From an optimization exercise on the open Yosys and OpenROAD flow, aimed at small area; shortcuts taken in it are not production practice.
The RTL was checked by simulation tests, not by an equivalence proof against the original design.
Some runs may be left out. An edit can pass the tests and still lose a function that they never use.
The clock port is modelled as an ideal driver; clocking choices that lean on that would not hold on a real chip.

==> flow/design.v <==
module Processing_Element (clk, reset, inA, inB, outA, outB, out);
input [7:0] inA, inB;
input clk, reset;
output reg [7:0]outA, outB;
output reg [15:0] out;
reg [15:0] mulAB;
always @ (posedge clk)
begin
if (reset)
	begin
	out <= 0;
	outA <= 0;
	outB <= 0;
	end
 else
	begin
	outA<= inA;
	outB <= inB;
	mulAB= inA*inB;
	out<= out + mulAB;
	end
end
endmodule
module systolic_array # (parameter N= 8)  (clk, reset, inA, inB, out);
input [N*8-1:0]inA,inB;
input clk, reset;
output [(N**2)*16-1:0]out;
wire [N*8-1:0]stageA[N:0]; 
wire [N*8-1:0]stageB[N:0]; 
wire [N*16-1:0]out_reg[N-1:0]; 
assign stageA[0]=inA;
assign stageB[0]=inB;
genvar i,j;
	generate 
		for (i=0; i<N; i=i+1)
		begin
		for (j=0; j<N; j=j+1)
		begin
			 Processing_Element PE1 (clk, reset, stageA[j][i*8+7:i*8], stageB[i][j*8+7:j*8], stageA[j+1][i*8+7:i*8], stageB[i+1][j*8+7:j*8], out_reg[i][((j+1)*16)-1:j*16]);
		end
		end
		for (i=0;i<N;i=i+1)
		begin
		  assign  out[((i+1)*(N*16)-1): (i*N*16)] = out_reg[i];
		end
	endgenerate
endmodule
==> flow/run.sh <==
#!/bin/bash
# synth_recipe.tcl (not shown) runs the flow's synth.tcl, then flattens the netlist and writes it again
# the make line also repeats each setting of config.mk as NAME=value (left out here)
make -C /OpenROAD-flow-scripts/flow DESIGN_CONFIG=/design/flow/config.mk WORK_HOME=/design/flow/orfs CLKGATE_MAP_FILE= SYNTH_SCRIPT=/design/flow/synth_recipe.tcl finish
==> flow/config.mk <==
export PLATFORM = sky130hd
export DESIGN_NAME = systolic_array
export DESIGN_NICKNAME = systolic_array
export VERILOG_FILES = /design/flow/design.v
export SDC_FILE = /design/flow/constraint.sdc
export NUM_CORES = 4
export LEC_CHECK = 0
export CAP_MARGIN = 20
export CORE_MARGIN = 2
export CORE_UTILIZATION = 40
export SLEW_MARGIN = 20
==> flow/constraint.sdc <==
create_clock -name core_clock -period 6.0 [get_ports {clk}]
set_input_delay 1.2000 -clock core_clock [delete_from_list [all_inputs] [get_ports {clk}]]
set_output_delay 1.2000 -clock core_clock [all_outputs]
set_load 0.01 [all_outputs]
Figure 1. The metal 1 layer (run 1).
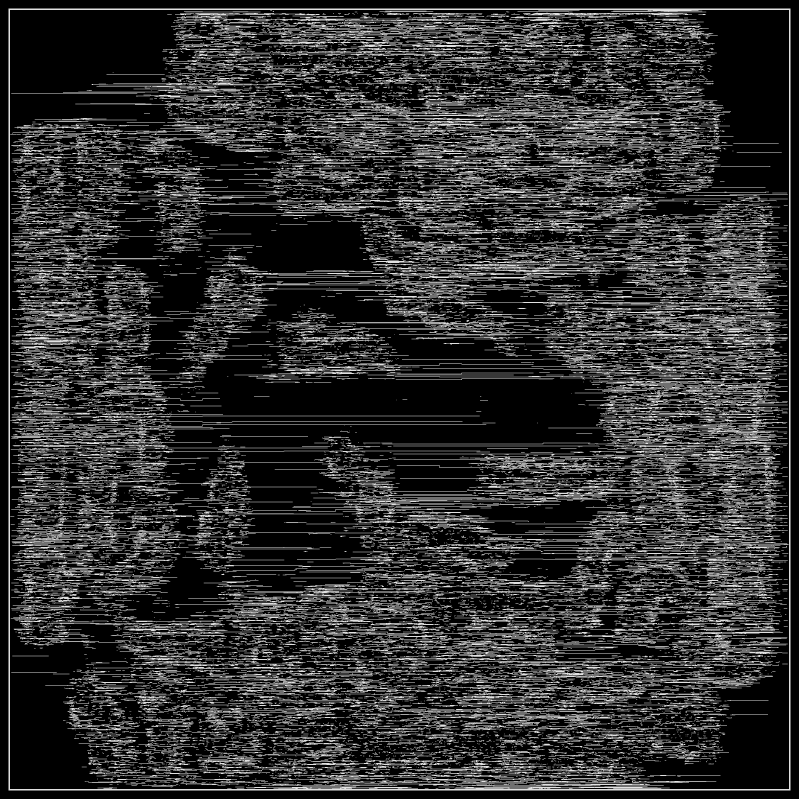
wire length on this layer: 262 mm
nets with wire on the layer: 28253
main direction: horizontal
longest straight run: 264 um
met1 usage: 30.13%
total number of vias: 150996
WL final: 606.4 mm

Figure 2. Signal wires on met2 (run 1).
Scale bar: 200 um.
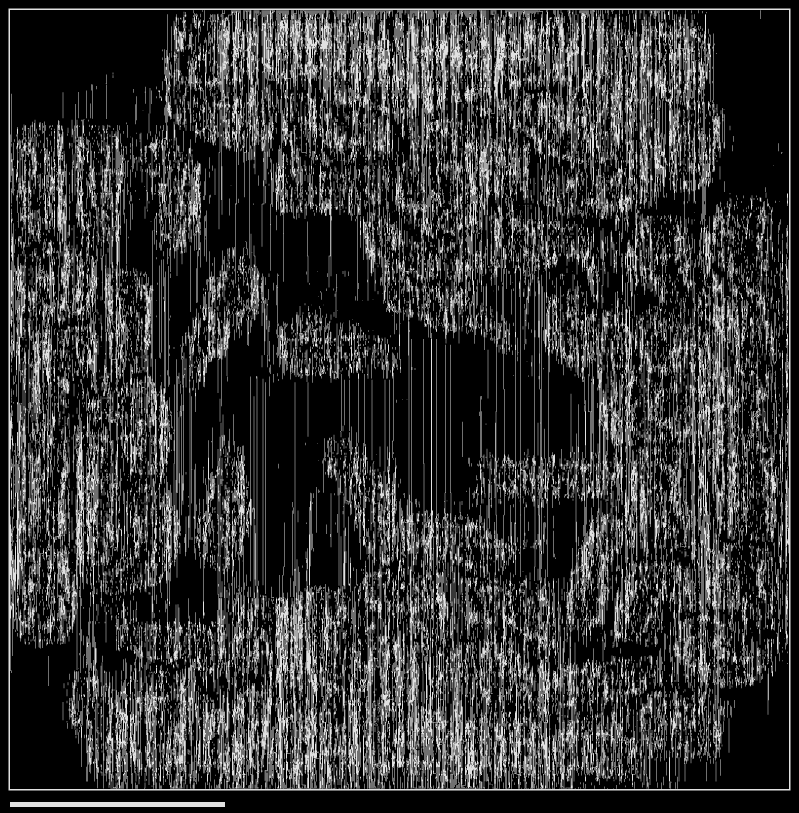
main direction: vertical
share of all routed wire: 45%
nets with wire on the layer: 25024
longest straight run: 285 um
routing usage on met2: 37.81%

Figure 3. Signal wires on met3 (run 1).
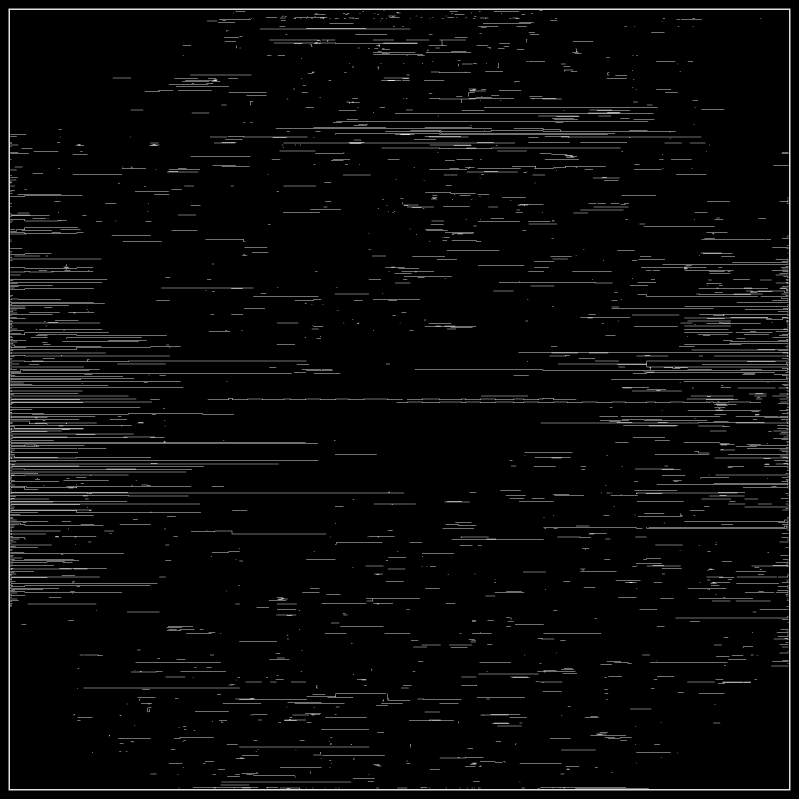
main direction: horizontal
wire length on this layer: 36.6 mm
nets with wire on the layer: 1424
longest straight run: 291 um
routing usage on met3: 4.699%

==> impl_metrics.ini, run 1 <==
[floorplanning]
ios = 1154
coreArea_um2 = 519900
row_count = 265
dieWidth_um = 726.0
die_h_um = 726.0
die-area_um2 = 527000
start_util_pct = 40.10

[layout]
largest_reg_flops = 1024
nets = 30058
fin_area_um2 = 237800
syn2layout_area_growth_pct = 14.04
layout-drive-gt1-share_pct = 2.631
fillCellCount = 50710

[global_routing]
grt_use_total_pct = 23.27
globalRouteOverflowTotal = 0
antenna_found_initial = 34
grt_start_max_net_pins = 180
grt_pass1_vias = 159936
grt_pass1_wl_mm = 951.6

[clock_tree]
max-clock-path-buffers = 4
cts-root-buf = clkbuf_16
cts_tree = done
cts_resized = 0
htree_levels = 5
numCtsBuffers = 270
postCtsSetupRepairBufs = 0
cts_sinks = 1920
clkLatencyLatePin_ns = 0.98
cts_hold_buf = 0
path_clk_slew_ns = 0.06

[logic_synthesis]
syn-instance-count = 23387
synthArstFlopShare_pct = 0
ys_seq_area_share_pct = 18.43
syn_area_per_cell_um2 = 8.915
synth_top_area_cell = fa_1
synthesis.yosys.warnings = 2
synth_area_um2 = 208500
synth_flop_cell = dfxtp_1
synth.distinct_cells = 71
synthAdderAreaFrac_pct = 44.17
synth_top_family_by_area = adder cells
synthXorXnorAreaFrac_pct = 2.478
synth.area.top_cells = fa_1 (31%), dfxtp_1 (18%), ha_1 (13%)
synth-edff-count = 0
netlist.area_leader.share_pct = 30.72
synthMuxAreaShare_pct = 0.2214
synthSimpleGateAreaFrac_pct = 17.34
synth_seq_cells = 1920
synth_compound_area_share_pct = 5.439

[critical_path]
start_kind = input port
cp-end-kind = flop
crit_fanout = 6
path_class = in -> reg
arrival_ns = 5.88
worst_ep_required_time_ns = 6.81

[routing]
drc_errors = 0
first_pass_iters = 6
route.detailed.wl_per_inst_um = 19.15
vias_per_cell = 4.768
drt_iter0_markers = 7081
drtAntennaViolNets = 0

[placed_design]
place.gp.congestion = 0.9187
dp_hpwl_mm = 505.7
portBuffers = 1153
postPlaceCellArea_um2 = 228100

[hold_path]
hold_path.class = reg -> reg

[sta]
setup_viol = 0
max_slew_margin_pct = 31.16
worstMarginPinSlew_ns = 1.031
finalMaxSlewViolations = 0
fin_crit_sh_pct = 84.49
hold_slack_ns = 0.5853
finClkSkew_ns = 0.06378
rsz0062_at_grt = false
hold_violations = 0
fmax_mhz = 197.3
tns_ns = 0
layout_min_cycle_time_ns = 5.070

[job]
cap_violations = 0

[outcome]
outcome = complete, no violations
## run 1: cell usage after synthesis (all sizes together) (12+ instances only)
| master | count |
|---|---|
| inv | 6165 |
| fa | 3200 |
| nand2 | 2282 |
| ha | 2240 |
| and2 | 2057 |
| dfxtp | 1920 |
| nor2b | 1332 |
| nor2 | 867 |
| o21ai | 396 |
| clkbuf | 388 |
| xnor2 | 334 |
| a21oi | 281 |
| xor2 | 256 |
| o21a | 215 |
| a21o | 208 |
| a211oi | 207 |
| nor3 | 197 |
| nand3 | 82 |
| a31oi | 70 |
| nand2b | 67 |
| buf | 51 |
| o21bai | 48 |
| o31ai | 46 |
| o31a | 44 |
| mux2 | 41 |
| and3 | 40 |
| nand4 | 40 |
| nor3b | 33 |
| o22ai | 28 |
| or3 | 28 |
| a41oi | 27 |
| o2111ai | 22 |
| or2 | 20 |
| a221oi | 17 |
| a31o | 14 |
| o211ai | 14 |
| o311ai | 12 |
## run 1: routing by layer
metal / GRT usage, % / share of wire [%] / vias up
met1: 30.13 / 43 / 75414
met4: 9.943 / 5.2 / 18
met3: 4.699 / 6.0 / 869
met2: 37.81 / 45 / 3040
li1: - / - / 71655
met5: 0 / 0.020 / -
## run 1: worst paths after layout
check / start / to / slack [ns] / cells after the start
max: inA[28] / genblk1[3].genblk1[0].PE1.out[14] / 0.93 / 15
min: genblk1[4].genblk1[2].PE1.outA[3] / genblk1[4].genblk1[3].PE1.outA[3] / 0.59 / 1
max reg2reg: genblk1[5].genblk1[1].PE1.outB[0] / genblk1[6].genblk1[1].PE1.out[13] / 1.00 / 17
min reg2reg: genblk1[4].genblk1[2].PE1.outA[3] / genblk1[4].genblk1[3].PE1.outA[3] / 0.59 / 1
## run 1: layout by cell type, fill, tap and decap left out, drive strengths merged, types with 116 or more instances in the layout
cell type / n
a211oi: 207
a21o: 208
a21oi: 281
and2: 2057
buf: 116
clkbuf: 360
clkdlybuf4s50: 1152
dfxtp: 1920
fa: 3200
ha: 2240
inv: 6181
nand2: 2282
nor2: 867
nor2b: 1332
nor3: 197
o21a: 215
o21ai: 396
xnor2: 334
xor2: 256
## run 1: through the flow
stage               cells  setup WS [ns]  utilization (%)
finish              31670         0.9304            45.74
global route        31650         0.6958            45.73
CTS                 31646          1.057            45.72
detailed placement  31158        0.03235            43.87
global placement    31158        0.04356            43.87
floorplan           23387         0.6593                -
## run 1: cell type report
type                    count  area [um2]  area share (%)
inverters                6165       23140           9.732
diodes                     24       60.06         0.02526
clock buffers             360        7667           3.225
well taps                6942        8686           3.653
repair buffers           1268       12580           5.293
clock inverters           128        1983          0.8340
flip-flops and latches   1920       38440           16.16
multi-input cells       14863      145200           61.07
## run 1: worst max-delay path, cell delays in order
cell and delay (ns):
clkdlybuf4s50_1 0.58, buf_4 0.23, and2_1 0.16, fa_1 0.59
fa_1 0.45, fa_1 0.50, inv_1 0.06, fa_1 0.50
inv_1 0.05, ha_1 0.22, or3_1 0.36, o22ai_1 0.27
nor2b_1 0.09, o32ai_1 0.25, mux2_2 0.37
## run 1: cells by family after synthesis
logic type                 after synthesis
adders and majority gates             5440
xor gates and xnor gates               590
buffers and inverters                 6604
muxes                                   41
DFF                                   1920
AOI/OAI and AO/OA                     1714
and+or+nand+nor                       7078
--- run 2 (changed files replaced; the others as in run 1) ---
==> flow/design.v <==
module Processing_Element (clk, reset, enn, inA, inB, outA, outB, out);
input [7:0] inA, inB;
input clk, reset, enn;
output reg [7:0] outA, outB;
output reg [15:0] out;
always @(posedge clk) begin
  outA <= inA;
  outB <= inB;
end
wire [7:0] xgn;                           
wire [63:0] p;                            
genvar i, j;
generate for (i = 0; i < 8; i = i + 1) begin : g_i
  OR2 u_g (inA[i], enn, xgn[i]);
  for (j = 0; j < 8; j = j + 1) begin : g_j
    NOR2 u_p (xgn[i], inB[j], p[8*i+j]);
  end
end endgenerate
  wire n1, n2;
  HA u_n1 (out[5], p[5], n1, n2);
  wire n3, n4;
  FA u_n3 (out[6], p[6], p[13], n3, n4);
  wire n5, n6;
  HA u_n5 (p[20], p[27], n5, n6);
  wire n7, n8;
  FA u_n7 (out[7], p[7], p[14], n7, n8);
  wire n9, n10;
  FA u_n9 (p[21], p[28], p[35], n9, n10);
  wire n11, n12;
  HA u_n11 (p[42], p[49], n11, n12);
  wire n13, n14;
  FA u_n13 (out[8], p[15], p[22], n13, n14);
  wire n15, n16;
  FA u_n15 (p[29], p[36], p[43], n15, n16);
  wire n17, n18;
  HA u_n17 (p[50], p[57], n17, n18);
  wire n19, n20;
  FA u_n19 (out[9], p[23], p[30], n19, n20);
  wire n21, n22;
  FA u_n21 (p[37], p[44], p[51], n21, n22);
  wire n23, n24;
  FA u_n23 (out[10], p[31], p[38], n23, n24);
  wire n25, n26;
  HA u_n25 (out[3], p[3], n25, n26);
  wire n27, n28;
  FA u_n27 (out[4], p[4], p[11], n27, n28);
  wire n29, n30;
  HA u_n29 (p[18], p[25], n29, n30);
  wire n31, n32;
  FA u_n31 (p[12], p[19], p[26], n31, n32);
  wire n33, n34;
  FA u_n33 (p[33], p[40], n1, n33, n34);
  wire n35, n36;
  FA u_n35 (p[34], p[41], p[48], n35, n36);
  wire n37, n38;
  FA u_n37 (n2, n5, n3, n37, n38);
  wire n39, n40;
  FA u_n39 (p[56], n6, n11, n39, n40);
  wire n41, n42;
  FA u_n41 (n4, n7, n9, n41, n42);
  wire n43, n44;
  FA u_n43 (n12, n17, n8, n43, n44);
  wire n45, n46;
  FA u_n45 (n10, n13, n15, n45, n46);
  wire n47, n48;
  FA u_n47 (p[58], n18, n14, n47, n48);
  wire n49, n50;
  FA u_n49 (n16, n19, n21, n49, n50);
  wire n51, n52;
  FA u_n51 (p[45], p[52], p[59], n51, n52);
  wire n53, n54;
  FA u_n53 (n20, n22, n23, n53, n54);
  wire n55, n56;
  FA u_n55 (out[11], p[39], p[46], n55, n56);
  wire n57, n58;
  FA u_n57 (p[53], p[60], n24, n57, n58);
  wire n59, n60;
  FA u_n59 (out[12], p[47], p[54], n59, n60);
  wire n61, n62;
  HA u_n61 (out[2], p[2], n61, n62);
  wire n63, n64;
  FA u_n63 (p[10], p[17], p[24], n63, n64);
  wire n65, n66;
  FA u_n65 (p[32], n26, n29, n65, n66);
  wire n67, n68;
  FA u_n67 (n30, n28, n31, n67, n68);
  wire n69, n70;
  FA u_n69 (n32, n35, n34, n69, n70);
  wire n71, n72;
  FA u_n71 (n36, n39, n38, n71, n72);
  wire n73, n74;
  FA u_n73 (n40, n43, n42, n73, n74);
  wire n75, n76;
  FA u_n75 (n44, n47, n46, n75, n76);
  wire n77, n78;
  FA u_n77 (n51, n48, n50, n77, n78);
  wire n79, n80;
  FA u_n79 (n52, n55, n54, n79, n80);
  wire n81, n82;
  FA u_n81 (p[61], n56, n59, n81, n82);
  wire n83, n84;
  FA u_n83 (out[13], p[55], p[62], n83, n84);
  wire n85, n86;
  HA u_n85 (out[1], p[1], n85, n86);
  wire n87, n88;
  FA u_n87 (p[9], p[16], n61, n87, n88);
  wire n89, n90;
  FA u_n89 (n62, n25, n63, n89, n90);
  wire n91, n92;
  FA u_n91 (n64, n27, n65, n91, n92);
  wire n93, n94;
  FA u_n93 (n66, n33, n67, n93, n94);
  wire n95, n96;
  FA u_n95 (n68, n37, n69, n95, n96);
  wire n97, n98;
  FA u_n97 (n41, n70, n71, n97, n98);
  wire n99, n100;
  FA u_n99 (n45, n72, n73, n99, n100);
  wire n101, n102;
  FA u_n101 (n49, n74, n75, n101, n102);
  wire n103, n104;
  FA u_n103 (n53, n76, n77, n103, n104);
  wire n105, n106;
  FA u_n105 (n57, n78, n79, n105, n106);
  wire n107, n108;
  FA u_n107 (n58, n81, n80, n107, n108);
  wire n109, n110;
  FA u_n109 (n60, n83, n82, n109, n110);
  wire n111, n112;
  FA u_n111 (out[14], p[63], n84, n111, n112);
  wire n113, n114;
  HA u_n113 (out[0], p[0], n113, n114);
  wire n115, n116;
  FA u_n115 (p[8], n114, n85, n115, n116);
  wire n117, n118;
  FA u_n117 (n86, n116, n87, n117, n118);
  wire n119, n120;
  FA u_n119 (n88, n89, n118, n119, n120);
  wire n121, n122;
  FA u_n121 (n90, n91, n120, n121, n122);
  wire n123, n124;
  FA u_n123 (n92, n93, n122, n123, n124);
  wire n125, n126;
  FA u_n125 (n94, n95, n124, n125, n126);
  wire n127, n128;
  HA u_n127 (n96, n97, n127, n128);
  wire n129;
  XNOR2 u_n129 (n127, n126, n129);
  wire n130;
  AOI21 u_n130 (n127, n126, n128, n130);
  wire n131;
  XNOR2 u_n131 (n98, n99, n131);
  wire n132;
  NAND2 u_n132 (n98, n99, n132);
  wire n133;
  XNOR2 u_n133 (n131, n130, n133);
  wire n134;
  OAI21 u_n134 (n131, n130, n132, n134);
  wire n135, n136;
  HA u_n135 (n100, n101, n135, n136);
  wire n137;
  XNOR2 u_n137 (n135, n134, n137);
  wire n138;
  AOI21 u_n138 (n135, n134, n136, n138);
  wire n139;
  XNOR2 u_n139 (n102, n103, n139);
  wire n140;
  NAND2 u_n140 (n102, n103, n140);
  wire n141;
  XNOR2 u_n141 (n139, n138, n141);
  wire n142;
  OAI21 u_n142 (n139, n138, n140, n142);
  wire n143, n144;
  HA u_n143 (n104, n105, n143, n144);
  wire n145;
  XNOR2 u_n145 (n143, n142, n145);
  wire n146;
  AOI21 u_n146 (n143, n142, n144, n146);
  wire n147;
  XNOR2 u_n147 (n106, n107, n147);
  wire n148;
  NAND2 u_n148 (n106, n107, n148);
  wire n149;
  XNOR2 u_n149 (n147, n146, n149);
  wire n150;
  OAI21 u_n150 (n147, n146, n148, n150);
  wire n151, n152;
  HA u_n151 (n108, n109, n151, n152);
  wire n153;
  XNOR2 u_n153 (n151, n150, n153);
  wire n154;
  AOI21 u_n154 (n151, n150, n152, n154);
  wire n155;
  XNOR2 u_n155 (n110, n111, n155);
  wire n156;
  NAND2 u_n156 (n110, n111, n156);
  wire n157;
  XNOR2 u_n157 (n155, n154, n157);
  wire n158;
  OAI21 u_n158 (n155, n154, n156, n158);
  wire n159;
  XOR2 u_n159 (out[15], n112, n159);
  wire n160;
  XNOR2 u_n160 (n159, n158, n160);
wire [15:0] d;
  RSTG u_d0 (reset, n113, d[0]);
  RSTG u_d1 (reset, n115, d[1]);
  RSTG u_d2 (reset, n117, d[2]);
  RSTG u_d3 (reset, n119, d[3]);
  RSTG u_d4 (reset, n121, d[4]);
  RSTG u_d5 (reset, n123, d[5]);
  RSTG u_d6 (reset, n125, d[6]);
  NOR2 u_d7 (n129, reset, d[7]);
  NOR2 u_d8 (n133, reset, d[8]);
  NOR2 u_d9 (n137, reset, d[9]);
  NOR2 u_d10 (n141, reset, d[10]);
  NOR2 u_d11 (n145, reset, d[11]);
  NOR2 u_d12 (n149, reset, d[12]);
  NOR2 u_d13 (n153, reset, d[13]);
  NOR2 u_d14 (n157, reset, d[14]);
  NOR2 u_d15 (n160, reset, d[15]);
always @(posedge clk) out <= d;
endmodule
module FA (a, b, c, s, co);
input a, b, c;
output s, co;
assign s = a ^ b ^ c;
assign co = (a & b) | (c & (a ^ b));
endmodule
module HA (a, b, s, co);
input a, b;
output s, co;
assign s = a ^ b;
assign co = a & b;
endmodule
module NOR2 (a, b, y);
input a, b;
output y;
assign y = ~(a | b);
endmodule
module OR2 (a, b, y);
input a, b;
output y;
assign y = a | b;
endmodule
module NAND2 (a, b, y);
input a, b;
output y;
assign y = ~(a & b);
endmodule
module XOR2 (a, b, y);
input a, b;
output y;
assign y = a ^ b;
endmodule
module XNOR2 (a, b, y);
input a, b;
output y;
assign y = ~(a ^ b);
endmodule
module RSTG (r, a, y);
input r, a;
output y;
assign y = ~r & a;
endmodule
module AOI21 (a1, a2, b1, y);
input a1, a2, b1;
output y;
assign y = ~((a1 & a2) | b1);
endmodule
module OAI21 (a1, a2, b1, y);
input a1, a2, b1;
output y;
assign y = ~((a1 | a2) & b1);
endmodule
module systolic_array # (parameter N = 8) (clk, reset, inA, inB, out);
input [N*8-1:0] inA, inB;
input clk, reset;
output [(N**2)*16-1:0] out;
wire [N*8-1:0] stageA [N:0];
wire [N*8-1:0] stageB [N:0];
assign stageA[0] = ~inA;
assign stageB[0] = ~inB;
reg [N-1:1] v;
always @(posedge clk) begin
  if (reset) v <= 0;
  else v <= {v[N-2:1], 1'b1};
end
wire [N-1:0] validn = ~{v, 1'b1};
genvar i, j;
generate
  for (i = 0; i < N; i = i + 1) begin : row
    for (j = 0; j < N; j = j + 1) begin : col
      Processing_Element PE1 (clk, reset, validn[(i > j) ? i : j],
        stageA[j][i*8+7:i*8], stageB[i][j*8+7:j*8],
        stageA[j+1][i*8+7:i*8], stageB[i+1][j*8+7:j*8],
        out[16*(N*i+j)+15 : 16*(N*i+j)]);
    end
  end
endgenerate
endmodule
==> flow/config.mk <==
export PLATFORM = sky130hd
export DESIGN_NAME = systolic_array
export DESIGN_NICKNAME = systolic_array
export VERILOG_FILES = /design/flow/design.v
export SDC_FILE = /design/flow/constraint.sdc
export NUM_CORES = 4
export LEC_CHECK = 0
export CAP_MARGIN = 20
export CORE_MARGIN = 2
export CORE_UTILIZATION = 50
export SLEW_MARGIN = 20
export SYNTH_HIERARCHICAL = 1
export SYNTH_MINIMUM_KEEP_SIZE = 0
==> run 2 against run 1 <==
  * Register-to-register slack got worse by 0.75 ns
  * Area after synthesis down 24%
  * Core utilization up 13 points
  * Final cell count fell by 38%
  * Via count shrank 30%
  * Critical path depth increased by 6
  * First-iteration DRC count shrank 12%
  * Synthesized cell count shrank 42%
  * Non-clock buffer count up 266
  * Hold slack worse by 0.25 ns
  * Routed wire length decreased by 23%
==> impl_metrics.ini, run 2 <==
[sta]
finClkSkew_ns = 0.04202
worst_slack_ns = 0.2458
layout_min_cycle_time_ns = 5.754
worstMarginPinSlew_ns = 1.040
setup_viol = 0
hold_violations = 0
fin_crit_sh_pct = 95.90
max_slew_margin_pct = 30.69
fmax_mhz = 173.8
finalMaxSlewViolations = 0
hold_slack_ns = 0.3339

[clock_tree]
numCtsBuffers = 235
path_clk_slew_ns = 0.07
cts_tree = done
max-clock-path-buffers = 4
cts_hold_buf = 0
htree_levels = 4
cts-root-buf = clkbuf_16
cts_sinks = 1927
clkLatencyLatePin_ns = 0.94

[layout]
multi_input_area_um2 = 118900
utilization_pct = 59.16
largest_reg_flops = 1024
regMostFlops = row.col.PE1.out
fillCellCount = 26060
mostFrequentLayoutCell = nor2_1
layout-drive-gt1-share_pct = 9.620
nets = 19850
most-common-layout-cells = nor2_1 (4672), fa_1 (3456), dfxtp_1 (1927)
syn2layout_area_growth_pct = 17.87
seq_area_um2 = 38580
top_regs = row.col.PE1.out x1024, row.col.PE1.outA x448, row.col.PE1.outB x448

[global_routing]
grt_use_total_pct = 29.85
grt_start_max_net_pins = 105
grt_pass1_wl_mm = 730.0
grt_pass1_vias = 118878
globalRouteOverflowTotal = 0
grt_use_met3_pct = 8.322
busiest_layer = met2
antenna_found_initial = 17

[hold_path]
hold_path.class = reg -> reg

[logic_synthesis]
synthesis.yosys.warnings = 8
synth_area_um2 = 158000
syn-instance-count = 13654
syn_area_per_cell_um2 = 11.57

[critical_path]
cp-end-kind = flop
worstPathCellList = inv_1, buf_4, or2_1, nor2_1, ha_1, fa_1, fa_1, fa_1, fa_1, fa_1, fa_1, a21oi_2, o21ai_1, a21oi_2, o21ai_1, a21oi_2, o21ai_1, a21oi_2, o21ai_1, xnor2_1, nor2_1
start_kind = flop
path_buf_inv = 2
slowest_delay_ns = 0.46
worst_ep_required_time_ns = 6.78
path_class = reg -> reg
slowest_stage = fa_1
arrival_ns = 6.53
cp_top_family = adder cells
crit_fanout = 16
cp_common_cell = fa_1

[placed_design]
portBuffers = 1153
dp_hpwl_mm = 387.7
place.gp.congestion = 0.9420
pre_cts_ws_ns = -0.4954

[job]
cap_violations = 0

[floorplanning]
row_count = 206
die-area_um2 = 320400
coreArea_um2 = 314700
die_h_um = 566.1
ios = 1154
start_util_pct = 50.19
dieWidth_um = 566.1

[routing]
route.detailed.wl_per_inst_um = 23.58
first_pass_iters = 5
drc_errors = 0
vias_per_cell = 5.308
drt_iter0_markers = 6236
drtAntennaViolNets = 0

[outcome]
outcome = complete, no violations

[power_and_ir_drop]
run 2: layout make-up:
| type | count | area share [%] |
|---|---|---|
| tap | 4160 | 2.796 |
| clock inverter | 121 | 0.8736 |
| sequential | 1927 | 20.72 |
| multi-input combinational | 11598 | 63.87 |
| antenna | 4 | 0.005376 |
| inverter | 136 | 0.2782 |
| timing repair buffer | 1534 | 7.849 |
| clock buffer | 308 | 3.611 |
run 2: metal layers:
metal	part of all wire (%)	up-vias
met5	0.0045	-
met4	5.9	4
met3	8.2	746
met2	46	3364
met1	40	54740
li1	-	46190
run 2: worst paths after layout:
| path | from | endpoint | slack, ns | cells after the start |
|---|---|---|---|---|
| worst min register to register | row[1].col[2].PE1.outA[7] | row[1].col[3].PE1.outA[7] | 0.33 | 0 |
| worst max register to register | v[1] | row[0].col[1].PE1.out[15] | 0.25 | 21 |
| worst max-delay path | v[1] | row[0].col[1].PE1.out[15] | 0.25 | 21 |
| worst min-delay path | row[1].col[2].PE1.outA[7] | row[1].col[3].PE1.outA[7] | 0.33 | 0 |
run 2: timing repair:
action	CTS	global route
resized for setup	0	9
setup endpoints to repair	0	19
setup buffers	0	1
run 2: stage by stage:
stage | area (um2) | std cells | TNS [ns]
final | 186200 | 19788 | 0
after global routing | 186200 | 19786 | -0.00003775
after CTS | 186100 | 19783 | 0
after detailed placement | 177800 | 19354 | -8.967
after global placement | 177800 | 19354 | -7.072
after floorplan | 158000 | 13661 | 0
Figure 4. The metal 1 layer (run 2).
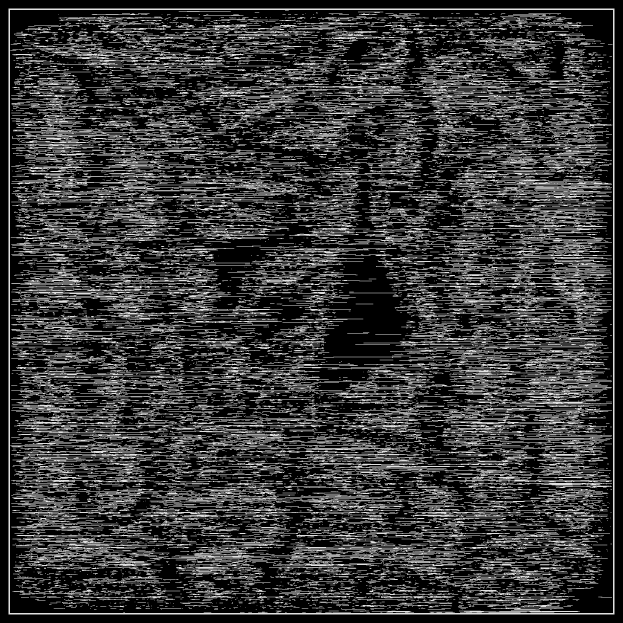
longest straight run: 171 um
wire length on this layer: 186 mm
WL final: 466.5 mm
met1 usage: 38.05%
total number of vias: 105044

Figure 5. Signal wires on met2 (run 2).
Scale bar: 200 um.
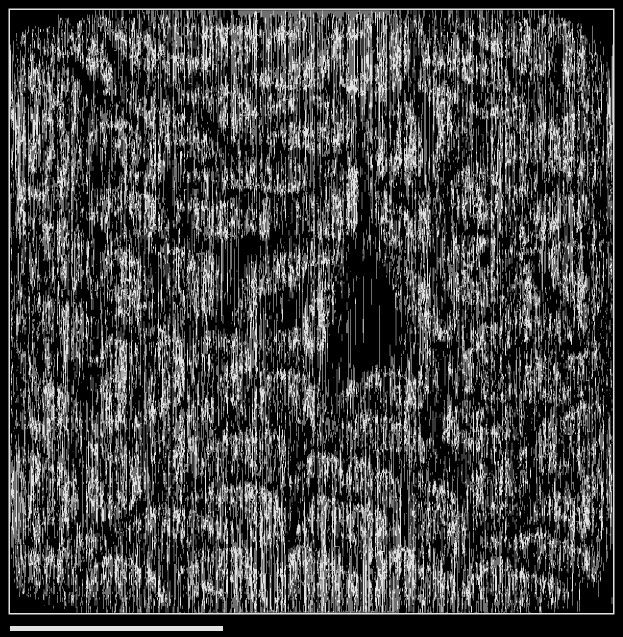
main direction: vertical
nets with wire on the layer: 17727
wire length on this layer: 215 mm
routing usage on met2: 46.94%

==> inputs of run 3 (changes only) <==
==> flow/flow/run.sh (new file) <==
#!/bin/bash
set -euo pipefail
bash standard.sh \
  "BUFFER_PORTS_ARGS=-buffer_cell sky130_fd_sc_hd__buf_1" \
  RECOVER_POWER=100 \
  "CTS_ARGS=-sink_clustering_enable -repair_clock_nets -dont_use_dummy_load" \
  finish > make_finish.log 2>&1
==> flow/standard.sh (new file) <==
#!/bin/bash
# synth_recipe.tcl (not shown) runs the flow's synth.tcl, then flattens the netlist and writes it again
# the make line also repeats each setting of config.mk as NAME=value (left out here)
make -C /OpenROAD-flow-scripts/flow DESIGN_CONFIG=/design/flow/config.mk WORK_HOME=/design/flow/orfs CLKGATE_MAP_FILE= SYNTH_SCRIPT=/design/flow/synth_recipe.tcl "${@:-finish}"
removed: flow/run.sh
==> run 3 against run 2 <==
  * Now fails the layout checks on max-capacitance violations, max-slew violations
  * Critical path depth stayed put
  * Routed wire length is 4.0% lower
  * Hold slack worse by 0.052 ns
==> impl_metrics.ini, run 3 <==
[critical_path]
worstPathCellList = inv_2, buf_12, or2_0, nor2_1, ha_1, fa_1, fa_1, fa_1, fa_1, fa_1, fa_1, a21oi_2, o21ai_1, a21oi_2, o21ai_1, a21oi_2, o21ai_1, a21oi_2, o21ai_1, xnor2_1, nor2_1
path_class = reg -> reg
cp-end-kind = flop
start_kind = flop
arrival_ns = 6.54
slowest_stage = fa_1
worst_ep_required_time_ns = 6.81

[clock_tree]
clkLatencyLatePin_ns = 0.99
cts_tree = done
cts-root-buf = clkbuf_16
htree_levels = 4
max-clock-path-buffers = 4
numCtsBuffers = 231
cts_sinks = 1927

[logic_synthesis]
synth_area_um2 = 158000
synthesis.yosys.warnings = 8

[routing]
drc_errors = 0
first_pass_iters = 6
drtAntennaViolNets = 0
vias_per_cell = 5.295

[global_routing]
grt_pass1_wl_mm = 699.5
grt_start_max_net_pins = 104
grt_use_total_pct = 28.64
grt_pass1_vias = 113220
globalRouteOverflowTotal = 0
grt_use_met1_pct = 37.56
antenna_found_initial = 12

[sta]
hold_slack_ns = 0.2819
worstMarginPinSlew_ns = 3.016
finClkSkew_ns = 0.1260
hold_violations = 0
finalMaxSlewViolations = 358
worst_slack_ns = 0.2666
fmax_mhz = 174.4
fin_crit_sh_pct = 95.56
max_slew_margin_pct = -101.1

[floorplanning]
start_util_pct = 50.19
row_count = 206
dieWidth_um = 566.1
die_h_um = 566.1
ios = 1154
die-area_um2 = 320400

[placed_design]
place.gp.congestion = 0.9550
placed_cells = 19208
pre_cts_ws_ns = -0.09686
portBuffers = 1153
dp_hpwl_mm = 371.3

[layout]
layout-drive-gt1-share_pct = 6.656
regMostFlops = row.col.PE1.out
most-common-layout-cells = nor2_1 (4672), fa_1 (3456), dfxtp_1 (1927)
seq_area_um2 = 38580

[outcome]
so_faults = max-capacitance violations, max-slew violations
outcome = finished with violations

[job]
cap_violations = 9
run 3: cell count changes in the layout (fill, tap and decap cells not counted), moves of 34 or more:
cell,change
a21oi_1,+43
a21oi_2,-43
buf_1,+779
buf_4,-219
bufinv_16,-34
clkbuf_1,+416
clkbuf_8,-44
clkdlybuf4s50_1,-1152
clkinv_2,-38
nor2b_1,+49
nor2b_2,+147
nor2b_4,-196
run 3: timing repair:
item	in CTS	in global routing
setup buffers	0	0
setup endpoints to repair	0	20
gates resized for setup	0	1
run 3: worst max-delay path, delay by kind of cell, from the launching register on:
kind / cells / cell delay (ns)
adders and majority gates: 7 / 2.84
buffers and inverters: 2 / 0.28
and+or+nand+nor: 3 / 0.57
xor gates and xnor gates: 1 / 0.17
DFF: 1 / 0.33
AOI/OAI and AO/OA: 8 / 1.35
run 3: final timing paths:
check / start / depth (start not counted) / to
setup reg to reg: v[3] / 21 / row[3].col[1].PE1.out[15]
hold / removal: row[5].col[0].PE1.outA[5] / 0 / row[5].col[1].PE1.outA[5]
hold reg to reg: row[5].col[0].PE1.outA[5] / 0 / row[5].col[1].PE1.outA[5]
setup / recovery: v[3] / 21 / row[3].col[1].PE1.out[15]
run 3: area by class of cell:
class / count / share of cell area, %
diodes: 15 / 0.02160
clock buffers: 231 / 3.326
flip-flops and latches: 1927 / 22.20
well taps: 4160 / 2.995
repair buffers: 1387 / 3.471
multi-input cells: 11598 / 67.69
inverters: 136 / 0.2966
run 3: per-layer routing:
metal	wire length [um]	part of all wire [%]
met5	13	0.0029
met4	27930	6.2
met3	36310	8.1
met2	202700	45
met1	181000	40
run 3: per-stage QoR:
stage               setup TNS [ns]  area, um2
floorplan                        0     158000
global placement           -0.1544     169600
detailed placement         -0.2088     169600
CTS                              0     175300
global route                     0     173800
finish                           0     173800
Figure 6. Signal wires on met3 (run 3).
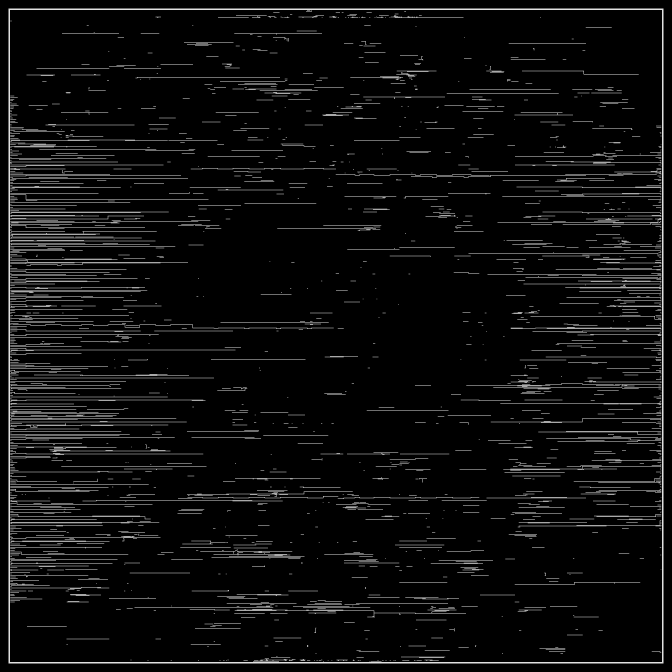
wire length on this layer: 36.3 mm
nets with wire on the layer: 1535
routing usage on met3: 7.526%
total number of vias: 103012
WL final: 447.9 mm

Figure 7. Signal wires on met2 (run 3).
Scale bar: 200 um.
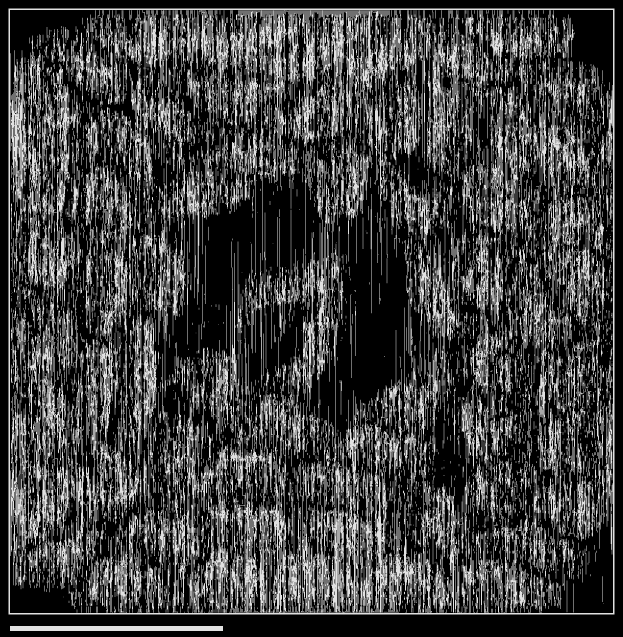
longest straight run: 213 um
nets with wire on the layer: 17327
main direction: vertical
wire length on this layer: 203 mm
share of all routed wire: 45%
routing usage on met2: 44.23%

==> inputs of run 4 (changes only) <==
--- a/flow/design.v
+++ b/flow/design.v
@@ -1,5 +1,5 @@
-module Processing_Element (clk, reset, enn, inA, inB, outA, outB, out);
+module Processing_Element (clk, reset, rn, enn, inA, inB, outA, outB, out);
 input [7:0] inA, inB;
-input clk, reset, enn;
+input clk, reset, rn, enn;    
 output reg [7:0] outA, outB;
 output reg [15:0] out;
@@ -204,11 +204,11 @@
   XNOR2 u_n160 (n159, n158, n160);
 wire [15:0] d;
-  RSTG u_d0 (reset, n113, d[0]);
-  RSTG u_d1 (reset, n115, d[1]);
-  RSTG u_d2 (reset, n117, d[2]);
-  RSTG u_d3 (reset, n119, d[3]);
-  RSTG u_d4 (reset, n121, d[4]);
-  RSTG u_d5 (reset, n123, d[5]);
-  RSTG u_d6 (reset, n125, d[6]);
+  AND2 u_d0 (n113, rn, d[0]);
+  AND2 u_d1 (n115, rn, d[1]);
+  AND2 u_d2 (n117, rn, d[2]);
+  AND2 u_d3 (n119, rn, d[3]);
+  AND2 u_d4 (n121, rn, d[4]);
+  AND2 u_d5 (n123, rn, d[5]);
+  AND2 u_d6 (n125, rn, d[6]);
   NOR2 u_d7 (n129, reset, d[7]);
   NOR2 u_d8 (n133, reset, d[8]);
@@ -259,8 +259,8 @@
 assign y = ~(a ^ b);
 endmodule
-module RSTG (r, a, y);
-input r, a;
+module AND2 (a, b, y);
+input a, b;
 output y;
-assign y = ~r & a;
+assign y = a & b;
 endmodule
 module AOI21 (a1, a2, b1, y);
@@ -288,9 +288,10 @@
 end
 wire [N-1:0] validn = ~{v, 1'b1};
+wire resetn = ~reset;
 genvar i, j;
 generate
   for (i = 0; i < N; i = i + 1) begin : row
     for (j = 0; j < N; j = j + 1) begin : col
-      Processing_Element PE1 (clk, reset, validn[(i > j) ? i : j],
+      Processing_Element PE1 (clk, reset, resetn, validn[(i > j) ? i : j],
         stageA[j][i*8+7:i*8], stageB[i][j*8+7:j*8],
         stageA[j+1][i*8+7:i*8], stageB[i+1][j*8+7:j*8],
==> flow/flow/run.sh (replaced) <==
#!/bin/bash
set -euo pipefail
bash standard.sh \
  "BUFFER_PORTS_ARGS=-buffer_cell sky130_fd_sc_hd__buf_1" \
  "CTS_ARGS=-sink_clustering_enable -repair_clock_nets -dont_use_dummy_load" \
  "POST_CTS_TCL=$PWD/flow/post_cts.tcl" \
  finish > make_finish.log 2>&1
==> flow/flow/post_cts.tcl (new file) <==
# Downsize gates on paths with slack to spare, then repair slew and
# capacitance and legalize again.
estimate_parasitics -placement
repair_timing -recover_power 100 -slack_margin 0.2 -verbose
repair_design -cap_margin 20 -slew_margin 20 -verbose
detailed_placement
check_placement -verbose
==> run 4 against run 3 <==
  * The run now finishes clean
  * Fmax is 0.30% higher
  * Die area is 2.1% lower
  * Via count is 0.52% lower
  * First-iteration DRC count is 6.4% lower
  * Sequential share of layout area is 0.33 points higher
  * Critical path depth stayed put
  * Routed wire length is 1.6% lower
==> impl_metrics.ini, run 4 <==
[global_routing]
antenna_found_initial = 15
grt_pass1_vias = 113068
globalRouteOverflowTotal = 0
grt_use_total_pct = 28.80
grt_pass1_wl_mm = 689.3
grt_start_max_net_pins = 114

[floorplanning]
die_h_um = 560.1
die-area_um2 = 313700
row_count = 204
dieWidth_um = 560.1
start_util_pct = 50.14
ios = 1154

[layout]
largest_reg_flops = 1024
fin_area_um2 = 171200
layout-drive-gt1-share_pct = 3.896
most-common-layout-cells = nor2_1 (4672), fa_1 (3456), dfxtp_1 (1927)
fillCellCount = 27267
regMostFlops = row.col.PE1.out

[job]
cap_violations = 0

[hold_path]
hold_path.startpoint = row[2].col[5].PE1.outA[3]
hold_path_depth = 0
min_to = row[2].col[6].PE1.outA[3]

[placed_design]
place.gp.congestion = 0.9334
pre_cts_ws_ns = -0.05642
postPlaceCellArea_um2 = 165800
portBuffers = 1153
dp_hpwl_mm = 363.5

[sta]
worst_slack_ns = 0.2840
worstMarginPinSlew_ns = 0.9662
max_slew_margin_pct = 35.59
fin_crit_sh_pct = 95.27
finalMaxSlewViolations = 0
fmax_mhz = 174.9
hold_violations = 0
finClkSkew_ns = 0.09602

[outcome]
outcome = complete, no violations

[routing]
first_pass_iters = 8
drc_errors = 0
vias_per_cell = 5.288
drt_iter0_markers = 5838
drtAntennaViolNets = 0

[critical_path]
cp-end-kind = flop
arrival_ns = 6.49
reg2reg_from = v[5]
path_class = reg -> reg
start_kind = flop
timing.rr.end = row[1].col[5].PE1.out[15]
worst_ep_required_time_ns = 6.77
reg2regPathDepth = 21

[logic_synthesis]
synthesis.yosys.warnings = 8
synth_area_um2 = 154600

[clock_tree]
cts_sinks = 1927
clkLatencyLatePin_ns = 0.92
cts_tree = done
## run 4: critical path, stage by stage (launching register included)
cell      delay, ns
dfxtp_1        0.34
clkinv_2       0.08
buf_12         0.17
or2_4          0.39
nor2_1         0.11
ha_1           0.25
fa_1           0.46
fa_1           0.41
fa_1           0.40
fa_1           0.40
fa_1           0.40
fa_1           0.42
a21oi_1        0.22
o21ai_0        0.20
a21oi_2        0.20
o21ai_0        0.20
a21oi_2        0.23
o21ai_1        0.14
a21oi_2        0.18
o21ai_1        0.10
xnor2_1        0.17
nor2_1         0.05
## run 4: per-stage QoR
stage / hold slack [ns] / instances / setup TNS [ns]
after global placement: 0.3279 / 19131 / 0
final: 0.2842 / 19378 / 0
after detailed placement: 0.3304 / 19131 / -0.2097
after floorplan: 0.3235 / 13661 / 0
after global routing: 0.3090 / 19371 / -0.008682
## run 4: area by class of cell
class                      count  area, um2  share of cell area, %
antenna                       10      25.02                0.01461
clock buffer                 229       5731                  3.347
inverter                     136      524.3                 0.3062
multi-input combinational  11598     115400                  67.39
sequential                  1927      38580                  22.53
tap                         4120       5155                  3.011
timing repair buffer        1358       5831                  3.405
## run 4: worst max path at each step
stage / slack (ns) / start / end / cells past startpoint
3_5_place_dp: -0.06 / inA[24] / row[3].col[0].PE1.out[15] / 21
3_3_place_gp: 0.03 / inA[48] / row[6].col[0].PE1.out[15] / 21
2_1_floorplan: 0.21 / v[7] / row[1].col[7].PE1.out[15] / 20
5_1_grt: -0.009 / v[7] / row[1].col[7].PE1.out[15] / 20
6_report: 0.28 / v[5] / row[1].col[5].PE1.out[15] / 21
## run 4: routing by layer
layer | global-route usage (%) | vias up | wire length, um
li1 | - | 45667 | -
met1 | 37.73 | 53015 | 179800
met2 | 44.02 | 3130 | 197100
met3 | 8.882 | 665 | 39970
met4 | 13.00 | 2 | 24030
met5 | 0 | - | 12
Figure 8. Signal wires on met2 (run 4).
Scale bar: 200 um.
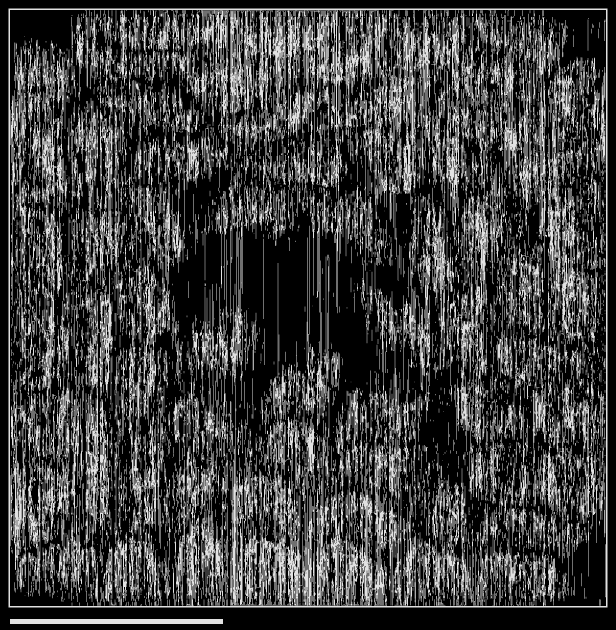
nets with wire on the layer: 17114
share of all routed wire: 45%
main direction: vertical
total number of vias: 102479
routing usage on met2: 44.02%
WL final: 440.9 mm

Figure 9. Signal wires on met3 (run 4).
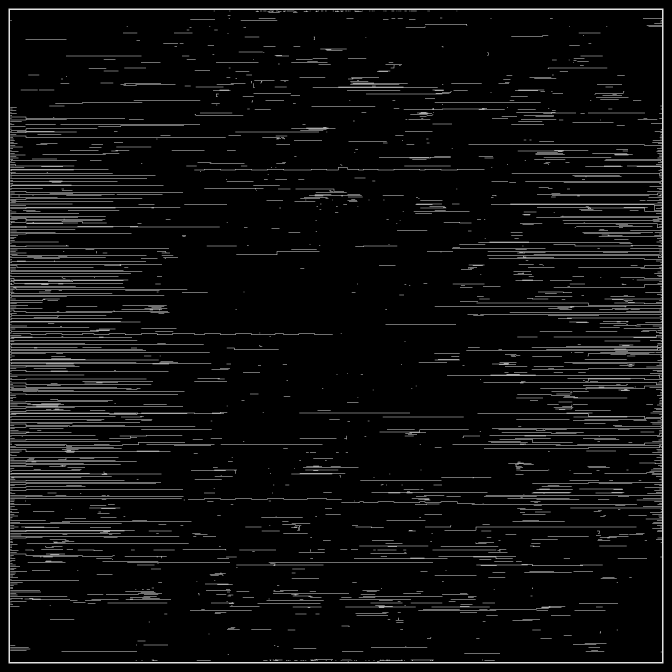
nets with wire on the layer: 1555
share of all routed wire: 9.1%
wire length on this layer: 40.0 mm
main direction: horizontal
longest straight run: 182 um
routing usage on met3: 8.882%

==> inputs of run 5 (changes only) <==
--- a/flow/design.v
+++ b/flow/design.v
@@ -1,5 +1,5 @@
-module Processing_Element (clk, reset, rn, enn, inA, inB, outA, outB, out);
+module Processing_Element (clk, g, gn, inA, inB, outA, outB, out);
 input [7:0] inA, inB;
-input clk, reset, rn, enn;    
+input clk, g, gn;
 output reg [7:0] outA, outB;
 output reg [15:0] out;
@@ -8,11 +8,9 @@
   outB <= inB;
 end
-wire [7:0] xgn;                           
 wire [63:0] p;                            
 genvar i, j;
 generate for (i = 0; i < 8; i = i + 1) begin : g_i
-  OR2 u_g (inA[i], enn, xgn[i]);
   for (j = 0; j < 8; j = j + 1) begin : g_j
-    NOR2 u_p (xgn[i], inB[j], p[8*i+j]);
+    NOR2 u_p (inA[i], inB[j], p[8*i+j]);
   end
 end endgenerate
@@ -144,19 +142,13 @@
   FA u_n125 (n94, n95, n124, n125, n126);
   wire n127, n128;
-  HA u_n127 (n96, n97, n127, n128);
-  wire n129;
-  XNOR2 u_n129 (n127, n126, n129);
-  wire n130;
-  AOI21 u_n130 (n127, n126, n128, n130);
-  wire n131;
-  XNOR2 u_n131 (n98, n99, n131);
-  wire n132;
-  NAND2 u_n132 (n98, n99, n132);
-  wire n133;
-  XNOR2 u_n133 (n131, n130, n133);
-  wire n134;
-  OAI21 u_n134 (n131, n130, n132, n134);
+  FA u_n127 (n96, n97, n126, n127, n128);
+  wire n129, n130;
+  FA u_n129 (n98, n99, n128, n129, n130);
+  wire n131, n132;
+  FA u_n131 (n100, n101, n130, n131, n132);
+  wire n133, n134;
+  FA u_n133 (n102, n103, n132, n133, n134);
   wire n135, n136;
-  HA u_n135 (n100, n101, n135, n136);
+  HA u_n135 (n104, n105, n135, n136);
   wire n137;
   XNOR2 u_n137 (n135, n134, n137);
@@ -164,7 +156,7 @@
   AOI21 u_n138 (n135, n134, n136, n138);
   wire n139;
-  XNOR2 u_n139 (n102, n103, n139);
+  XNOR2 u_n139 (n106, n107, n139);
   wire n140;
-  NAND2 u_n140 (n102, n103, n140);
+  NAND2 u_n140 (n106, n107, n140);
   wire n141;
   XNOR2 u_n141 (n139, n138, n141);
@@ -172,5 +164,5 @@
   OAI21 u_n142 (n139, n138, n140, n142);
   wire n143, n144;
-  HA u_n143 (n104, n105, n143, n144);
+  HA u_n143 (n108, n109, n143, n144);
   wire n145;
   XNOR2 u_n145 (n143, n142, n145);
@@ -178,46 +170,32 @@
   AOI21 u_n146 (n143, n142, n144, n146);
   wire n147;
-  XNOR2 u_n147 (n106, n107, n147);
+  XNOR2 u_n147 (n110, n111, n147);
   wire n148;
-  NAND2 u_n148 (n106, n107, n148);
+  NAND2 u_n148 (n110, n111, n148);
   wire n149;
   XNOR2 u_n149 (n147, n146, n149);
   wire n150;
   OAI21 u_n150 (n147, n146, n148, n150);
-  wire n151, n152;
-  HA u_n151 (n108, n109, n151, n152);
-  wire n153;
-  XNOR2 u_n153 (n151, n150, n153);
-  wire n154;
-  AOI21 u_n154 (n151, n150, n152, n154);
-  wire n155;
-  XNOR2 u_n155 (n110, n111, n155);
-  wire n156;
-  NAND2 u_n156 (n110, n111, n156);
-  wire n157;
-  XNOR2 u_n157 (n155, n154, n157);
-  wire n158;
-  OAI21 u_n158 (n155, n154, n156, n158);
-  wire n159;
-  XOR2 u_n159 (out[15], n112, n159);
-  wire n160;
-  XNOR2 u_n160 (n159, n158, n160);
+  wire n151;
+  XOR2 u_n151 (out[15], n112, n151);
+  wire n152;
+  XNOR2 u_n152 (n151, n150, n152);
 wire [15:0] d;
-  AND2 u_d0 (n113, rn, d[0]);
-  AND2 u_d1 (n115, rn, d[1]);
-  AND2 u_d2 (n117, rn, d[2]);
-  AND2 u_d3 (n119, rn, d[3]);
-  AND2 u_d4 (n121, rn, d[4]);
-  AND2 u_d5 (n123, rn, d[5]);
-  AND2 u_d6 (n125, rn, d[6]);
-  NOR2 u_d7 (n129, reset, d[7]);
-  NOR2 u_d8 (n133, reset, d[8]);
-  NOR2 u_d9 (n137, reset, d[9]);
-  NOR2 u_d10 (n141, reset, d[10]);
-  NOR2 u_d11 (n145, reset, d[11]);
-  NOR2 u_d12 (n149, reset, d[12]);
-  NOR2 u_d13 (n153, reset, d[13]);
-  NOR2 u_d14 (n157, reset, d[14]);
-  NOR2 u_d15 (n160, reset, d[15]);
+  AND2 u_d0 (n113, g, d[0]);
+  AND2 u_d1 (n115, g, d[1]);
+  AND2 u_d2 (n117, g, d[2]);
+  AND2 u_d3 (n119, g, d[3]);
+  AND2 u_d4 (n121, g, d[4]);
+  AND2 u_d5 (n123, g, d[5]);
+  AND2 u_d6 (n125, g, d[6]);
+  AND2 u_d7 (n127, g, d[7]);
+  AND2 u_d8 (n129, g, d[8]);
+  AND2 u_d9 (n131, g, d[9]);
+  AND2 u_d10 (n133, g, d[10]);
+  NOR2 u_d11 (n137, gn, d[11]);
+  NOR2 u_d12 (n141, gn, d[12]);
+  NOR2 u_d13 (n145, gn, d[13]);
+  NOR2 u_d14 (n149, gn, d[14]);
+  NOR2 u_d15 (n152, gn, d[15]);
 always @(posedge clk) out <= d;
 endmodule
@@ -238,9 +216,4 @@
 output y;
 assign y = ~(a | b);
-endmodule
-module OR2 (a, b, y);
-input a, b;
-output y;
-assign y = a | b;
 endmodule
 module NAND2 (a, b, y);
@@ -287,11 +260,11 @@
   else v <= {v[N-2:1], 1'b1};
 end
-wire [N-1:0] validn = ~{v, 1'b1};
-wire resetn = ~reset;
+wire [N-1:0] g = {v, 1'b1} & {N{~reset}};
+wire [N-1:0] gn = ~g;
 genvar i, j;
 generate
   for (i = 0; i < N; i = i + 1) begin : row
     for (j = 0; j < N; j = j + 1) begin : col
-      Processing_Element PE1 (clk, reset, resetn, validn[(i > j) ? i : j],
+      Processing_Element PE1 (clk, g[(i > j) ? i : j], gn[(i > j) ? i : j],
         stageA[j][i*8+7:i*8], stageB[i][j*8+7:j*8],
         stageA[j+1][i*8+7:i*8], stageB[i+1][j*8+7:j*8],
==> flow/flow/run.sh (replaced) <==
#!/bin/bash
set -euo pipefail
bash standard.sh \
  "BUFFER_PORTS_ARGS=-buffer_cell sky130_fd_sc_hd__buf_1" \
  "CTS_ARGS=-sink_clustering_enable -repair_clock_nets -dont_use_dummy_load -buf_list {sky130_fd_sc_hd__clkbuf_4 sky130_fd_sc_hd__clkbuf_8}" \
  "POST_CTS_TCL=$PWD/flow/post_cts.tcl" \
  finish > make_finish.log 2>&1
--- a/flow/config.mk
+++ b/flow/config.mk
@@ -8,5 +8,5 @@
 export CAP_MARGIN = 20
 export CORE_MARGIN = 2
-export CORE_UTILIZATION = 50
+export CORE_UTILIZATION = 60
 export SLEW_MARGIN = 20
 export SYNTH_HIERARCHICAL = 1
==> run 5 against run 4 <==
  * Design area is 0.83% lower
  * Critical path depth stayed put
  * Clock skew is 0.0080 ns lower
  * Critical endpoint is now row[0].col[2].PE1.out[15]
==> impl_metrics.ini, run 5 <==
[outcome]
outcome = complete, no violations

[global_routing]
globalRouteOverflowTotal = 0
grt_pass1_vias = 116796
grt_pass1_wl_mm = 701.5
antenna_found_initial = 21
grt_use_total_pct = 36.53
grt_start_max_net_pins = 93

[floorplanning]
die_h_um = 504.1
start_util_pct = 60.34
die-area_um2 = 254100
ios = 1154
dieWidth_um = 504.1
row_count = 183

[placed_design]
postPlaceCellArea_um2 = 165900
portBuffers = 1153
dp_hpwl_mm = 374.9
place.gp.congestion = 0.9725

[clock_tree]
cts_tree = done
cts_sinks = 1927
path_clk_slew_ns = 0.07
clkLatencyLatePin_ns = 0.98

[critical_path]
path_class = in -> reg
cp-end-kind = flop
arrival_ns = 6.71
start_kind = input port
worst_ep_required_time_ns = 6.84
crit_fanout = 5

[layout]
nets = 19499
largest_reg_flops = 1024
top_regs = row.col.PE1.out x1024, row.col.PE1.outA x448, row.col.PE1.outB x448
fin_area_um2 = 169800
regMostFlops = row.col.PE1.out
layout-drive-gt1-share_pct = 9.217
most-common-layout-cells = nor2_1 (4414), fa_1 (3624), dfxtp_1 (1757)
syn2layout_area_growth_pct = 13.18
mostFrequentLayoutCell = nor2_1

[sta]
max_slew_margin_pct = 33.18
worstMarginPinSlew_ns = 1.002
hold_violations = 0
setup_viol = 0
fin_crit_sh_pct = 97.87
finClkSkew_ns = 0.08803
layout_min_cycle_time_ns = 5.872
fmax_mhz = 170.3
finalMaxSlewViolations = 0

[routing]
first_pass_iters = 6
route.detailed.wl_per_inst_um = 24.50
drt_iter0_markers = 6203
vias_per_cell = 5.579
drc_errors = 0
drtAntennaViolNets = 0

[job]
cap_violations = 0

[logic_synthesis]
syn_area_per_cell_um2 = 11.99
synthesis.yosys.warnings = 8
synth_area_um2 = 150000
syn-instance-count = 12510

[hold_path]
hold_path.class = reg -> reg
## run 5: cell types whose count changed in the layout (fill, tap and decap cells not counted), sizes merged, moves of 8 or more
cell,previous run,this run
conb,8,0
ha,832,704
and2,448,704
fa,3456,3712
nor2,4672,4416
clkinvlp,2,23
xnor2,832,448
nand2,256,128
a21oi,256,128
buf,918,1220
or2,512,0
inv,133,106
o21ai,256,128
clkbuf,669,1223
## run 5: path summary, 6_finish.rpt
kind                                  start                   endpoint  slack (ns)  depth (start not counted)
setup / recovery                    inB[17]  row[0].col[2].PE1.out[15]        0.13                         21
hold / removal    row[4].col[7].PE1.outB[2]  row[5].col[7].PE1.outB[2]        0.33                          0
setup reg to reg  row[4].col[6].PE1.outA[0]  row[4].col[7].PE1.out[15]        0.16                         19
hold reg to reg   row[4].col[7].PE1.outB[2]  row[5].col[7].PE1.outB[2]        0.33                          0
## run 5: final cells by class
class,instances,area (um2)
Fill cell,19440,78850
Timing Repair Buffer,2085,9982
Tap cell,3330,4167
Clock buffer,358,4927
Inverter,129,555.5
Sequential cell,1927,38830
Antenna cell,9,22.52
Multi-Input combinational cell,10452,111300
## run 5: per-layer routing
layer | routed length (um) | track usage, % | share of wire (%) | vias to the layer above
met4 | 30780 | 20.52 | 6.9 | 12
met2 | 204900 | 55.97 | 46 | 4171
met3 | 44210 | 11.84 | 9.9 | 1035
met1 | 168100 | 46.09 | 38 | 53372
met5 | 84 | 0 | 0.019 | -
li1 | - | - | - | 43453
## run 5: critical path, cell delays in order
cell and delay [ns]:
clkbuf_2 0.13, clkbuf_2 0.14, clkinvlp_4 0.14, buf_4 0.17, nor2_1 0.19, fa_1 0.46
fa_1 0.40, fa_1 0.39, fa_1 0.39, fa_2 0.35, fa_1 0.40, fa_1 0.41
fa_2 0.35, fa_1 0.39, fa_1 0.44, a21oi_2 0.18, o21ai_2 0.09, a21oi_2 0.17
o21ai_1 0.11, xnor2_1 0.15, nor2_1 0.05
## run 5: per-stage QoR
| stage | hold WS, ns | setup TNS (ns) | worst slack, ns | cells |
|---|---|---|---|---|
| after floorplan | 0.4216 | -1.369 | -0.1255 | 12510 |
| after global placement | 0.3798 | -13.05 | -0.5448 | 17883 |
| after detailed placement | 0.3997 | -17.40 | -0.5968 | 17883 |
| after global routing | 0.3176 | -0.03789 | -0.01661 | 18288 |
| final | 0.3252 | 0 | 0.1278 | 18290 |
Figure 10. Signal wires on met2 (run 5).
Scale bar: 200 um.
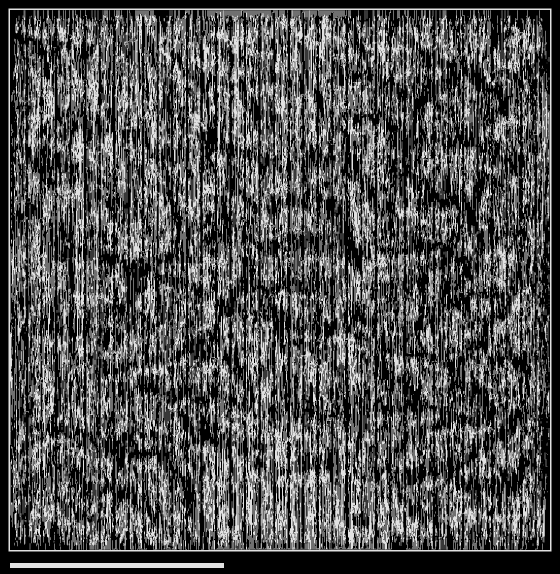
nets with wire on the layer: 17683
main direction: vertical
share of all routed wire: 46%
wire length on this layer: 205 mm
longest straight run: 224 um
routing usage on met2: 55.97%
WL final: 448.1 mm
total number of vias: 102043

Figure 11. Cell outlines without signal wires (run 5).
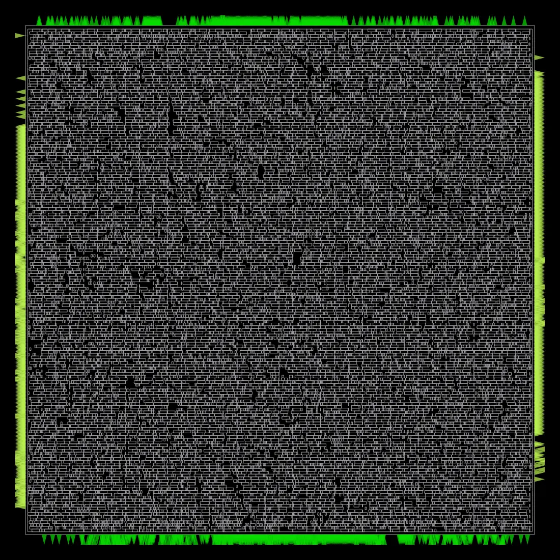
Layout Utilization: 68.29%
Placeable Area: 248700 um2

==> inputs of run 6 (changes only) <==
--- a/flow/design.v
+++ b/flow/design.v
@@ -146,39 +146,49 @@
   FA u_n129 (n98, n99, n128, n129, n130);
   wire n131, n132;
-  FA u_n131 (n100, n101, n130, n131, n132);
-  wire n133, n134;
-  FA u_n133 (n102, n103, n132, n133, n134);
-  wire n135, n136;
-  HA u_n135 (n104, n105, n135, n136);
+  HA u_n131 (n100, n101, n131, n132);
+  wire n133;
+  XNOR2 u_n133 (n131, n130, n133);
+  wire n134;
+  AOI21 u_n134 (n131, n130, n132, n134);
+  wire n135;
+  XNOR2 u_n135 (n102, n103, n135);
+  wire n136;
+  NAND2 u_n136 (n102, n103, n136);
   wire n137;
   XNOR2 u_n137 (n135, n134, n137);
   wire n138;
-  AOI21 u_n138 (n135, n134, n136, n138);
-  wire n139;
-  XNOR2 u_n139 (n106, n107, n139);
-  wire n140;
-  NAND2 u_n140 (n106, n107, n140);
+  OAI21 u_n138 (n135, n134, n136, n138);
+  wire n139, n140;
+  HA u_n139 (n104, n105, n139, n140);
   wire n141;
   XNOR2 u_n141 (n139, n138, n141);
   wire n142;
-  OAI21 u_n142 (n139, n138, n140, n142);
-  wire n143, n144;
-  HA u_n143 (n108, n109, n143, n144);
+  AOI21 u_n142 (n139, n138, n140, n142);
+  wire n143;
+  XNOR2 u_n143 (n106, n107, n143);
+  wire n144;
+  NAND2 u_n144 (n106, n107, n144);
   wire n145;
   XNOR2 u_n145 (n143, n142, n145);
   wire n146;
-  AOI21 u_n146 (n143, n142, n144, n146);
-  wire n147;
-  XNOR2 u_n147 (n110, n111, n147);
-  wire n148;
-  NAND2 u_n148 (n110, n111, n148);
+  OAI21 u_n146 (n143, n142, n144, n146);
+  wire n147, n148;
+  HA u_n147 (n108, n109, n147, n148);
   wire n149;
   XNOR2 u_n149 (n147, n146, n149);
   wire n150;
-  OAI21 u_n150 (n147, n146, n148, n150);
+  AOI21 u_n150 (n147, n146, n148, n150);
   wire n151;
-  XOR2 u_n151 (out[15], n112, n151);
+  XNOR2 u_n151 (n110, n111, n151);
   wire n152;
-  XNOR2 u_n152 (n151, n150, n152);
+  NAND2 u_n152 (n110, n111, n152);
+  wire n153;
+  XNOR2 u_n153 (n151, n150, n153);
+  wire n154;
+  OAI21 u_n154 (n151, n150, n152, n154);
+  wire n155;
+  XOR2 u_n155 (out[15], n112, n155);
+  wire n156;
+  XNOR2 u_n156 (n155, n154, n156);
 wire [15:0] d;
   AND2 u_d0 (n113, g, d[0]);
@@ -191,11 +201,11 @@
   AND2 u_d7 (n127, g, d[7]);
   AND2 u_d8 (n129, g, d[8]);
-  AND2 u_d9 (n131, g, d[9]);
-  AND2 u_d10 (n133, g, d[10]);
-  NOR2 u_d11 (n137, gn, d[11]);
-  NOR2 u_d12 (n141, gn, d[12]);
-  NOR2 u_d13 (n145, gn, d[13]);
-  NOR2 u_d14 (n149, gn, d[14]);
-  NOR2 u_d15 (n152, gn, d[15]);
+  NOR2 u_d9 (n133, gn, d[9]);
+  NOR2 u_d10 (n137, gn, d[10]);
+  NOR2 u_d11 (n141, gn, d[11]);
+  NOR2 u_d12 (n145, gn, d[12]);
+  NOR2 u_d13 (n149, gn, d[13]);
+  NOR2 u_d14 (n153, gn, d[14]);
+  NOR2 u_d15 (n156, gn, d[15]);
 always @(posedge clk) out <= d;
 endmodule
==> flow/flow/run.sh (replaced) <==
#!/bin/bash
set -euo pipefail
bash standard.sh \
  "BUFFER_PORTS_ARGS=-buffer_cell sky130_fd_sc_hd__buf_1" \
  "CTS_ARGS=-sink_clustering_enable -repair_clock_nets -dont_use_dummy_load" \
  "POST_CTS_TCL=$PWD/flow/post_cts.tcl" \
  finish > make_finish.log 2>&1
==> run 6 against run 5 <==
  * Worst setup slack better by 0.055 ns
  * Fmax is 0.94% higher
  * Routed wire length is 4.9% lower
  * Non-clock buffer count is 461 lower
  * Synthesized cell count is 2.6% higher
==> impl_metrics.ini, run 6 <==
[global_routing]
grt_pass1_wl_mm = 673.8
antenna_found_initial = 10
globalRouteOverflowTotal = 0
grt_pass1_vias = 114934
grt_use_total_pct = 34.65
grt_start_max_net_pins = 72

[logic_synthesis]
syn-instance-count = 12830
synth_area_um2 = 150800
synthesis.yosys.warnings = 8
syn_area_per_cell_um2 = 11.75

[placed_design]
pre_cts_ws_ns = -0.4395
place.gp.congestion = 0.9714
dp_hpwl_mm = 352.4

[layout]
largest_reg_flops = 1024
most-common-layout-cells = nor2_1 (4543), fa_1 (3584), dfxtp_1 (1859)
mostFrequentLayoutCell = nor2_1
nets = 19156
seq_area_um2 = 38660
layout-drive-gt1-share_pct = 4.553
syn2layout_area_growth_pct = 11.03
multi_input_area_um2 = 111500
top_regs = row.col.PE1.out x1024, row.col.PE1.outA x448, row.col.PE1.outB x448
regMostFlops = row.col.PE1.out
fillCellCount = 19780

[critical_path]
worst_ep_required_time_ns = 6.76
r2r_slack_ns = 0.18
reg2regPathDepth = 18
cp-end-kind = flop
reg2reg_from = row[0].col[2].PE1.outB[2]
arrival_ns = 6.58
start_kind = flop
timing.rr.end = row[1].col[2].PE1.out[15]
crit_fanout = 8
path_class = reg -> reg

[floorplanning]
ios = 1154
die-area_um2 = 255300
row_count = 184
start_util_pct = 60.13
coreArea_um2 = 250700
die_h_um = 505.3
dieWidth_um = 505.3

[clock_tree]
path_clk_slew_ns = 0.06
cts_sinks = 1927
clkLatencyLatePin_ns = 0.88
cts_tree = done

[sta]
finalMaxSlewViolations = 0
hold_violations = 0
fmax_mhz = 171.9
hold_slack_ns = 0.4096
fin_crit_sh_pct = 96.96
worst_slack_ns = 0.1824
finClkSkew_ns = 0.06195
layout_min_cycle_time_ns = 5.818
worstMarginPinSlew_ns = 1.060
setup_viol = 0
max_slew_margin_pct = 29.36

[routing]
route.detailed.wl_per_inst_um = 23.63
drtAntennaViolNets = 0
vias_per_cell = 5.583
drt_iter0_markers = 6011
first_pass_iters = 6
drc_errors = 0

[hold_path]
min_to = row[1].col[1].PE1.outA[0]
hold_path.startpoint = row[1].col[0].PE1.outA[0]
hold_path_depth = 0
hold_path.class = reg -> reg

[outcome]
outcome = complete, no violations

[job]
cap_violations = 0
[run 6: cell type report]
| type | count | area share (%) |
|---|---|---|
| Multi-Input combinational cell | 10772 | 66.60 |
| Sequential cell | 1927 | 23.10 |
| Timing Repair Buffer | 1624 | 4.206 |
| Clock buffer | 220 | 3.289 |
| Tap cell | 3348 | 2.503 |
| Inverter | 129 | 0.3013 |
| Antenna cell | 2 | 0.002990 |
[run 6: how the worst max path moves through the flow]
stage / startpoint / to / cells after the start
2_1_floorplan: inB[58] / row[0].col[7].PE1.out[15] / 19
3_5_place_dp: inB[50] / row[0].col[6].PE1.out[15] / 20
6_report: row[0].col[2].PE1.outB[2] / row[1].col[2].PE1.out[15] / 18
3_3_place_gp: inA[0] / row[0].col[0].PE1.out[15] / 20
5_1_grt: row[2].col[7].PE1.outB[0] / row[3].col[7].PE1.out[15] / 18
[run 6: per-layer routing]
metal,up-vias,part of all wire [%],routed length (um),track usage (%)
met3,910,8.7,36940,10.23
met5,-,0.0028,12,0
met1,52669,38,160100,43.01
met4,2,7.6,32580,21.25
li1,43430,-,-,-
met2,3602,46,196300,53.72
[run 6: stage by stage]
| step | utilization [%] | std cells | instance area (um2) | setup TNS [ns] |
|---|---|---|---|---|
| floorplan | - | 12830 | 150800 | -0.01873 |
| finish | 66.76 | 18022 | 167400 | 0 |
| global placement | 64.99 | 17803 | 162900 | -4.850 |
| global route | 66.76 | 18021 | 167400 | 0 |
| detailed placement | 65.00 | 17804 | 163000 | -9.145 |
[run 6: worst max-delay path, stage by stage, from the launching register on]
cell and delay (ns):
dfxtp_1 0.35, clkbuf_2 0.22, nor2_1 0.09, fa_1 0.57, fa_1 0.45, fa_1 0.43
fa_1 0.41, fa_1 0.43, fa_1 0.40, fa_1 0.43, fa_1 0.43, a21oi_1 0.24
o21ai_0 0.19, a21oi_1 0.28, o21ai_0 0.22, a21oi_2 0.22, o21ai_1 0.11, xnor2_1 0.18
nor2_1 0.05
Figure 12. Signal wires on met2 (run 6).
Scale bar: 200 um.
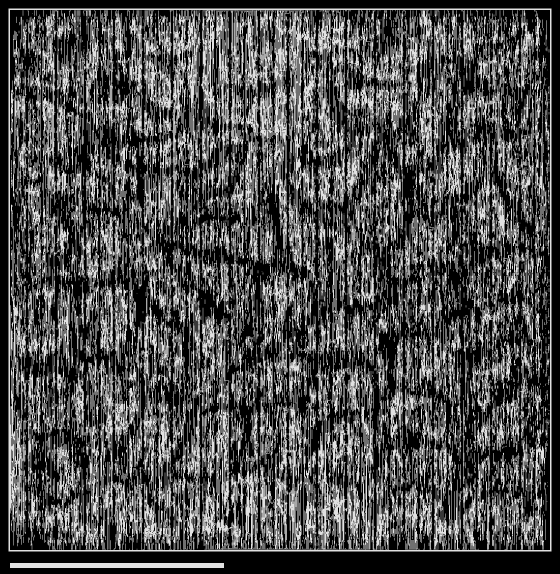
longest straight run: 163 um
nets with wire on the layer: 17277
main direction: vertical
total number of vias: 100613
routing usage on met2: 53.72%
WL final: 425.9 mm

Figure 13. The metal 1 layer (run 6).
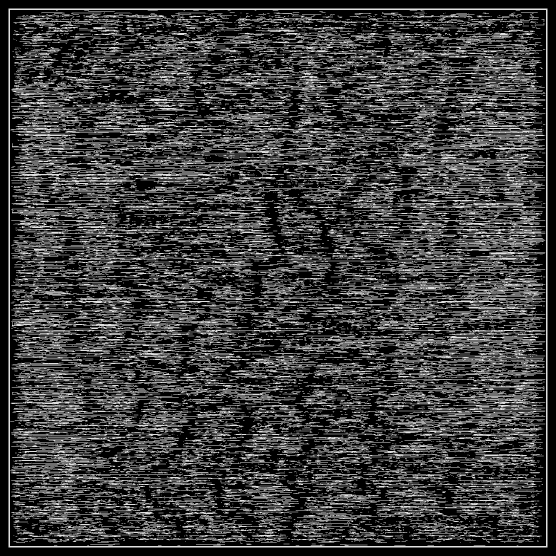
longest straight run: 167 um
wire length on this layer: 160 mm
main direction: horizontal
nets with wire on the layer: 17155
met1 usage: 43.01%

==> inputs of run 7 (changes only) <==
==> flow/flow/run.sh (replaced) <==
#!/bin/bash
set -euo pipefail
bash standard.sh \
  "BUFFER_PORTS_ARGS=-buffer_cell sky130_fd_sc_hd__buf_1" \
  "CTS_ARGS=-sink_clustering_enable -repair_clock_nets -dont_use_dummy_load -sink_clustering_size 24 -sink_clustering_max_diameter 60" \
  "POST_CTS_TCL=$PWD/flow/post_cts.tcl" \
  finish > make_finish.log 2>&1
==> run 7 against run 6 <==
  * Flip-flop and latch count is the same
  * Critical endpoint unchanged
  * Worst setup slack better by 0.0092 ns
  * Routed wire length decreased by 0.13%
  * Area after synthesis is the same
  * Still clean on timing, DRC and antenna
  * Core utilization fell by 0.21 points
  * Via count is 0.21% lower
==> impl_metrics.ini, run 7 <==
[placed_design]
place.gp.congestion = 0.9714
postPlaceCellArea_um2 = 163000
dp_hpwl_mm = 352.4
placed_cells = 17804

[logic_synthesis]
syn-instance-count = 12830
syn_area_per_cell_um2 = 11.75
synthesis.yosys.warnings = 8
synth_area_um2 = 150800

[sta]
fin_crit_sh_pct = 96.81
max_slew_margin_pct = 31.33
layout_min_cycle_time_ns = 5.808
setup_viol = 0
fmax_mhz = 172.2
worstMarginPinSlew_ns = 1.028
hold_violations = 0
tns_ns = 0
finalMaxSlewViolations = 0

[global_routing]
antenna_found_initial = 10
grt_start_max_net_pins = 72
grt_pass1_vias = 114847
globalRouteOverflowTotal = 0

[hold_path]
hold_path.class = reg -> reg

[outcome]
outcome = complete, no violations

[floorplanning]
coreArea_um2 = 250700
ios = 1154
die-area_um2 = 255300
start_util_pct = 60.13
row_count = 184
dieWidth_um = 505.3
die_h_um = 505.3

[critical_path]
slowest_delay_ns = 0.57
start_kind = flop
r2r_slack_ns = 0.19
worstPathCellList = clkbuf_2, nor2_1, fa_1, fa_1, fa_1, fa_1, fa_1, fa_1, fa_1, fa_1, a21oi_1, o21ai_0, a21oi_1, o21ai_1, a21oi_2, o21ai_0, xnor2_1, nor2_1
timing.rr.end = row[1].col[2].PE1.out[15]
arrival_ns = 6.55
worst_ep_required_time_ns = 6.74
path_class = reg -> reg
startpoint = row[0].col[2].PE1.outB[2]
reg2reg_from = row[0].col[2].PE1.outB[2]
cp_common_cell = fa_1
crit_end = row[1].col[2].PE1.out[15]
slowest_stage = fa_1
cp-end-kind = flop
crit_fanout = 8

[layout]
multi_input_area_um2 = 111500
layoutNonFillerInstCount = 18005
mostFrequentLayoutCell = nor2_1
top_regs = row.col.PE1.out x1024, row.col.PE1.outA x448, row.col.PE1.outB x448
seq_area_um2 = 38660
nets = 19136
fin_area_um2 = 166900
most-common-layout-cells = nor2_1 (4543), fa_1 (3584), dfxtp_1 (1858)

[job]
cap_violations = 0

[clock_tree]
cts_tree = done
path_clk_slew_ns = 0.07

[routing]
first_pass_iters = 8
drc_errors = 0
vias_per_cell = 5.576
route.detailed.wl_per_inst_um = 23.62
drt_iter0_markers = 6169
-- run 7: worst min-delay path by stage --
stage / to / start / depth (start not counted)
2_1_floorplan: row[0].col[1].PE1.outA[0] / row[0].col[0].PE1.outA[0] / 0
3_3_place_gp: row[3].col[3].PE1.outB[2] / row[2].col[3].PE1.outB[2] / 0
3_5_place_dp: row[3].col[3].PE1.outB[2] / row[2].col[3].PE1.outB[2] / 0
5_1_grt: row[3].col[3].PE1.outB[2] / row[2].col[3].PE1.outB[2] / 0
6_report: row[3].col[3].PE1.outB[2] / row[2].col[3].PE1.outB[2] / 0
-- run 7: layer usage --
metal | part of all wire [%] | up-vias | track usage, %
met5 | 0.0028 | - | 0
met1 | 37 | 52510 | 42.92
met2 | 46 | 3574 | 53.68
met3 | 8.7 | 921 | 9.925
met4 | 7.7 | 2 | 21.44
li1 | - | 43393 | -
-- run 7: worst max-delay path, delay by kind of cell (launching register included) --
| kind | cells | cell delay [ns] |
|---|---|---|
| fa+ha+maj | 8 | 3.56 |
| buf+inv | 1 | 0.22 |
| simple gates | 2 | 0.14 |
| compound gates | 6 | 1.24 |
| flops | 1 | 0.36 |
| xor+xnor | 1 | 0.19 |
-- run 7: area by class of cell --
cell class                 instances  area share [%]
tap                             3348           2.510
inverter                         129          0.3022
antenna                            5        0.007498
timing repair buffer            1625           4.221
multi-input combinational      10772           66.80
clock buffer                     199           2.984
sequential                      1927           23.17
-- run 7: per-stage QoR --
stage                     hold WS, ns  setup WS [ns]  utilization, %
final                          0.3755         0.1915           66.56
after global routing           0.3875       -0.05172           66.55
after detailed placement       0.4043        -0.4395           65.00
after global placement         0.4113        -0.3445           64.99
after floorplan                0.4216       -0.01873               -
Figure 14. The metal 1 layer (run 7).
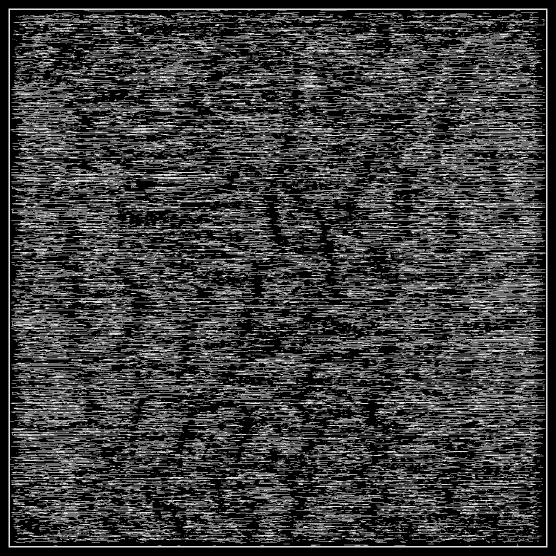
share of all routed wire: 37%
main direction: horizontal
WL final: 425.4 mm
total number of vias: 100400

Figure 15. The clock network (run 7).
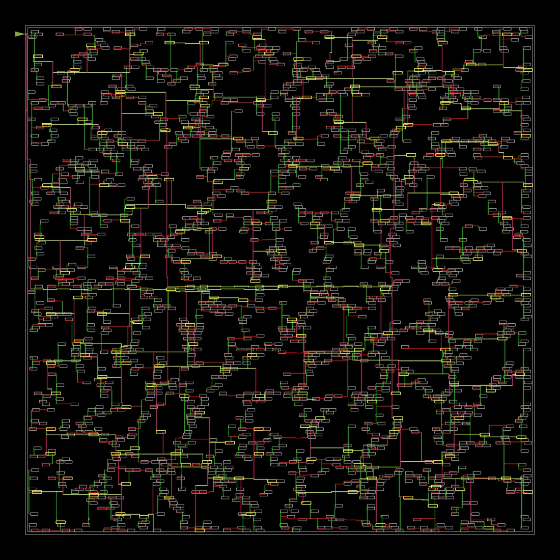
sequential cells: 1927
# clock sinks: 1927
Clock Buffer Count: 199

==> inputs of run 8 (changes only) <==
==> flow/flow/run.sh (replaced) <==
#!/bin/bash
set -euo pipefail
bash standard.sh \
  "BUFFER_PORTS_ARGS=-buffer_cell sky130_fd_sc_hd__buf_1" \
  "CTS_ARGS=-sink_clustering_enable -repair_clock_nets -dont_use_dummy_load -sink_clustering_size 30 -sink_clustering_max_diameter 70" \
  "POST_CTS_TCL=$PWD/flow/post_cts.tcl" \
  finish > make_finish.log 2>&1
==> run 8 against run 7 <==
  * Still clean
  * Area after synthesis unchanged
  * Register-to-register slack about the same
  * Routed wire length down 0.41%
  * Sequential share of layout area up 0.15 points
  * Non-clock buffer count down 1
  * Flip-flop and latch count unchanged
  * Via count down 0.30%
  * Synthesized cell count unchanged
  * Final cell count down 0.26%
  * Clock skew up 0.025 ns
  * Largest cell class unchanged
  * Highest routed layer unchanged
==> impl_metrics.ini, run 8 <==
[layout]
layoutNonFillerInstCount = 17959
most-common-layout-cells = nor2_1 (4543), fa_1 (3584), dfxtp_1 (1860)
multi_input_area_um2 = 111500
top_regs = row.col.PE1.out x1024, row.col.PE1.outA x448, row.col.PE1.outB x448
nets = 19092

[critical_path]
cp-end-kind = flop
worst_ep_required_time_ns = 6.74
crit_fanout = 9
arrival_ns = 6.55
worstPathCellList = nor2_1, ha_1, fa_1, fa_1, fa_1, fa_1, fa_1, fa_1, fa_1, fa_1, a21oi_1, o21ai_0, a21oi_2, o21ai_0, a21oi_2, o21ai_0, xnor2_1, nor2_1
cp_common_cell = fa_1
slowest_stage = dfxtp_1

[global_routing]
grt_pass1_vias = 114484
globalRouteOverflowTotal = 0
antenna_found_initial = 10
grt_use_met3_pct = 9.858

[sta]
worstMarginPinSlew_ns = 1.073
hold_slack_ns = 0.3937
max_slew_margin_pct = 28.47
fin_crit_sh_pct = 96.85
finalMaxSlewViolations = 0
fmax_mhz = 172.1
hold_violations = 0

[clock_tree]
path_clk_slew_ns = 0.10
cts_tree = done

[routing]
drt_iter0_markers = 6166
drc_errors = 0
first_pass_iters = 5
vias_per_cell = 5.574

[logic_synthesis]
syn-instance-count = 12830
syn_area_per_cell_um2 = 11.75

[placed_design]
dp_hpwl_mm = 352.4
pre_cts_ws_ns = -0.4395

[outcome]
outcome = complete, no violations

[hold_path]
hold_path.class = reg -> reg
hold_path_depth = 0

[floorplanning]
row_count = 184
start_util_pct = 60.13
==> run 8: area by class of cell <==
cell class              instances  area share, %
multi-input cells           10772          67.25
diodes                          3       0.004528
flip-flops and latches       1927          23.32
clock buffers                 156          2.355
well taps                    3348          2.527
repair buffers               1624          4.245
inverters                     129         0.3042
==> run 8: path summary, 6_finish.rpt <==
kind	from	endpoint	slack [ns]
setup / recovery	row[0].col[6].PE1.outB[1]	row[1].col[6].PE1.out[15]	0.19
hold / removal	row[5].col[3].PE1.outB[2]	row[6].col[3].PE1.outB[2]	0.39
setup reg to reg	row[0].col[6].PE1.outB[1]	row[1].col[6].PE1.out[15]	0.19
hold reg to reg	row[5].col[3].PE1.outB[2]	row[6].col[3].PE1.outB[2]	0.39
==> run 8: per-stage QoR <==
stage	util (%)	TNS (ns)	instance area, um2
after detailed placement	65.00	-9.145	163000
after global placement	64.99	-4.850	162900
final	66.13	0	165800
after floorplan	-	-0.01873	150800
after global routing	66.12	-0.0006626	165800
==> run 8: layer usage <==
| layer | vias to the layer above | wire length (um) |
|---|---|---|
| met1 | 52527 | 159700 |
| met4 | 2 | 32760 |
| met3 | 860 | 35970 |
| li1 | 43287 | - |
| met2 | 3426 | 195100 |
| met5 | - | 13 |
Figure 16. The metal 1 layer (run 8).
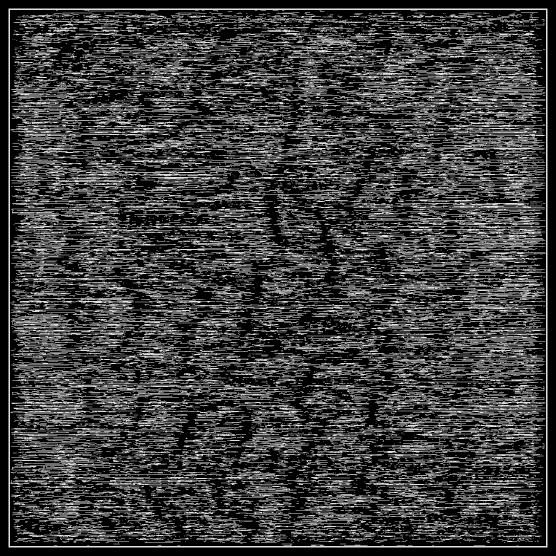
longest straight run: 163 um
main direction: horizontal
share of all routed wire: 38%
wire length on this layer: 160 mm
met1 usage: 42.96%
WL final: 423.6 mm
total number of vias: 100102

Figure 17. Signal wires on met2 (run 8).
Scale bar: 200 um.
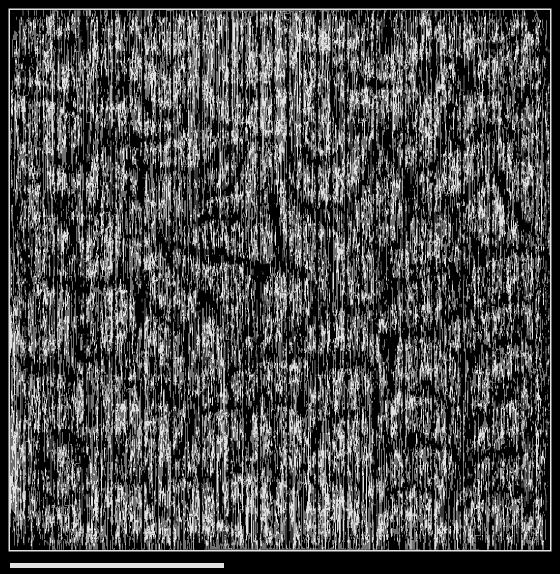
share of all routed wire: 46%
wire length on this layer: 195 mm
main direction: vertical
nets with wire on the layer: 17214
routing usage on met2: 53.44%

==> inputs of run 9 (changes only) <==
==> flow/flow/post_cts.tcl (replaced) <==
# Downsize gates on paths with slack to spare, then repair slew and
# capacitance and legalize again.
estimate_parasitics -placement
repair_timing -recover_power 100 -slack_margin 0.1 -verbose
repair_design -cap_margin 20 -slew_margin 20 -verbose
detailed_placement
check_placement -verbose
==> run 9 against run 8 <==
  * Still clean
  * Fmax unchanged
  * Worst setup slack unchanged
  * Global-route usage unchanged
  * Synthesized cell count stayed put
  * Non-clock buffer count unchanged
  * Clock skew did not move
  * Flip-flop and latch count stayed put
  * Hold slack is the same
==> impl_metrics.ini, run 9 <==
[outcome]
outcome = complete, no violations

[critical_path]
reg2regPathDepth = 18
path_class = reg -> reg
start_kind = flop
arrival_ns = 6.55
worst_ep_required_time_ns = 6.74
cp-end-kind = flop
crit_fanout = 9

[global_routing]
grt_use_total_pct = 34.49
grt_start_max_net_pins = 72
grt_pass1_vias = 114484
globalRouteOverflowTotal = 0
antenna_found_initial = 10
grt_pass1_wl_mm = 670.9

[layout]
syn2layout_area_growth_pct = 9.968
top_regs = row.col.PE1.out x1024, row.col.PE1.outA x448, row.col.PE1.outB x448
regMostFlops = row.col.PE1.out
layoutNonFillerInstCount = 17959
most-common-layout-cells = nor2_1 (4543), fa_1 (3584), dfxtp_1 (1860)
largest_reg_flops = 1024
mostFrequentLayoutCell = nor2_1
layout-drive-gt1-share_pct = 4.135
seq_area_um2 = 38660
nets = 19092
multi_input_area_um2 = 111500

[placed_design]
place.gp.congestion = 0.9714
portBuffers = 1153
dp_hpwl_mm = 352.4
placed_cells = 17804
pre_cts_ws_ns = -0.4395

[floorplanning]
ios = 1154
start_util_pct = 60.13
die-area_um2 = 255300
die_h_um = 505.3
dieWidth_um = 505.3
row_count = 184

[clock_tree]
cts_tree = done
clkLatencyLatePin_ns = 0.86
cts_sinks = 1927
path_clk_slew_ns = 0.10

[sta]
max_slew_margin_pct = 28.47
fin_crit_sh_pct = 96.85
setup_viol = 0
worst_slack_ns = 0.1892
fmax_mhz = 172.1
hold_violations = 0
finClkSkew_ns = 0.08523
finalMaxSlewViolations = 0
layout_min_cycle_time_ns = 5.811
worstMarginPinSlew_ns = 1.073

[logic_synthesis]
syn_area_per_cell_um2 = 11.75
synth_area_um2 = 150800
syn-instance-count = 12830
synthesis.yosys.warnings = 8

[routing]
drtAntennaViolNets = 0
first_pass_iters = 5
route.detailed.wl_per_inst_um = 23.59
drc_errors = 0
vias = 100102
routed_wl_mm = 423.6
vias_per_cell = 5.574
drt_iter0_markers = 6166

[job]
cap_violations = 0

[hold_path]
hold_path.class = reg -> reg
hold_path_depth = 0
run 9: critical path, stage by stage, from the launching register on:
cell and delay, ns:
dfxtp_1 0.66, nor2_1 0.11, ha_1 0.30, fa_1 0.39
fa_1 0.42, fa_1 0.39, fa_1 0.38, fa_1 0.39
fa_1 0.41, fa_1 0.40, fa_1 0.42, a21oi_1 0.23
o21ai_0 0.21, a21oi_2 0.21, o21ai_0 0.20, a21oi_2 0.22
o21ai_0 0.13, xnor2_1 0.18, nor2_1 0.05
run 9: final timing paths:
kind / start / to / slack, ns
setup reg to reg: row[0].col[6].PE1.outB[1] / row[1].col[6].PE1.out[15] / 0.19
hold / removal: row[5].col[3].PE1.outB[2] / row[6].col[3].PE1.outB[2] / 0.39
hold reg to reg: row[5].col[3].PE1.outB[2] / row[6].col[3].PE1.outB[2] / 0.39
setup / recovery: row[0].col[6].PE1.outB[1] / row[1].col[6].PE1.out[15] / 0.19
run 9: stage by stage:
| stage | TNS [ns] | instance area [um2] | hold slack (ns) | util (%) |
|---|---|---|---|---|
| final | 0 | 165800 | 0.3937 | 66.13 |
| after global placement | -4.850 | 162900 | 0.4113 | 64.99 |
| after detailed placement | -9.145 | 163000 | 0.4043 | 65.00 |
| after global routing | -0.0006626 | 165800 | 0.4061 | 66.12 |
| after floorplan | -0.01873 | 150800 | 0.4216 | - |
run 9: metal layers:
metal  track usage, %  part of all wire, %  up-vias
li1                 -                    -    43287
met1            42.96                   38    52527
met2            53.44                   46     3426
met3            9.858                  8.5      860
met4            21.42                  7.7        2
met5                0               0.0031        -
run 9: cell type report:
type                       instances  share of cell area, %
clock buffer                     156                  2.355
tap                             3348                  2.527
inverter                         129                 0.3042
multi-input combinational      10772                  67.25
timing repair buffer            1624                  4.245
antenna                            3               0.004528
sequential                      1927                  23.32
Figure 18. Metal 4 (run 9).
Scale bar: 200 um.
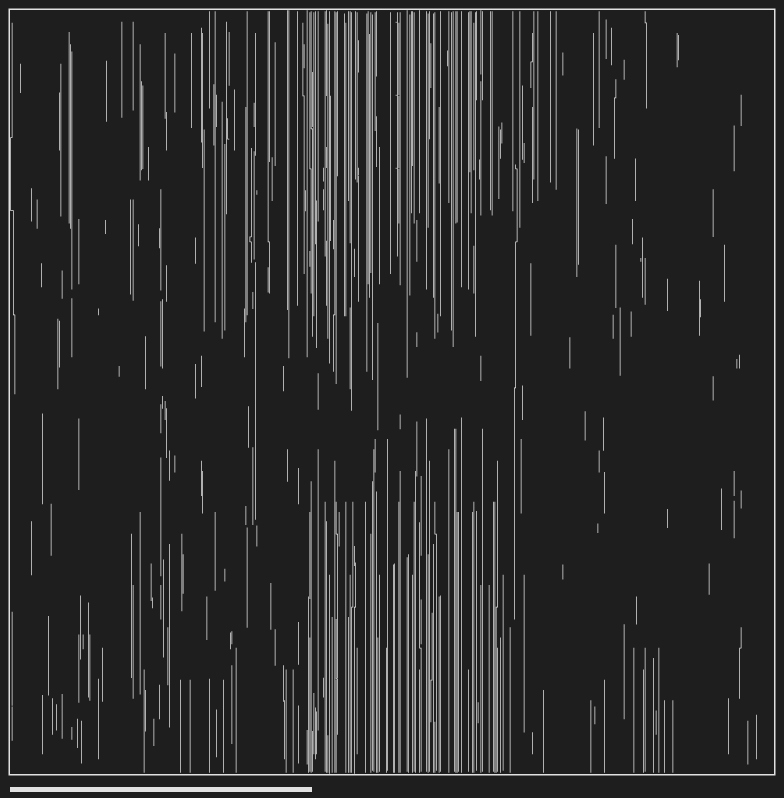
longest straight run: 263 um
wire length on this layer: 32.8 mm
nets with wire on the layer: 331

Figure 19. Cell outlines without signal wires (run 9).
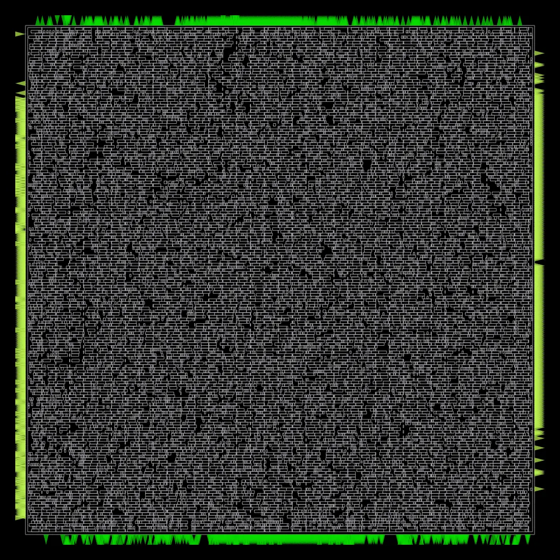
tap cells: 3348
Placeable Area: 250700 um2
Layout Utilization: 66.13%
fillers: 19919

==> inputs of run 10 (changes only) <==
==> flow/flow/post_cts.tcl (replaced) <==
# Downsize gates on paths with slack to spare, then repair slew and
# capacitance and legalize again.
estimate_parasitics -placement
repair_timing -recover_power 100 -slack_margin 0.2 -verbose
repair_design -cap_margin 10 -slew_margin 10 -verbose
detailed_placement
check_placement -verbose
--- a/flow/config.mk
+++ b/flow/config.mk
@@ -6,8 +6,8 @@
 export NUM_CORES = 4
 export LEC_CHECK = 0
-export CAP_MARGIN = 20
+export CAP_MARGIN = 10
 export CORE_MARGIN = 2
 export CORE_UTILIZATION = 60
-export SLEW_MARGIN = 20
+export SLEW_MARGIN = 10
 export SYNTH_HIERARCHICAL = 1
 export SYNTH_MINIMUM_KEEP_SIZE = 0
==> run 10 against run 9 <==
  * Fmax is 0.22% higher
  * Hold slack worse by 0.0053 ns
  * Global-route usage is essentially flat
  * Routed wire length down 0.10%
  * Design area is essentially flat
  * Clock-buffer cell count rose by 1
  * Worst setup slack improved by 0.013 ns
  * Clock skew barely moved
  * Critical path type unchanged
  * Die area did not move
  * Non-clock buffer count stayed put
  * Largest cell class unchanged
==> impl_metrics.ini, run 10 <==
[hold_path]
hold_path_depth = 0
min_to = row[3].col[7].PE1.outB[2]
hold_path.class = reg -> reg

[critical_path]
arrival_ns = 6.51
r2r_slack_ns = 0.20
timing.rr.end = row[1].col[2].PE1.out[15]
path_class = reg -> reg
worst_ep_required_time_ns = 6.71
crit_fanout = 9

[placed_design]
portBuffers = 1153
postPlaceCellArea_um2 = 162900
placed_cells = 17803

[global_routing]
grt_use_total_pct = 34.52
grt_start_max_net_pins = 84
antenna_found_initial = 7

[clock_tree]
path_clk_slew_ns = 0.09
cts_tree = done
cts_sinks = 1927

[sta]
setup_viol = 0
finClkSkew_ns = 0.08495
finalMaxSlewViolations = 0
hold_violations = 0
worst_slack_ns = 0.2019
tns_ns = 0
fmax_mhz = 172.5

[floorplanning]
die-area_um2 = 255300
ios = 1154
row_count = 184

[layout]
top_regs = row.col.PE1.out x1024, row.col.PE1.outA x448, row.col.PE1.outB x448
nets = 19093
layout-drive-gt1-share_pct = 4.217
syn2layout_area_growth_pct = 9.992
fin_area_um2 = 165800
most-common-layout-cells = nor2_1 (4544), fa_1 (3584), dfxtp_1 (1850)
regMostFlops = row.col.PE1.out

[job]
cap_violations = 0

[outcome]
outcome = complete, no violations

[logic_synthesis]
synthesis.yosys.warnings = 8
syn-instance-count = 12830
synth_area_um2 = 150800

[routing]
route.detailed.wl_per_inst_um = 23.56
vias_per_cell = 5.563
## run 10: changes by cell type in the layout (fill, tap and decap cells not counted), sizes merged
| cell | change |
|---|---|
| clkbuf | +2 |
| buf | -1 |
| diode | +1 |
## run 10: area by class of cell
class | instances | area, um2
Clock buffer | 157 | 3929
Tap cell | 3348 | 4189
Sequential cell | 1927 | 38670
Antenna cell | 4 | 10.01
Inverter | 129 | 506.7
Timing Repair Buffer | 1624 | 7043
Fill cell | 19907 | 84890
Multi-Input combinational cell | 10772 | 111500
## run 10: critical path: stages, from the launching register on
cell and delay [ns]:
dfxtp_1 0.58, nor2_1 0.11, fa_1 0.56, fa_1 0.45
fa_1 0.43, fa_1 0.41, fa_1 0.42, fa_1 0.41
fa_1 0.43, fa_1 0.43, a21oi_1 0.26, o21ai_0 0.22
a21oi_2 0.22, o21ai_1 0.13, a21oi_1 0.24, o21ai_1 0.13
xnor2_1 0.19, nor2_1 0.05
## run 10: layer usage
layer,up-vias,share of wire (%),track usage (%)
met5,-,0.0052,0
met4,4,7.7,21.31
met3,856,8.6,9.998
met2,3466,46,53.34
met1,52303,38,43.11
li1,43283,-,-
## run 10: through the flow
stage | hold slack [ns] | utilization [%]
2_1_floorplan | 0.4216 | -
3_3_place_gp | 0.4113 | 64.99
3_5_place_dp | 0.4073 | 64.99
5_1_grt | 0.3906 | 66.14
6_report | 0.3884 | 66.14
## run 10: worst max-delay path by stage
| stage | to | cells past startpoint |
|---|---|---|
| 2_1_floorplan | row[0].col[7].PE1.out[15] | 19 |
| 3_3_place_gp | row[0].col[0].PE1.out[15] | 20 |
| 3_5_place_dp | row[0].col[6].PE1.out[15] | 20 |
| 5_1_grt | row[3].col[5].PE1.out[15] | 18 |
| 6_report | row[1].col[2].PE1.out[15] | 17 |
Figure 20. Metal 4 (run 10).
Scale bar: 200 um.
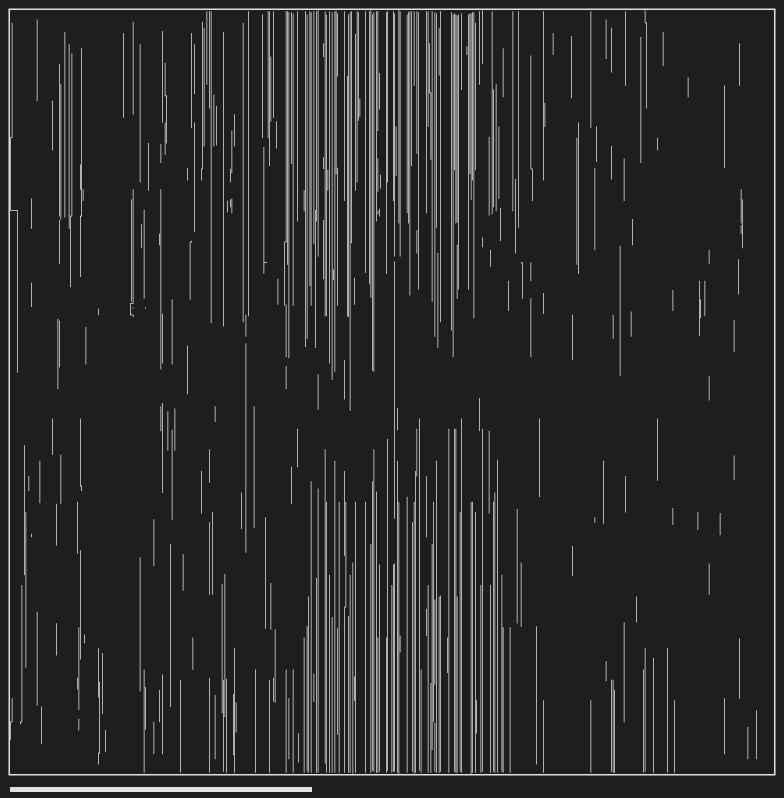
longest straight run: 263 um
nets with wire on the layer: 331
share of all routed wire: 7.7%
wire length on this layer: 32.7 mm
WL final: 423.2 mm
total number of vias: 99912

Figure 21. The metal 1 layer (run 10).
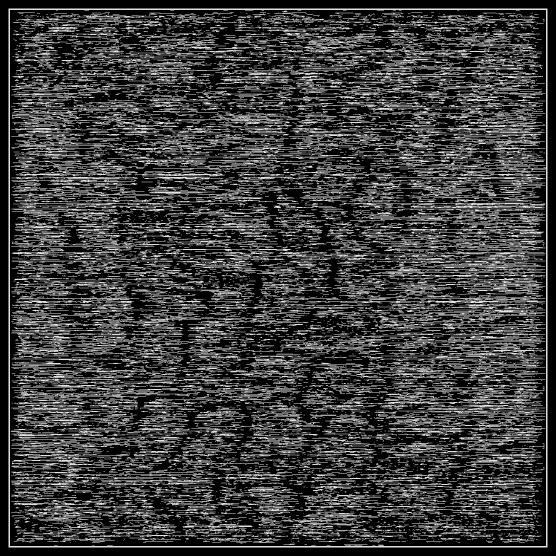
wire length on this layer: 159 mm
longest straight run: 173 um
met1 usage: 43.11%

==> inputs of run 11 (changes only) <==
==> flow/flow/run.sh (replaced) <==
#!/bin/bash
set -euo pipefail
bash standard.sh \
  "BUFFER_PORTS_ARGS=-buffer_cell sky130_fd_sc_hd__buf_1" \
  "CTS_ARGS=-sink_clustering_enable -repair_clock_nets -dont_use_dummy_load -sink_clustering_size 15 -sink_clustering_max_diameter 50 -buf_list sky130_fd_sc_hd__clkbuf_8" \
  "POST_CTS_TCL=$PWD/flow/post_cts.tcl" \
  finish > make_finish.log 2>&1
==> flow/flow/post_cts.tcl (replaced) <==
# Downsize gates on paths with slack to spare, then repair slew and
# capacitance and legalize again.
estimate_parasitics -placement
repair_timing -recover_power 100 -slack_margin 0.2 -verbose
repair_design -cap_margin 20 -slew_margin 20 -verbose
detailed_placement
check_placement -verbose
--- a/flow/config.mk
+++ b/flow/config.mk
@@ -6,8 +6,8 @@
 export NUM_CORES = 4
 export LEC_CHECK = 0
-export CAP_MARGIN = 10
+export CAP_MARGIN = 20
 export CORE_MARGIN = 2
 export CORE_UTILIZATION = 60
-export SLEW_MARGIN = 10
+export SLEW_MARGIN = 20
 export SYNTH_HIERARCHICAL = 1
 export SYNTH_MINIMUM_KEEP_SIZE = 0
==> run 11 against run 10 <==
  * Worst setup slack worse by 0.015 ns
  * Flip-flop and latch count unchanged
  * Fmax down 0.26%
  * Sequential share of layout area about the same
  * Critical path type unchanged
  * Critical endpoint is now row[1].col[1].PE1.out[15]
==> impl_metrics.ini, run 11 <==
[layout]
mostFrequentLayoutCell = nor2_1
regMostFlops = row.col.PE1.out
top_regs = row.col.PE1.out x1024, row.col.PE1.outA x448, row.col.PE1.outB x448
fillCellCount = 20030
most-common-layout-cells = nor2_1 (4544), fa_1 (3584), dfxtp_1 (1865)
nets = 19214
multi_input_area_um2 = 111500
syn2layout_area_growth_pct = 9.897
seq_area_um2 = 38650
largest_reg_flops = 1024
layout-drive-gt1-share_pct = 4.813

[global_routing]
grt_use_total_pct = 34.55
grt_start_max_net_pins = 72
globalRouteOverflowTotal = 0
antenna_found_initial = 10
grt_pass1_wl_mm = 673.4
grt_pass1_vias = 115104

[placed_design]
place.gp.congestion = 0.9714
pre_cts_ws_ns = -0.4395
portBuffers = 1153
dp_hpwl_mm = 352.4

[hold_path]
hold_path.class = reg -> reg
hold_path_depth = 0

[floorplanning]
row_count = 184
start_util_pct = 60.13
die-area_um2 = 255300
die_h_um = 505.3
ios = 1154
dieWidth_um = 505.3
coreArea_um2 = 250700

[sta]
worst_slack_ns = 0.1869
worstMarginPinSlew_ns = 1.029
hold_violations = 0
max_slew_margin_pct = 31.25
fmax_mhz = 172.0
finalMaxSlewViolations = 0
fin_crit_sh_pct = 96.88
setup_viol = 0
layout_min_cycle_time_ns = 5.813
tns_ns = 0
finClkSkew_ns = 0.09822

[critical_path]
arrival_ns = 6.63
start_kind = flop
reg2regPathDepth = 18
path_class = reg -> reg
worst_ep_required_time_ns = 6.81
cp-end-kind = flop
crit_fanout = 9

[logic_synthesis]
syn-instance-count = 12830
synthesis.yosys.warnings = 8
syn_area_per_cell_um2 = 11.75
synth_area_um2 = 150800

[clock_tree]
clkLatencyLatePin_ns = 0.99
cts_sinks = 1927
cts_tree = done
path_clk_slew_ns = 0.09

[job]
cap_violations = 0

[routing]
first_pass_iters = 8
drt_iter0_markers = 6232
route.detailed.wl_per_inst_um = 23.54
drc_errors = 0
vias_per_cell = 5.572
drtAntennaViolNets = 0

[outcome]
outcome = complete, no violations
[run 11: cell type report]
class                      instances  area share [%]
tap                             3348           2.528
clock buffer                     276           2.293
timing repair buffer            1626           4.256
inverter                         129          0.3043
antenna                            9         0.01359
multi-input combinational      10772           67.27
sequential                      1927           23.33
[run 11: per-stage QoR]
step	std cells	utilization, %	hold slack (ns)	instance area (um2)
6_report	18087	66.08	0.3640	165700
2_1_floorplan	12830	-	0.4216	150800
3_5_place_dp	17804	65.00	0.4043	163000
5_1_grt	18085	66.08	0.3586	165700
3_3_place_gp	17803	64.99	0.4113	162900
[run 11: routing by layer]
metal / GRT usage (%) / share of wire (%) / up-vias
met3: 10.47 / 8.9 / 905
li1: - / - / 43528
met1: 42.96 / 38 / 52747
met2: 53.55 / 46 / 3592
met4: 20.64 / 7.4 / 2
met5: 0 / 0.0031 / -
[run 11: final timing paths]
kind / end / start / slack (ns)
worst min register to register: row[7].col[2].PE1.outA[2] / row[7].col[1].PE1.outA[2] / 0.36
worst max-delay path: row[1].col[1].PE1.out[15] / row[0].col[1].PE1.outB[1] / 0.19
worst max register to register: row[1].col[1].PE1.out[15] / row[0].col[1].PE1.outB[1] / 0.19
worst min-delay path: row[7].col[2].PE1.outA[2] / row[7].col[1].PE1.outA[2] / 0.36
[run 11: critical path, stage by stage, from the launching register on]
cell and delay (ns):
dfxtp_1 0.55, nor2_1 0.10, ha_1 0.30, fa_1 0.41, fa_1 0.46, fa_1 0.43
fa_1 0.39, fa_1 0.42, fa_1 0.41, fa_1 0.40, fa_1 0.42, a21oi_1 0.26
o21ai_0 0.21, a21oi_2 0.20, o21ai_1 0.15, a21oi_2 0.21, o21ai_1 0.11, xnor2_1 0.17
nor2_1 0.05
Figure 22. The metal 1 layer (run 11).
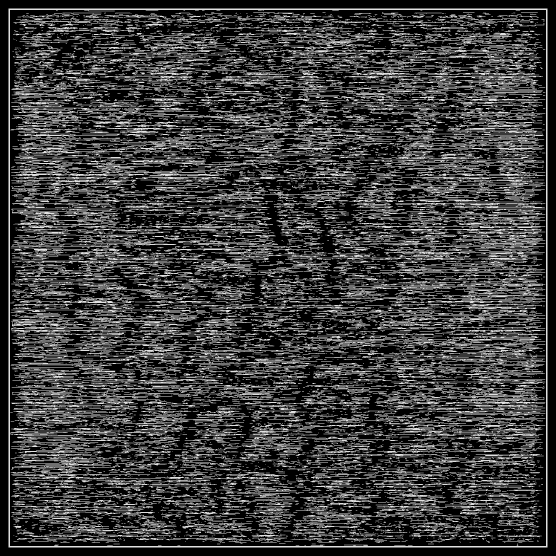
nets with wire on the layer: 17195
main direction: horizontal
wire length on this layer: 160 mm
share of all routed wire: 38%
longest straight run: 163 um
met1 usage: 42.96%
WL final: 425.8 mm
total number of vias: 100774

Figure 23. Metal 4 (run 11).
Scale bar: 200 um.
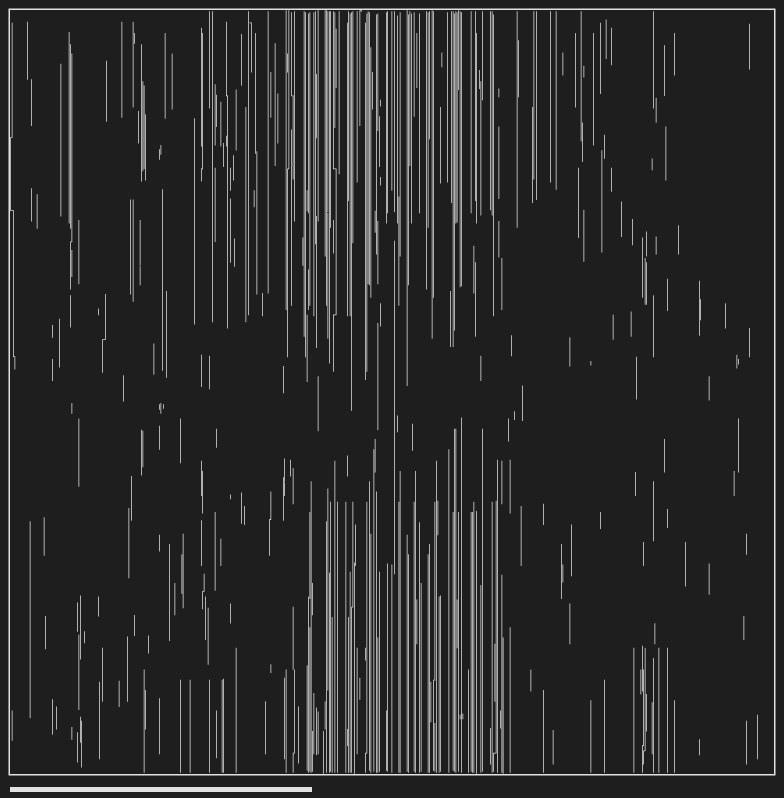
nets with wire on the layer: 345
wire length on this layer: 31.5 mm
longest straight run: 263 um
main direction: vertical
share of all routed wire: 7.4%

==> inputs of run 12 (changes only) <==
==> flow/flow/run.sh (replaced) <==
#!/bin/bash
set -euo pipefail
bash standard.sh \
  "BUFFER_PORTS_ARGS=-buffer_cell sky130_fd_sc_hd__buf_1" \
  "CTS_ARGS=-sink_clustering_enable -repair_clock_nets -dont_use_dummy_load -sink_clustering_size 30 -sink_clustering_max_diameter 70 -buf_list {sky130_fd_sc_hd__clkbuf_8 sky130_fd_sc_hd__clkbuf_16}" \
  "POST_CTS_TCL=$PWD/flow/post_cts.tcl" \
  finish > make_finish.log 2>&1
==> run 12 against run 11 <==
  * Global-route usage decreased by 0.066 points
  * Synthesized cell count unchanged
  * Flip-flop and latch count stayed put
  * Design area is essentially flat
  * Clock skew is 0.013 ns lower
  * First-iteration DRC count is 1.1% lower
  * Still clean
  * Die area did not move
  * Critical path depth did not move
  * Final cell count is 0.71% lower
==> impl_metrics.ini, run 12 <==
[sta]
fin_crit_sh_pct = 96.85
hold_violations = 0
worst_slack_ns = 0.1892
hold_slack_ns = 0.3937
worstMarginPinSlew_ns = 1.073
finalMaxSlewViolations = 0
max_slew_margin_pct = 28.47
fmax_mhz = 172.1
layout_min_cycle_time_ns = 5.811
setup_viol = 0

[routing]
drc_errors = 0
route.detailed.wl_per_inst_um = 23.59
first_pass_iters = 5
vias_per_cell = 5.574
drtAntennaViolNets = 0
drt_iter0_markers = 6166

[critical_path]
reg2regPathDepth = 18
arrival_ns = 6.55
reg2reg_from = row[0].col[6].PE1.outB[1]
r2r_slack_ns = 0.19
start_kind = flop
crit_fanout = 9
worst_ep_required_time_ns = 6.74
path_class = reg -> reg
cp-end-kind = flop
timing.rr.end = row[1].col[6].PE1.out[15]

[floorplanning]
row_count = 184
ios = 1154
dieWidth_um = 505.3
start_util_pct = 60.13
coreArea_um2 = 250700
die_h_um = 505.3
die-area_um2 = 255300

[logic_synthesis]
syn_area_per_cell_um2 = 11.75
synthesis.yosys.warnings = 8
synth_area_um2 = 150800
syn-instance-count = 12830

[hold_path]
hold_path_depth = 0
min_to = row[6].col[3].PE1.outB[2]
hold_path.startpoint = row[5].col[3].PE1.outB[2]
hold_path.class = reg -> reg

[outcome]
outcome = complete, no violations

[job]
cap_violations = 0

[placed_design]
portBuffers = 1153
placed_cells = 17804
dp_hpwl_mm = 352.4
pre_cts_ws_ns = -0.4395
place.gp.congestion = 0.9714

[layout]
most-common-layout-cells = nor2_1 (4543), fa_1 (3584), dfxtp_1 (1860)
syn2layout_area_growth_pct = 9.968
regMostFlops = row.col.PE1.out
nets = 19092
layout-drive-gt1-share_pct = 4.135
largest_reg_flops = 1024
top_regs = row.col.PE1.out x1024, row.col.PE1.outA x448, row.col.PE1.outB x448
layoutNonFillerInstCount = 17959
mostFrequentLayoutCell = nor2_1

[global_routing]
globalRouteOverflowTotal = 0
grt_pass1_wl_mm = 670.9
grt_start_max_net_pins = 72
grt_pass1_vias = 114484
grt_use_total_pct = 34.49
antenna_found_initial = 10

[clock_tree]
cts_sinks = 1927
path_clk_slew_ns = 0.10
cts_tree = done
clkLatencyLatePin_ns = 0.86
==> run 12: worst max-delay path by stage <==
| stage | depth (start not counted) | slack (ns) | from | endpoint |
|---|---|---|---|---|
| after detailed placement | 20 | -0.44 | inB[50] | row[0].col[6].PE1.out[15] |
| after floorplan | 19 | -0.02 | inB[58] | row[0].col[7].PE1.out[15] |
| after global placement | 20 | -0.34 | inA[0] | row[0].col[0].PE1.out[15] |
| after global routing | 18 | -0.0007 | row[0].col[1].PE1.outB[2] | row[1].col[1].PE1.out[15] |
| final | 18 | 0.19 | row[0].col[6].PE1.outB[1] | row[1].col[6].PE1.out[15] |
==> run 12: metal layers <==
metal	global-route usage (%)	vias up	routed length [um]
met1	42.96	52527	159700
met3	9.858	860	35970
met2	53.44	3426	195100
met5	0	-	13
met4	21.42	2	32760
li1	-	43287	-
==> run 12: area by class of cell <==
class,count,area [um2]
inverter,129,504.2
sequential,1927,38660
multi-input combinational,10772,111500
timing repair buffer,1624,7037
tap,3348,4189
clock buffer,156,3904
antenna,3,7.507
fill,19919,84930
==> run 12: worst max-delay path, cell delays in order (launching register included) <==
cell     delay (ns)
dfxtp_1        0.66
nor2_1         0.11
ha_1           0.30
fa_1           0.39
fa_1           0.42
fa_1           0.39
fa_1           0.38
fa_1           0.39
fa_1           0.41
fa_1           0.40
fa_1           0.42
a21oi_1        0.23
o21ai_0        0.21
a21oi_2        0.21
o21ai_0        0.20
a21oi_2        0.22
o21ai_0        0.13
xnor2_1        0.18
nor2_1         0.05
==> run 12: through the flow <==
| stage | setup TNS, ns | util [%] | cell area [um2] |
|---|---|---|---|
| global placement | -4.850 | 64.99 | 162900 |
| detailed placement | -9.145 | 65.00 | 163000 |
| finish | 0 | 66.13 | 165800 |
| floorplan | -0.01873 | - | 150800 |
| global route | -0.0006626 | 66.12 | 165800 |
Figure 24. The clock network (run 12).
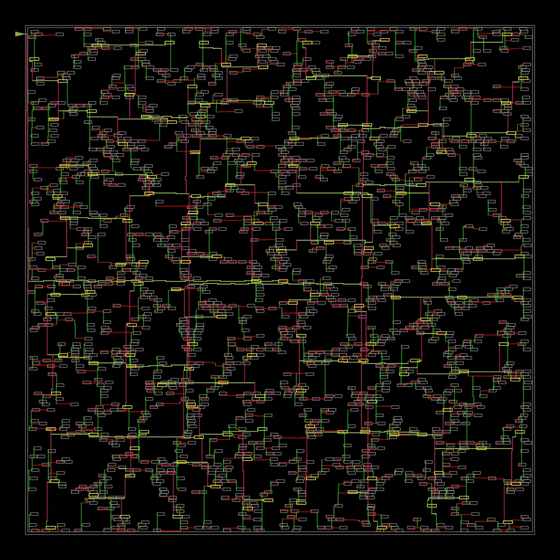
worst clock skew: 0.08523 ns

Figure 25. Signal wires on met3 (run 12).
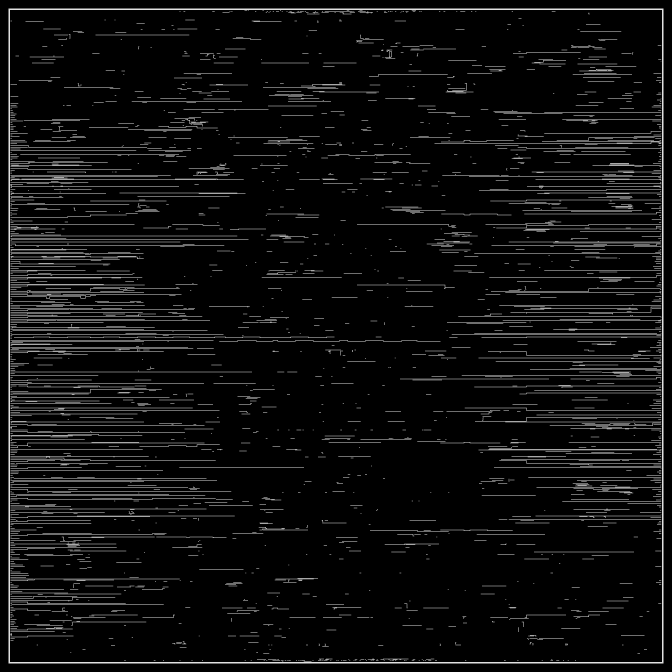
longest straight run: 187 um
wire length on this layer: 36.0 mm
main direction: horizontal
total number of vias: 100102
WL final: 423.6 mm
routing usage on met3: 9.858%


==> layout pictures side by side <==
Cell outlines without signal wires.
(a)
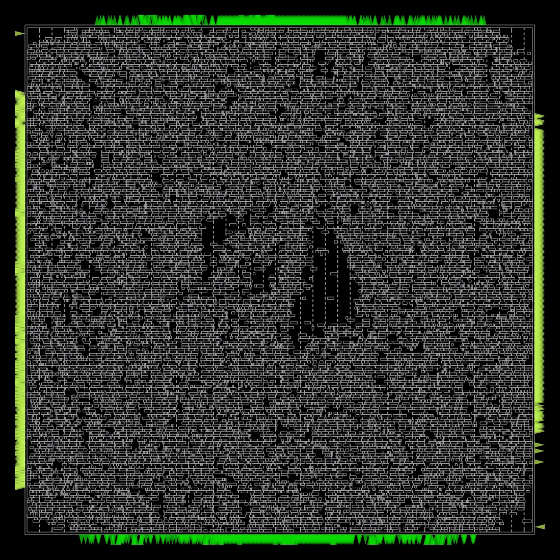
(b)
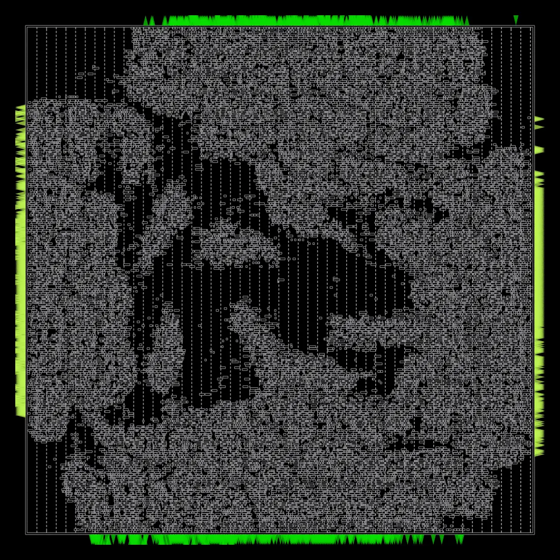
(a) comes from run 2.
(b) comes from run 1.
Of these, most cells: (b)
Of these, highest utilization: (a)


## Gallery

The metal 1 layer.
Plate I
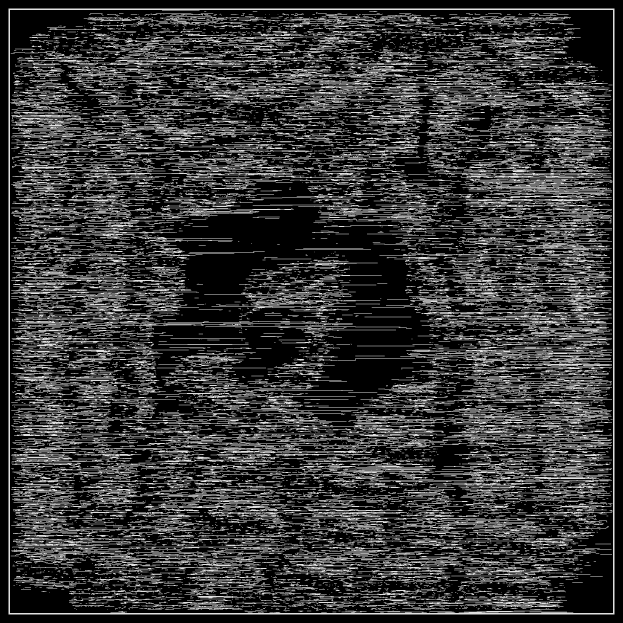
Plate II
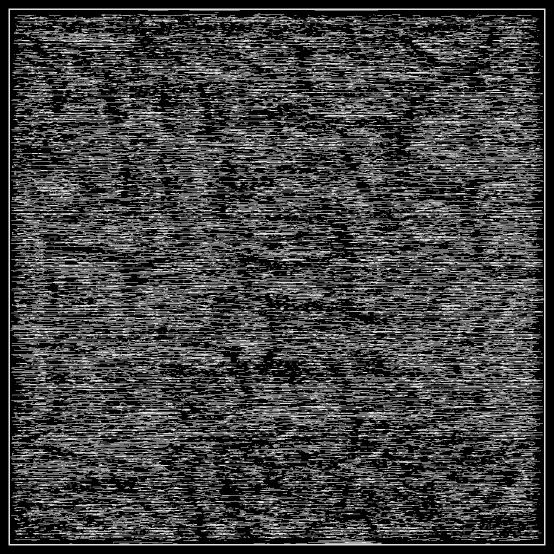
run 5: Plate II
run 3: Plate I

Key to Plate II:
main direction: horizontal
wire length on this layer: 168 mm
longest straight run: 137 um

[what the ideal ports hide]
Ports are ideal in the flow. The routed layouts listed here were re-timed in OpenROAD.
Step 1 sets driving cells, clkbuf_16 on the clock port and buf_2 on the other inputs (assumed; they add their load-dependent delay and slew).
Step 2 adds t to the input delays and takes it off the output delays; t is the mean of the earliest and latest rising clock arrival at the registers after step 1. Input paths then give back, and output paths get back, about the clock's delay inside the block.
Slacks: no drivers / after step 1 / after step 2; pairs: no drivers / after step 1.
| run | t, ns | slack for setup (ns) | latest minus earliest clock arrival (ns) | slew at the worst register clock pin (ns) |
|---|---|---|---|---|
| run 1 | 1.060 | 0.930 / 0.997 / -0.025 | 0.092 / 0.092 | 0.07 / 0.07 |
| run 2 | 1.027 | 0.246 / 0.246 / -0.603 | 0.054 / 0.055 | 0.07 / 0.07 |
| run 3 | 1.045 | 0.267 / 0.267 / -0.462 | 0.128 / 0.128 | 0.07 / 0.07 |
| run 4 | 0.981 | 0.284 / 0.284 / -0.283 | 0.106 / 0.107 | 0.07 / 0.07 |
| run 5 | 1.043 | 0.128 / 0.159 / -0.850 | 0.106 / 0.106 | 0.07 / 0.07 |
| run 6 | 0.957 | 0.182 / 0.182 / -0.680 | 0.074 / 0.075 | 0.06 / 0.06 |
| run 7 | 0.970 | 0.192 / 0.192 / -0.675 | 0.080 / 0.080 | 0.09 / 0.09 |
| run 8 | 0.919 | 0.189 / 0.189 / -0.618 | 0.094 / 0.095 | 0.10 / 0.10 |
| run 9 | 0.919 | 0.189 / 0.189 / -0.618 | 0.094 / 0.095 | 0.10 / 0.10 |
| run 10 | 0.938 | 0.202 / 0.202 / -0.662 | 0.092 / 0.093 | 0.11 / 0.11 |
| run 11 | 1.058 | 0.187 / 0.187 / -0.757 | 0.124 / 0.124 | 0.09 / 0.09 |
| run 12 | 0.919 | 0.189 / 0.189 / -0.618 | 0.094 / 0.095 | 0.10 / 0.10 |
The setup slack of run 5, which loses most, moves by +0.031 ns with the drivers and by -0.978 ns with both steps.
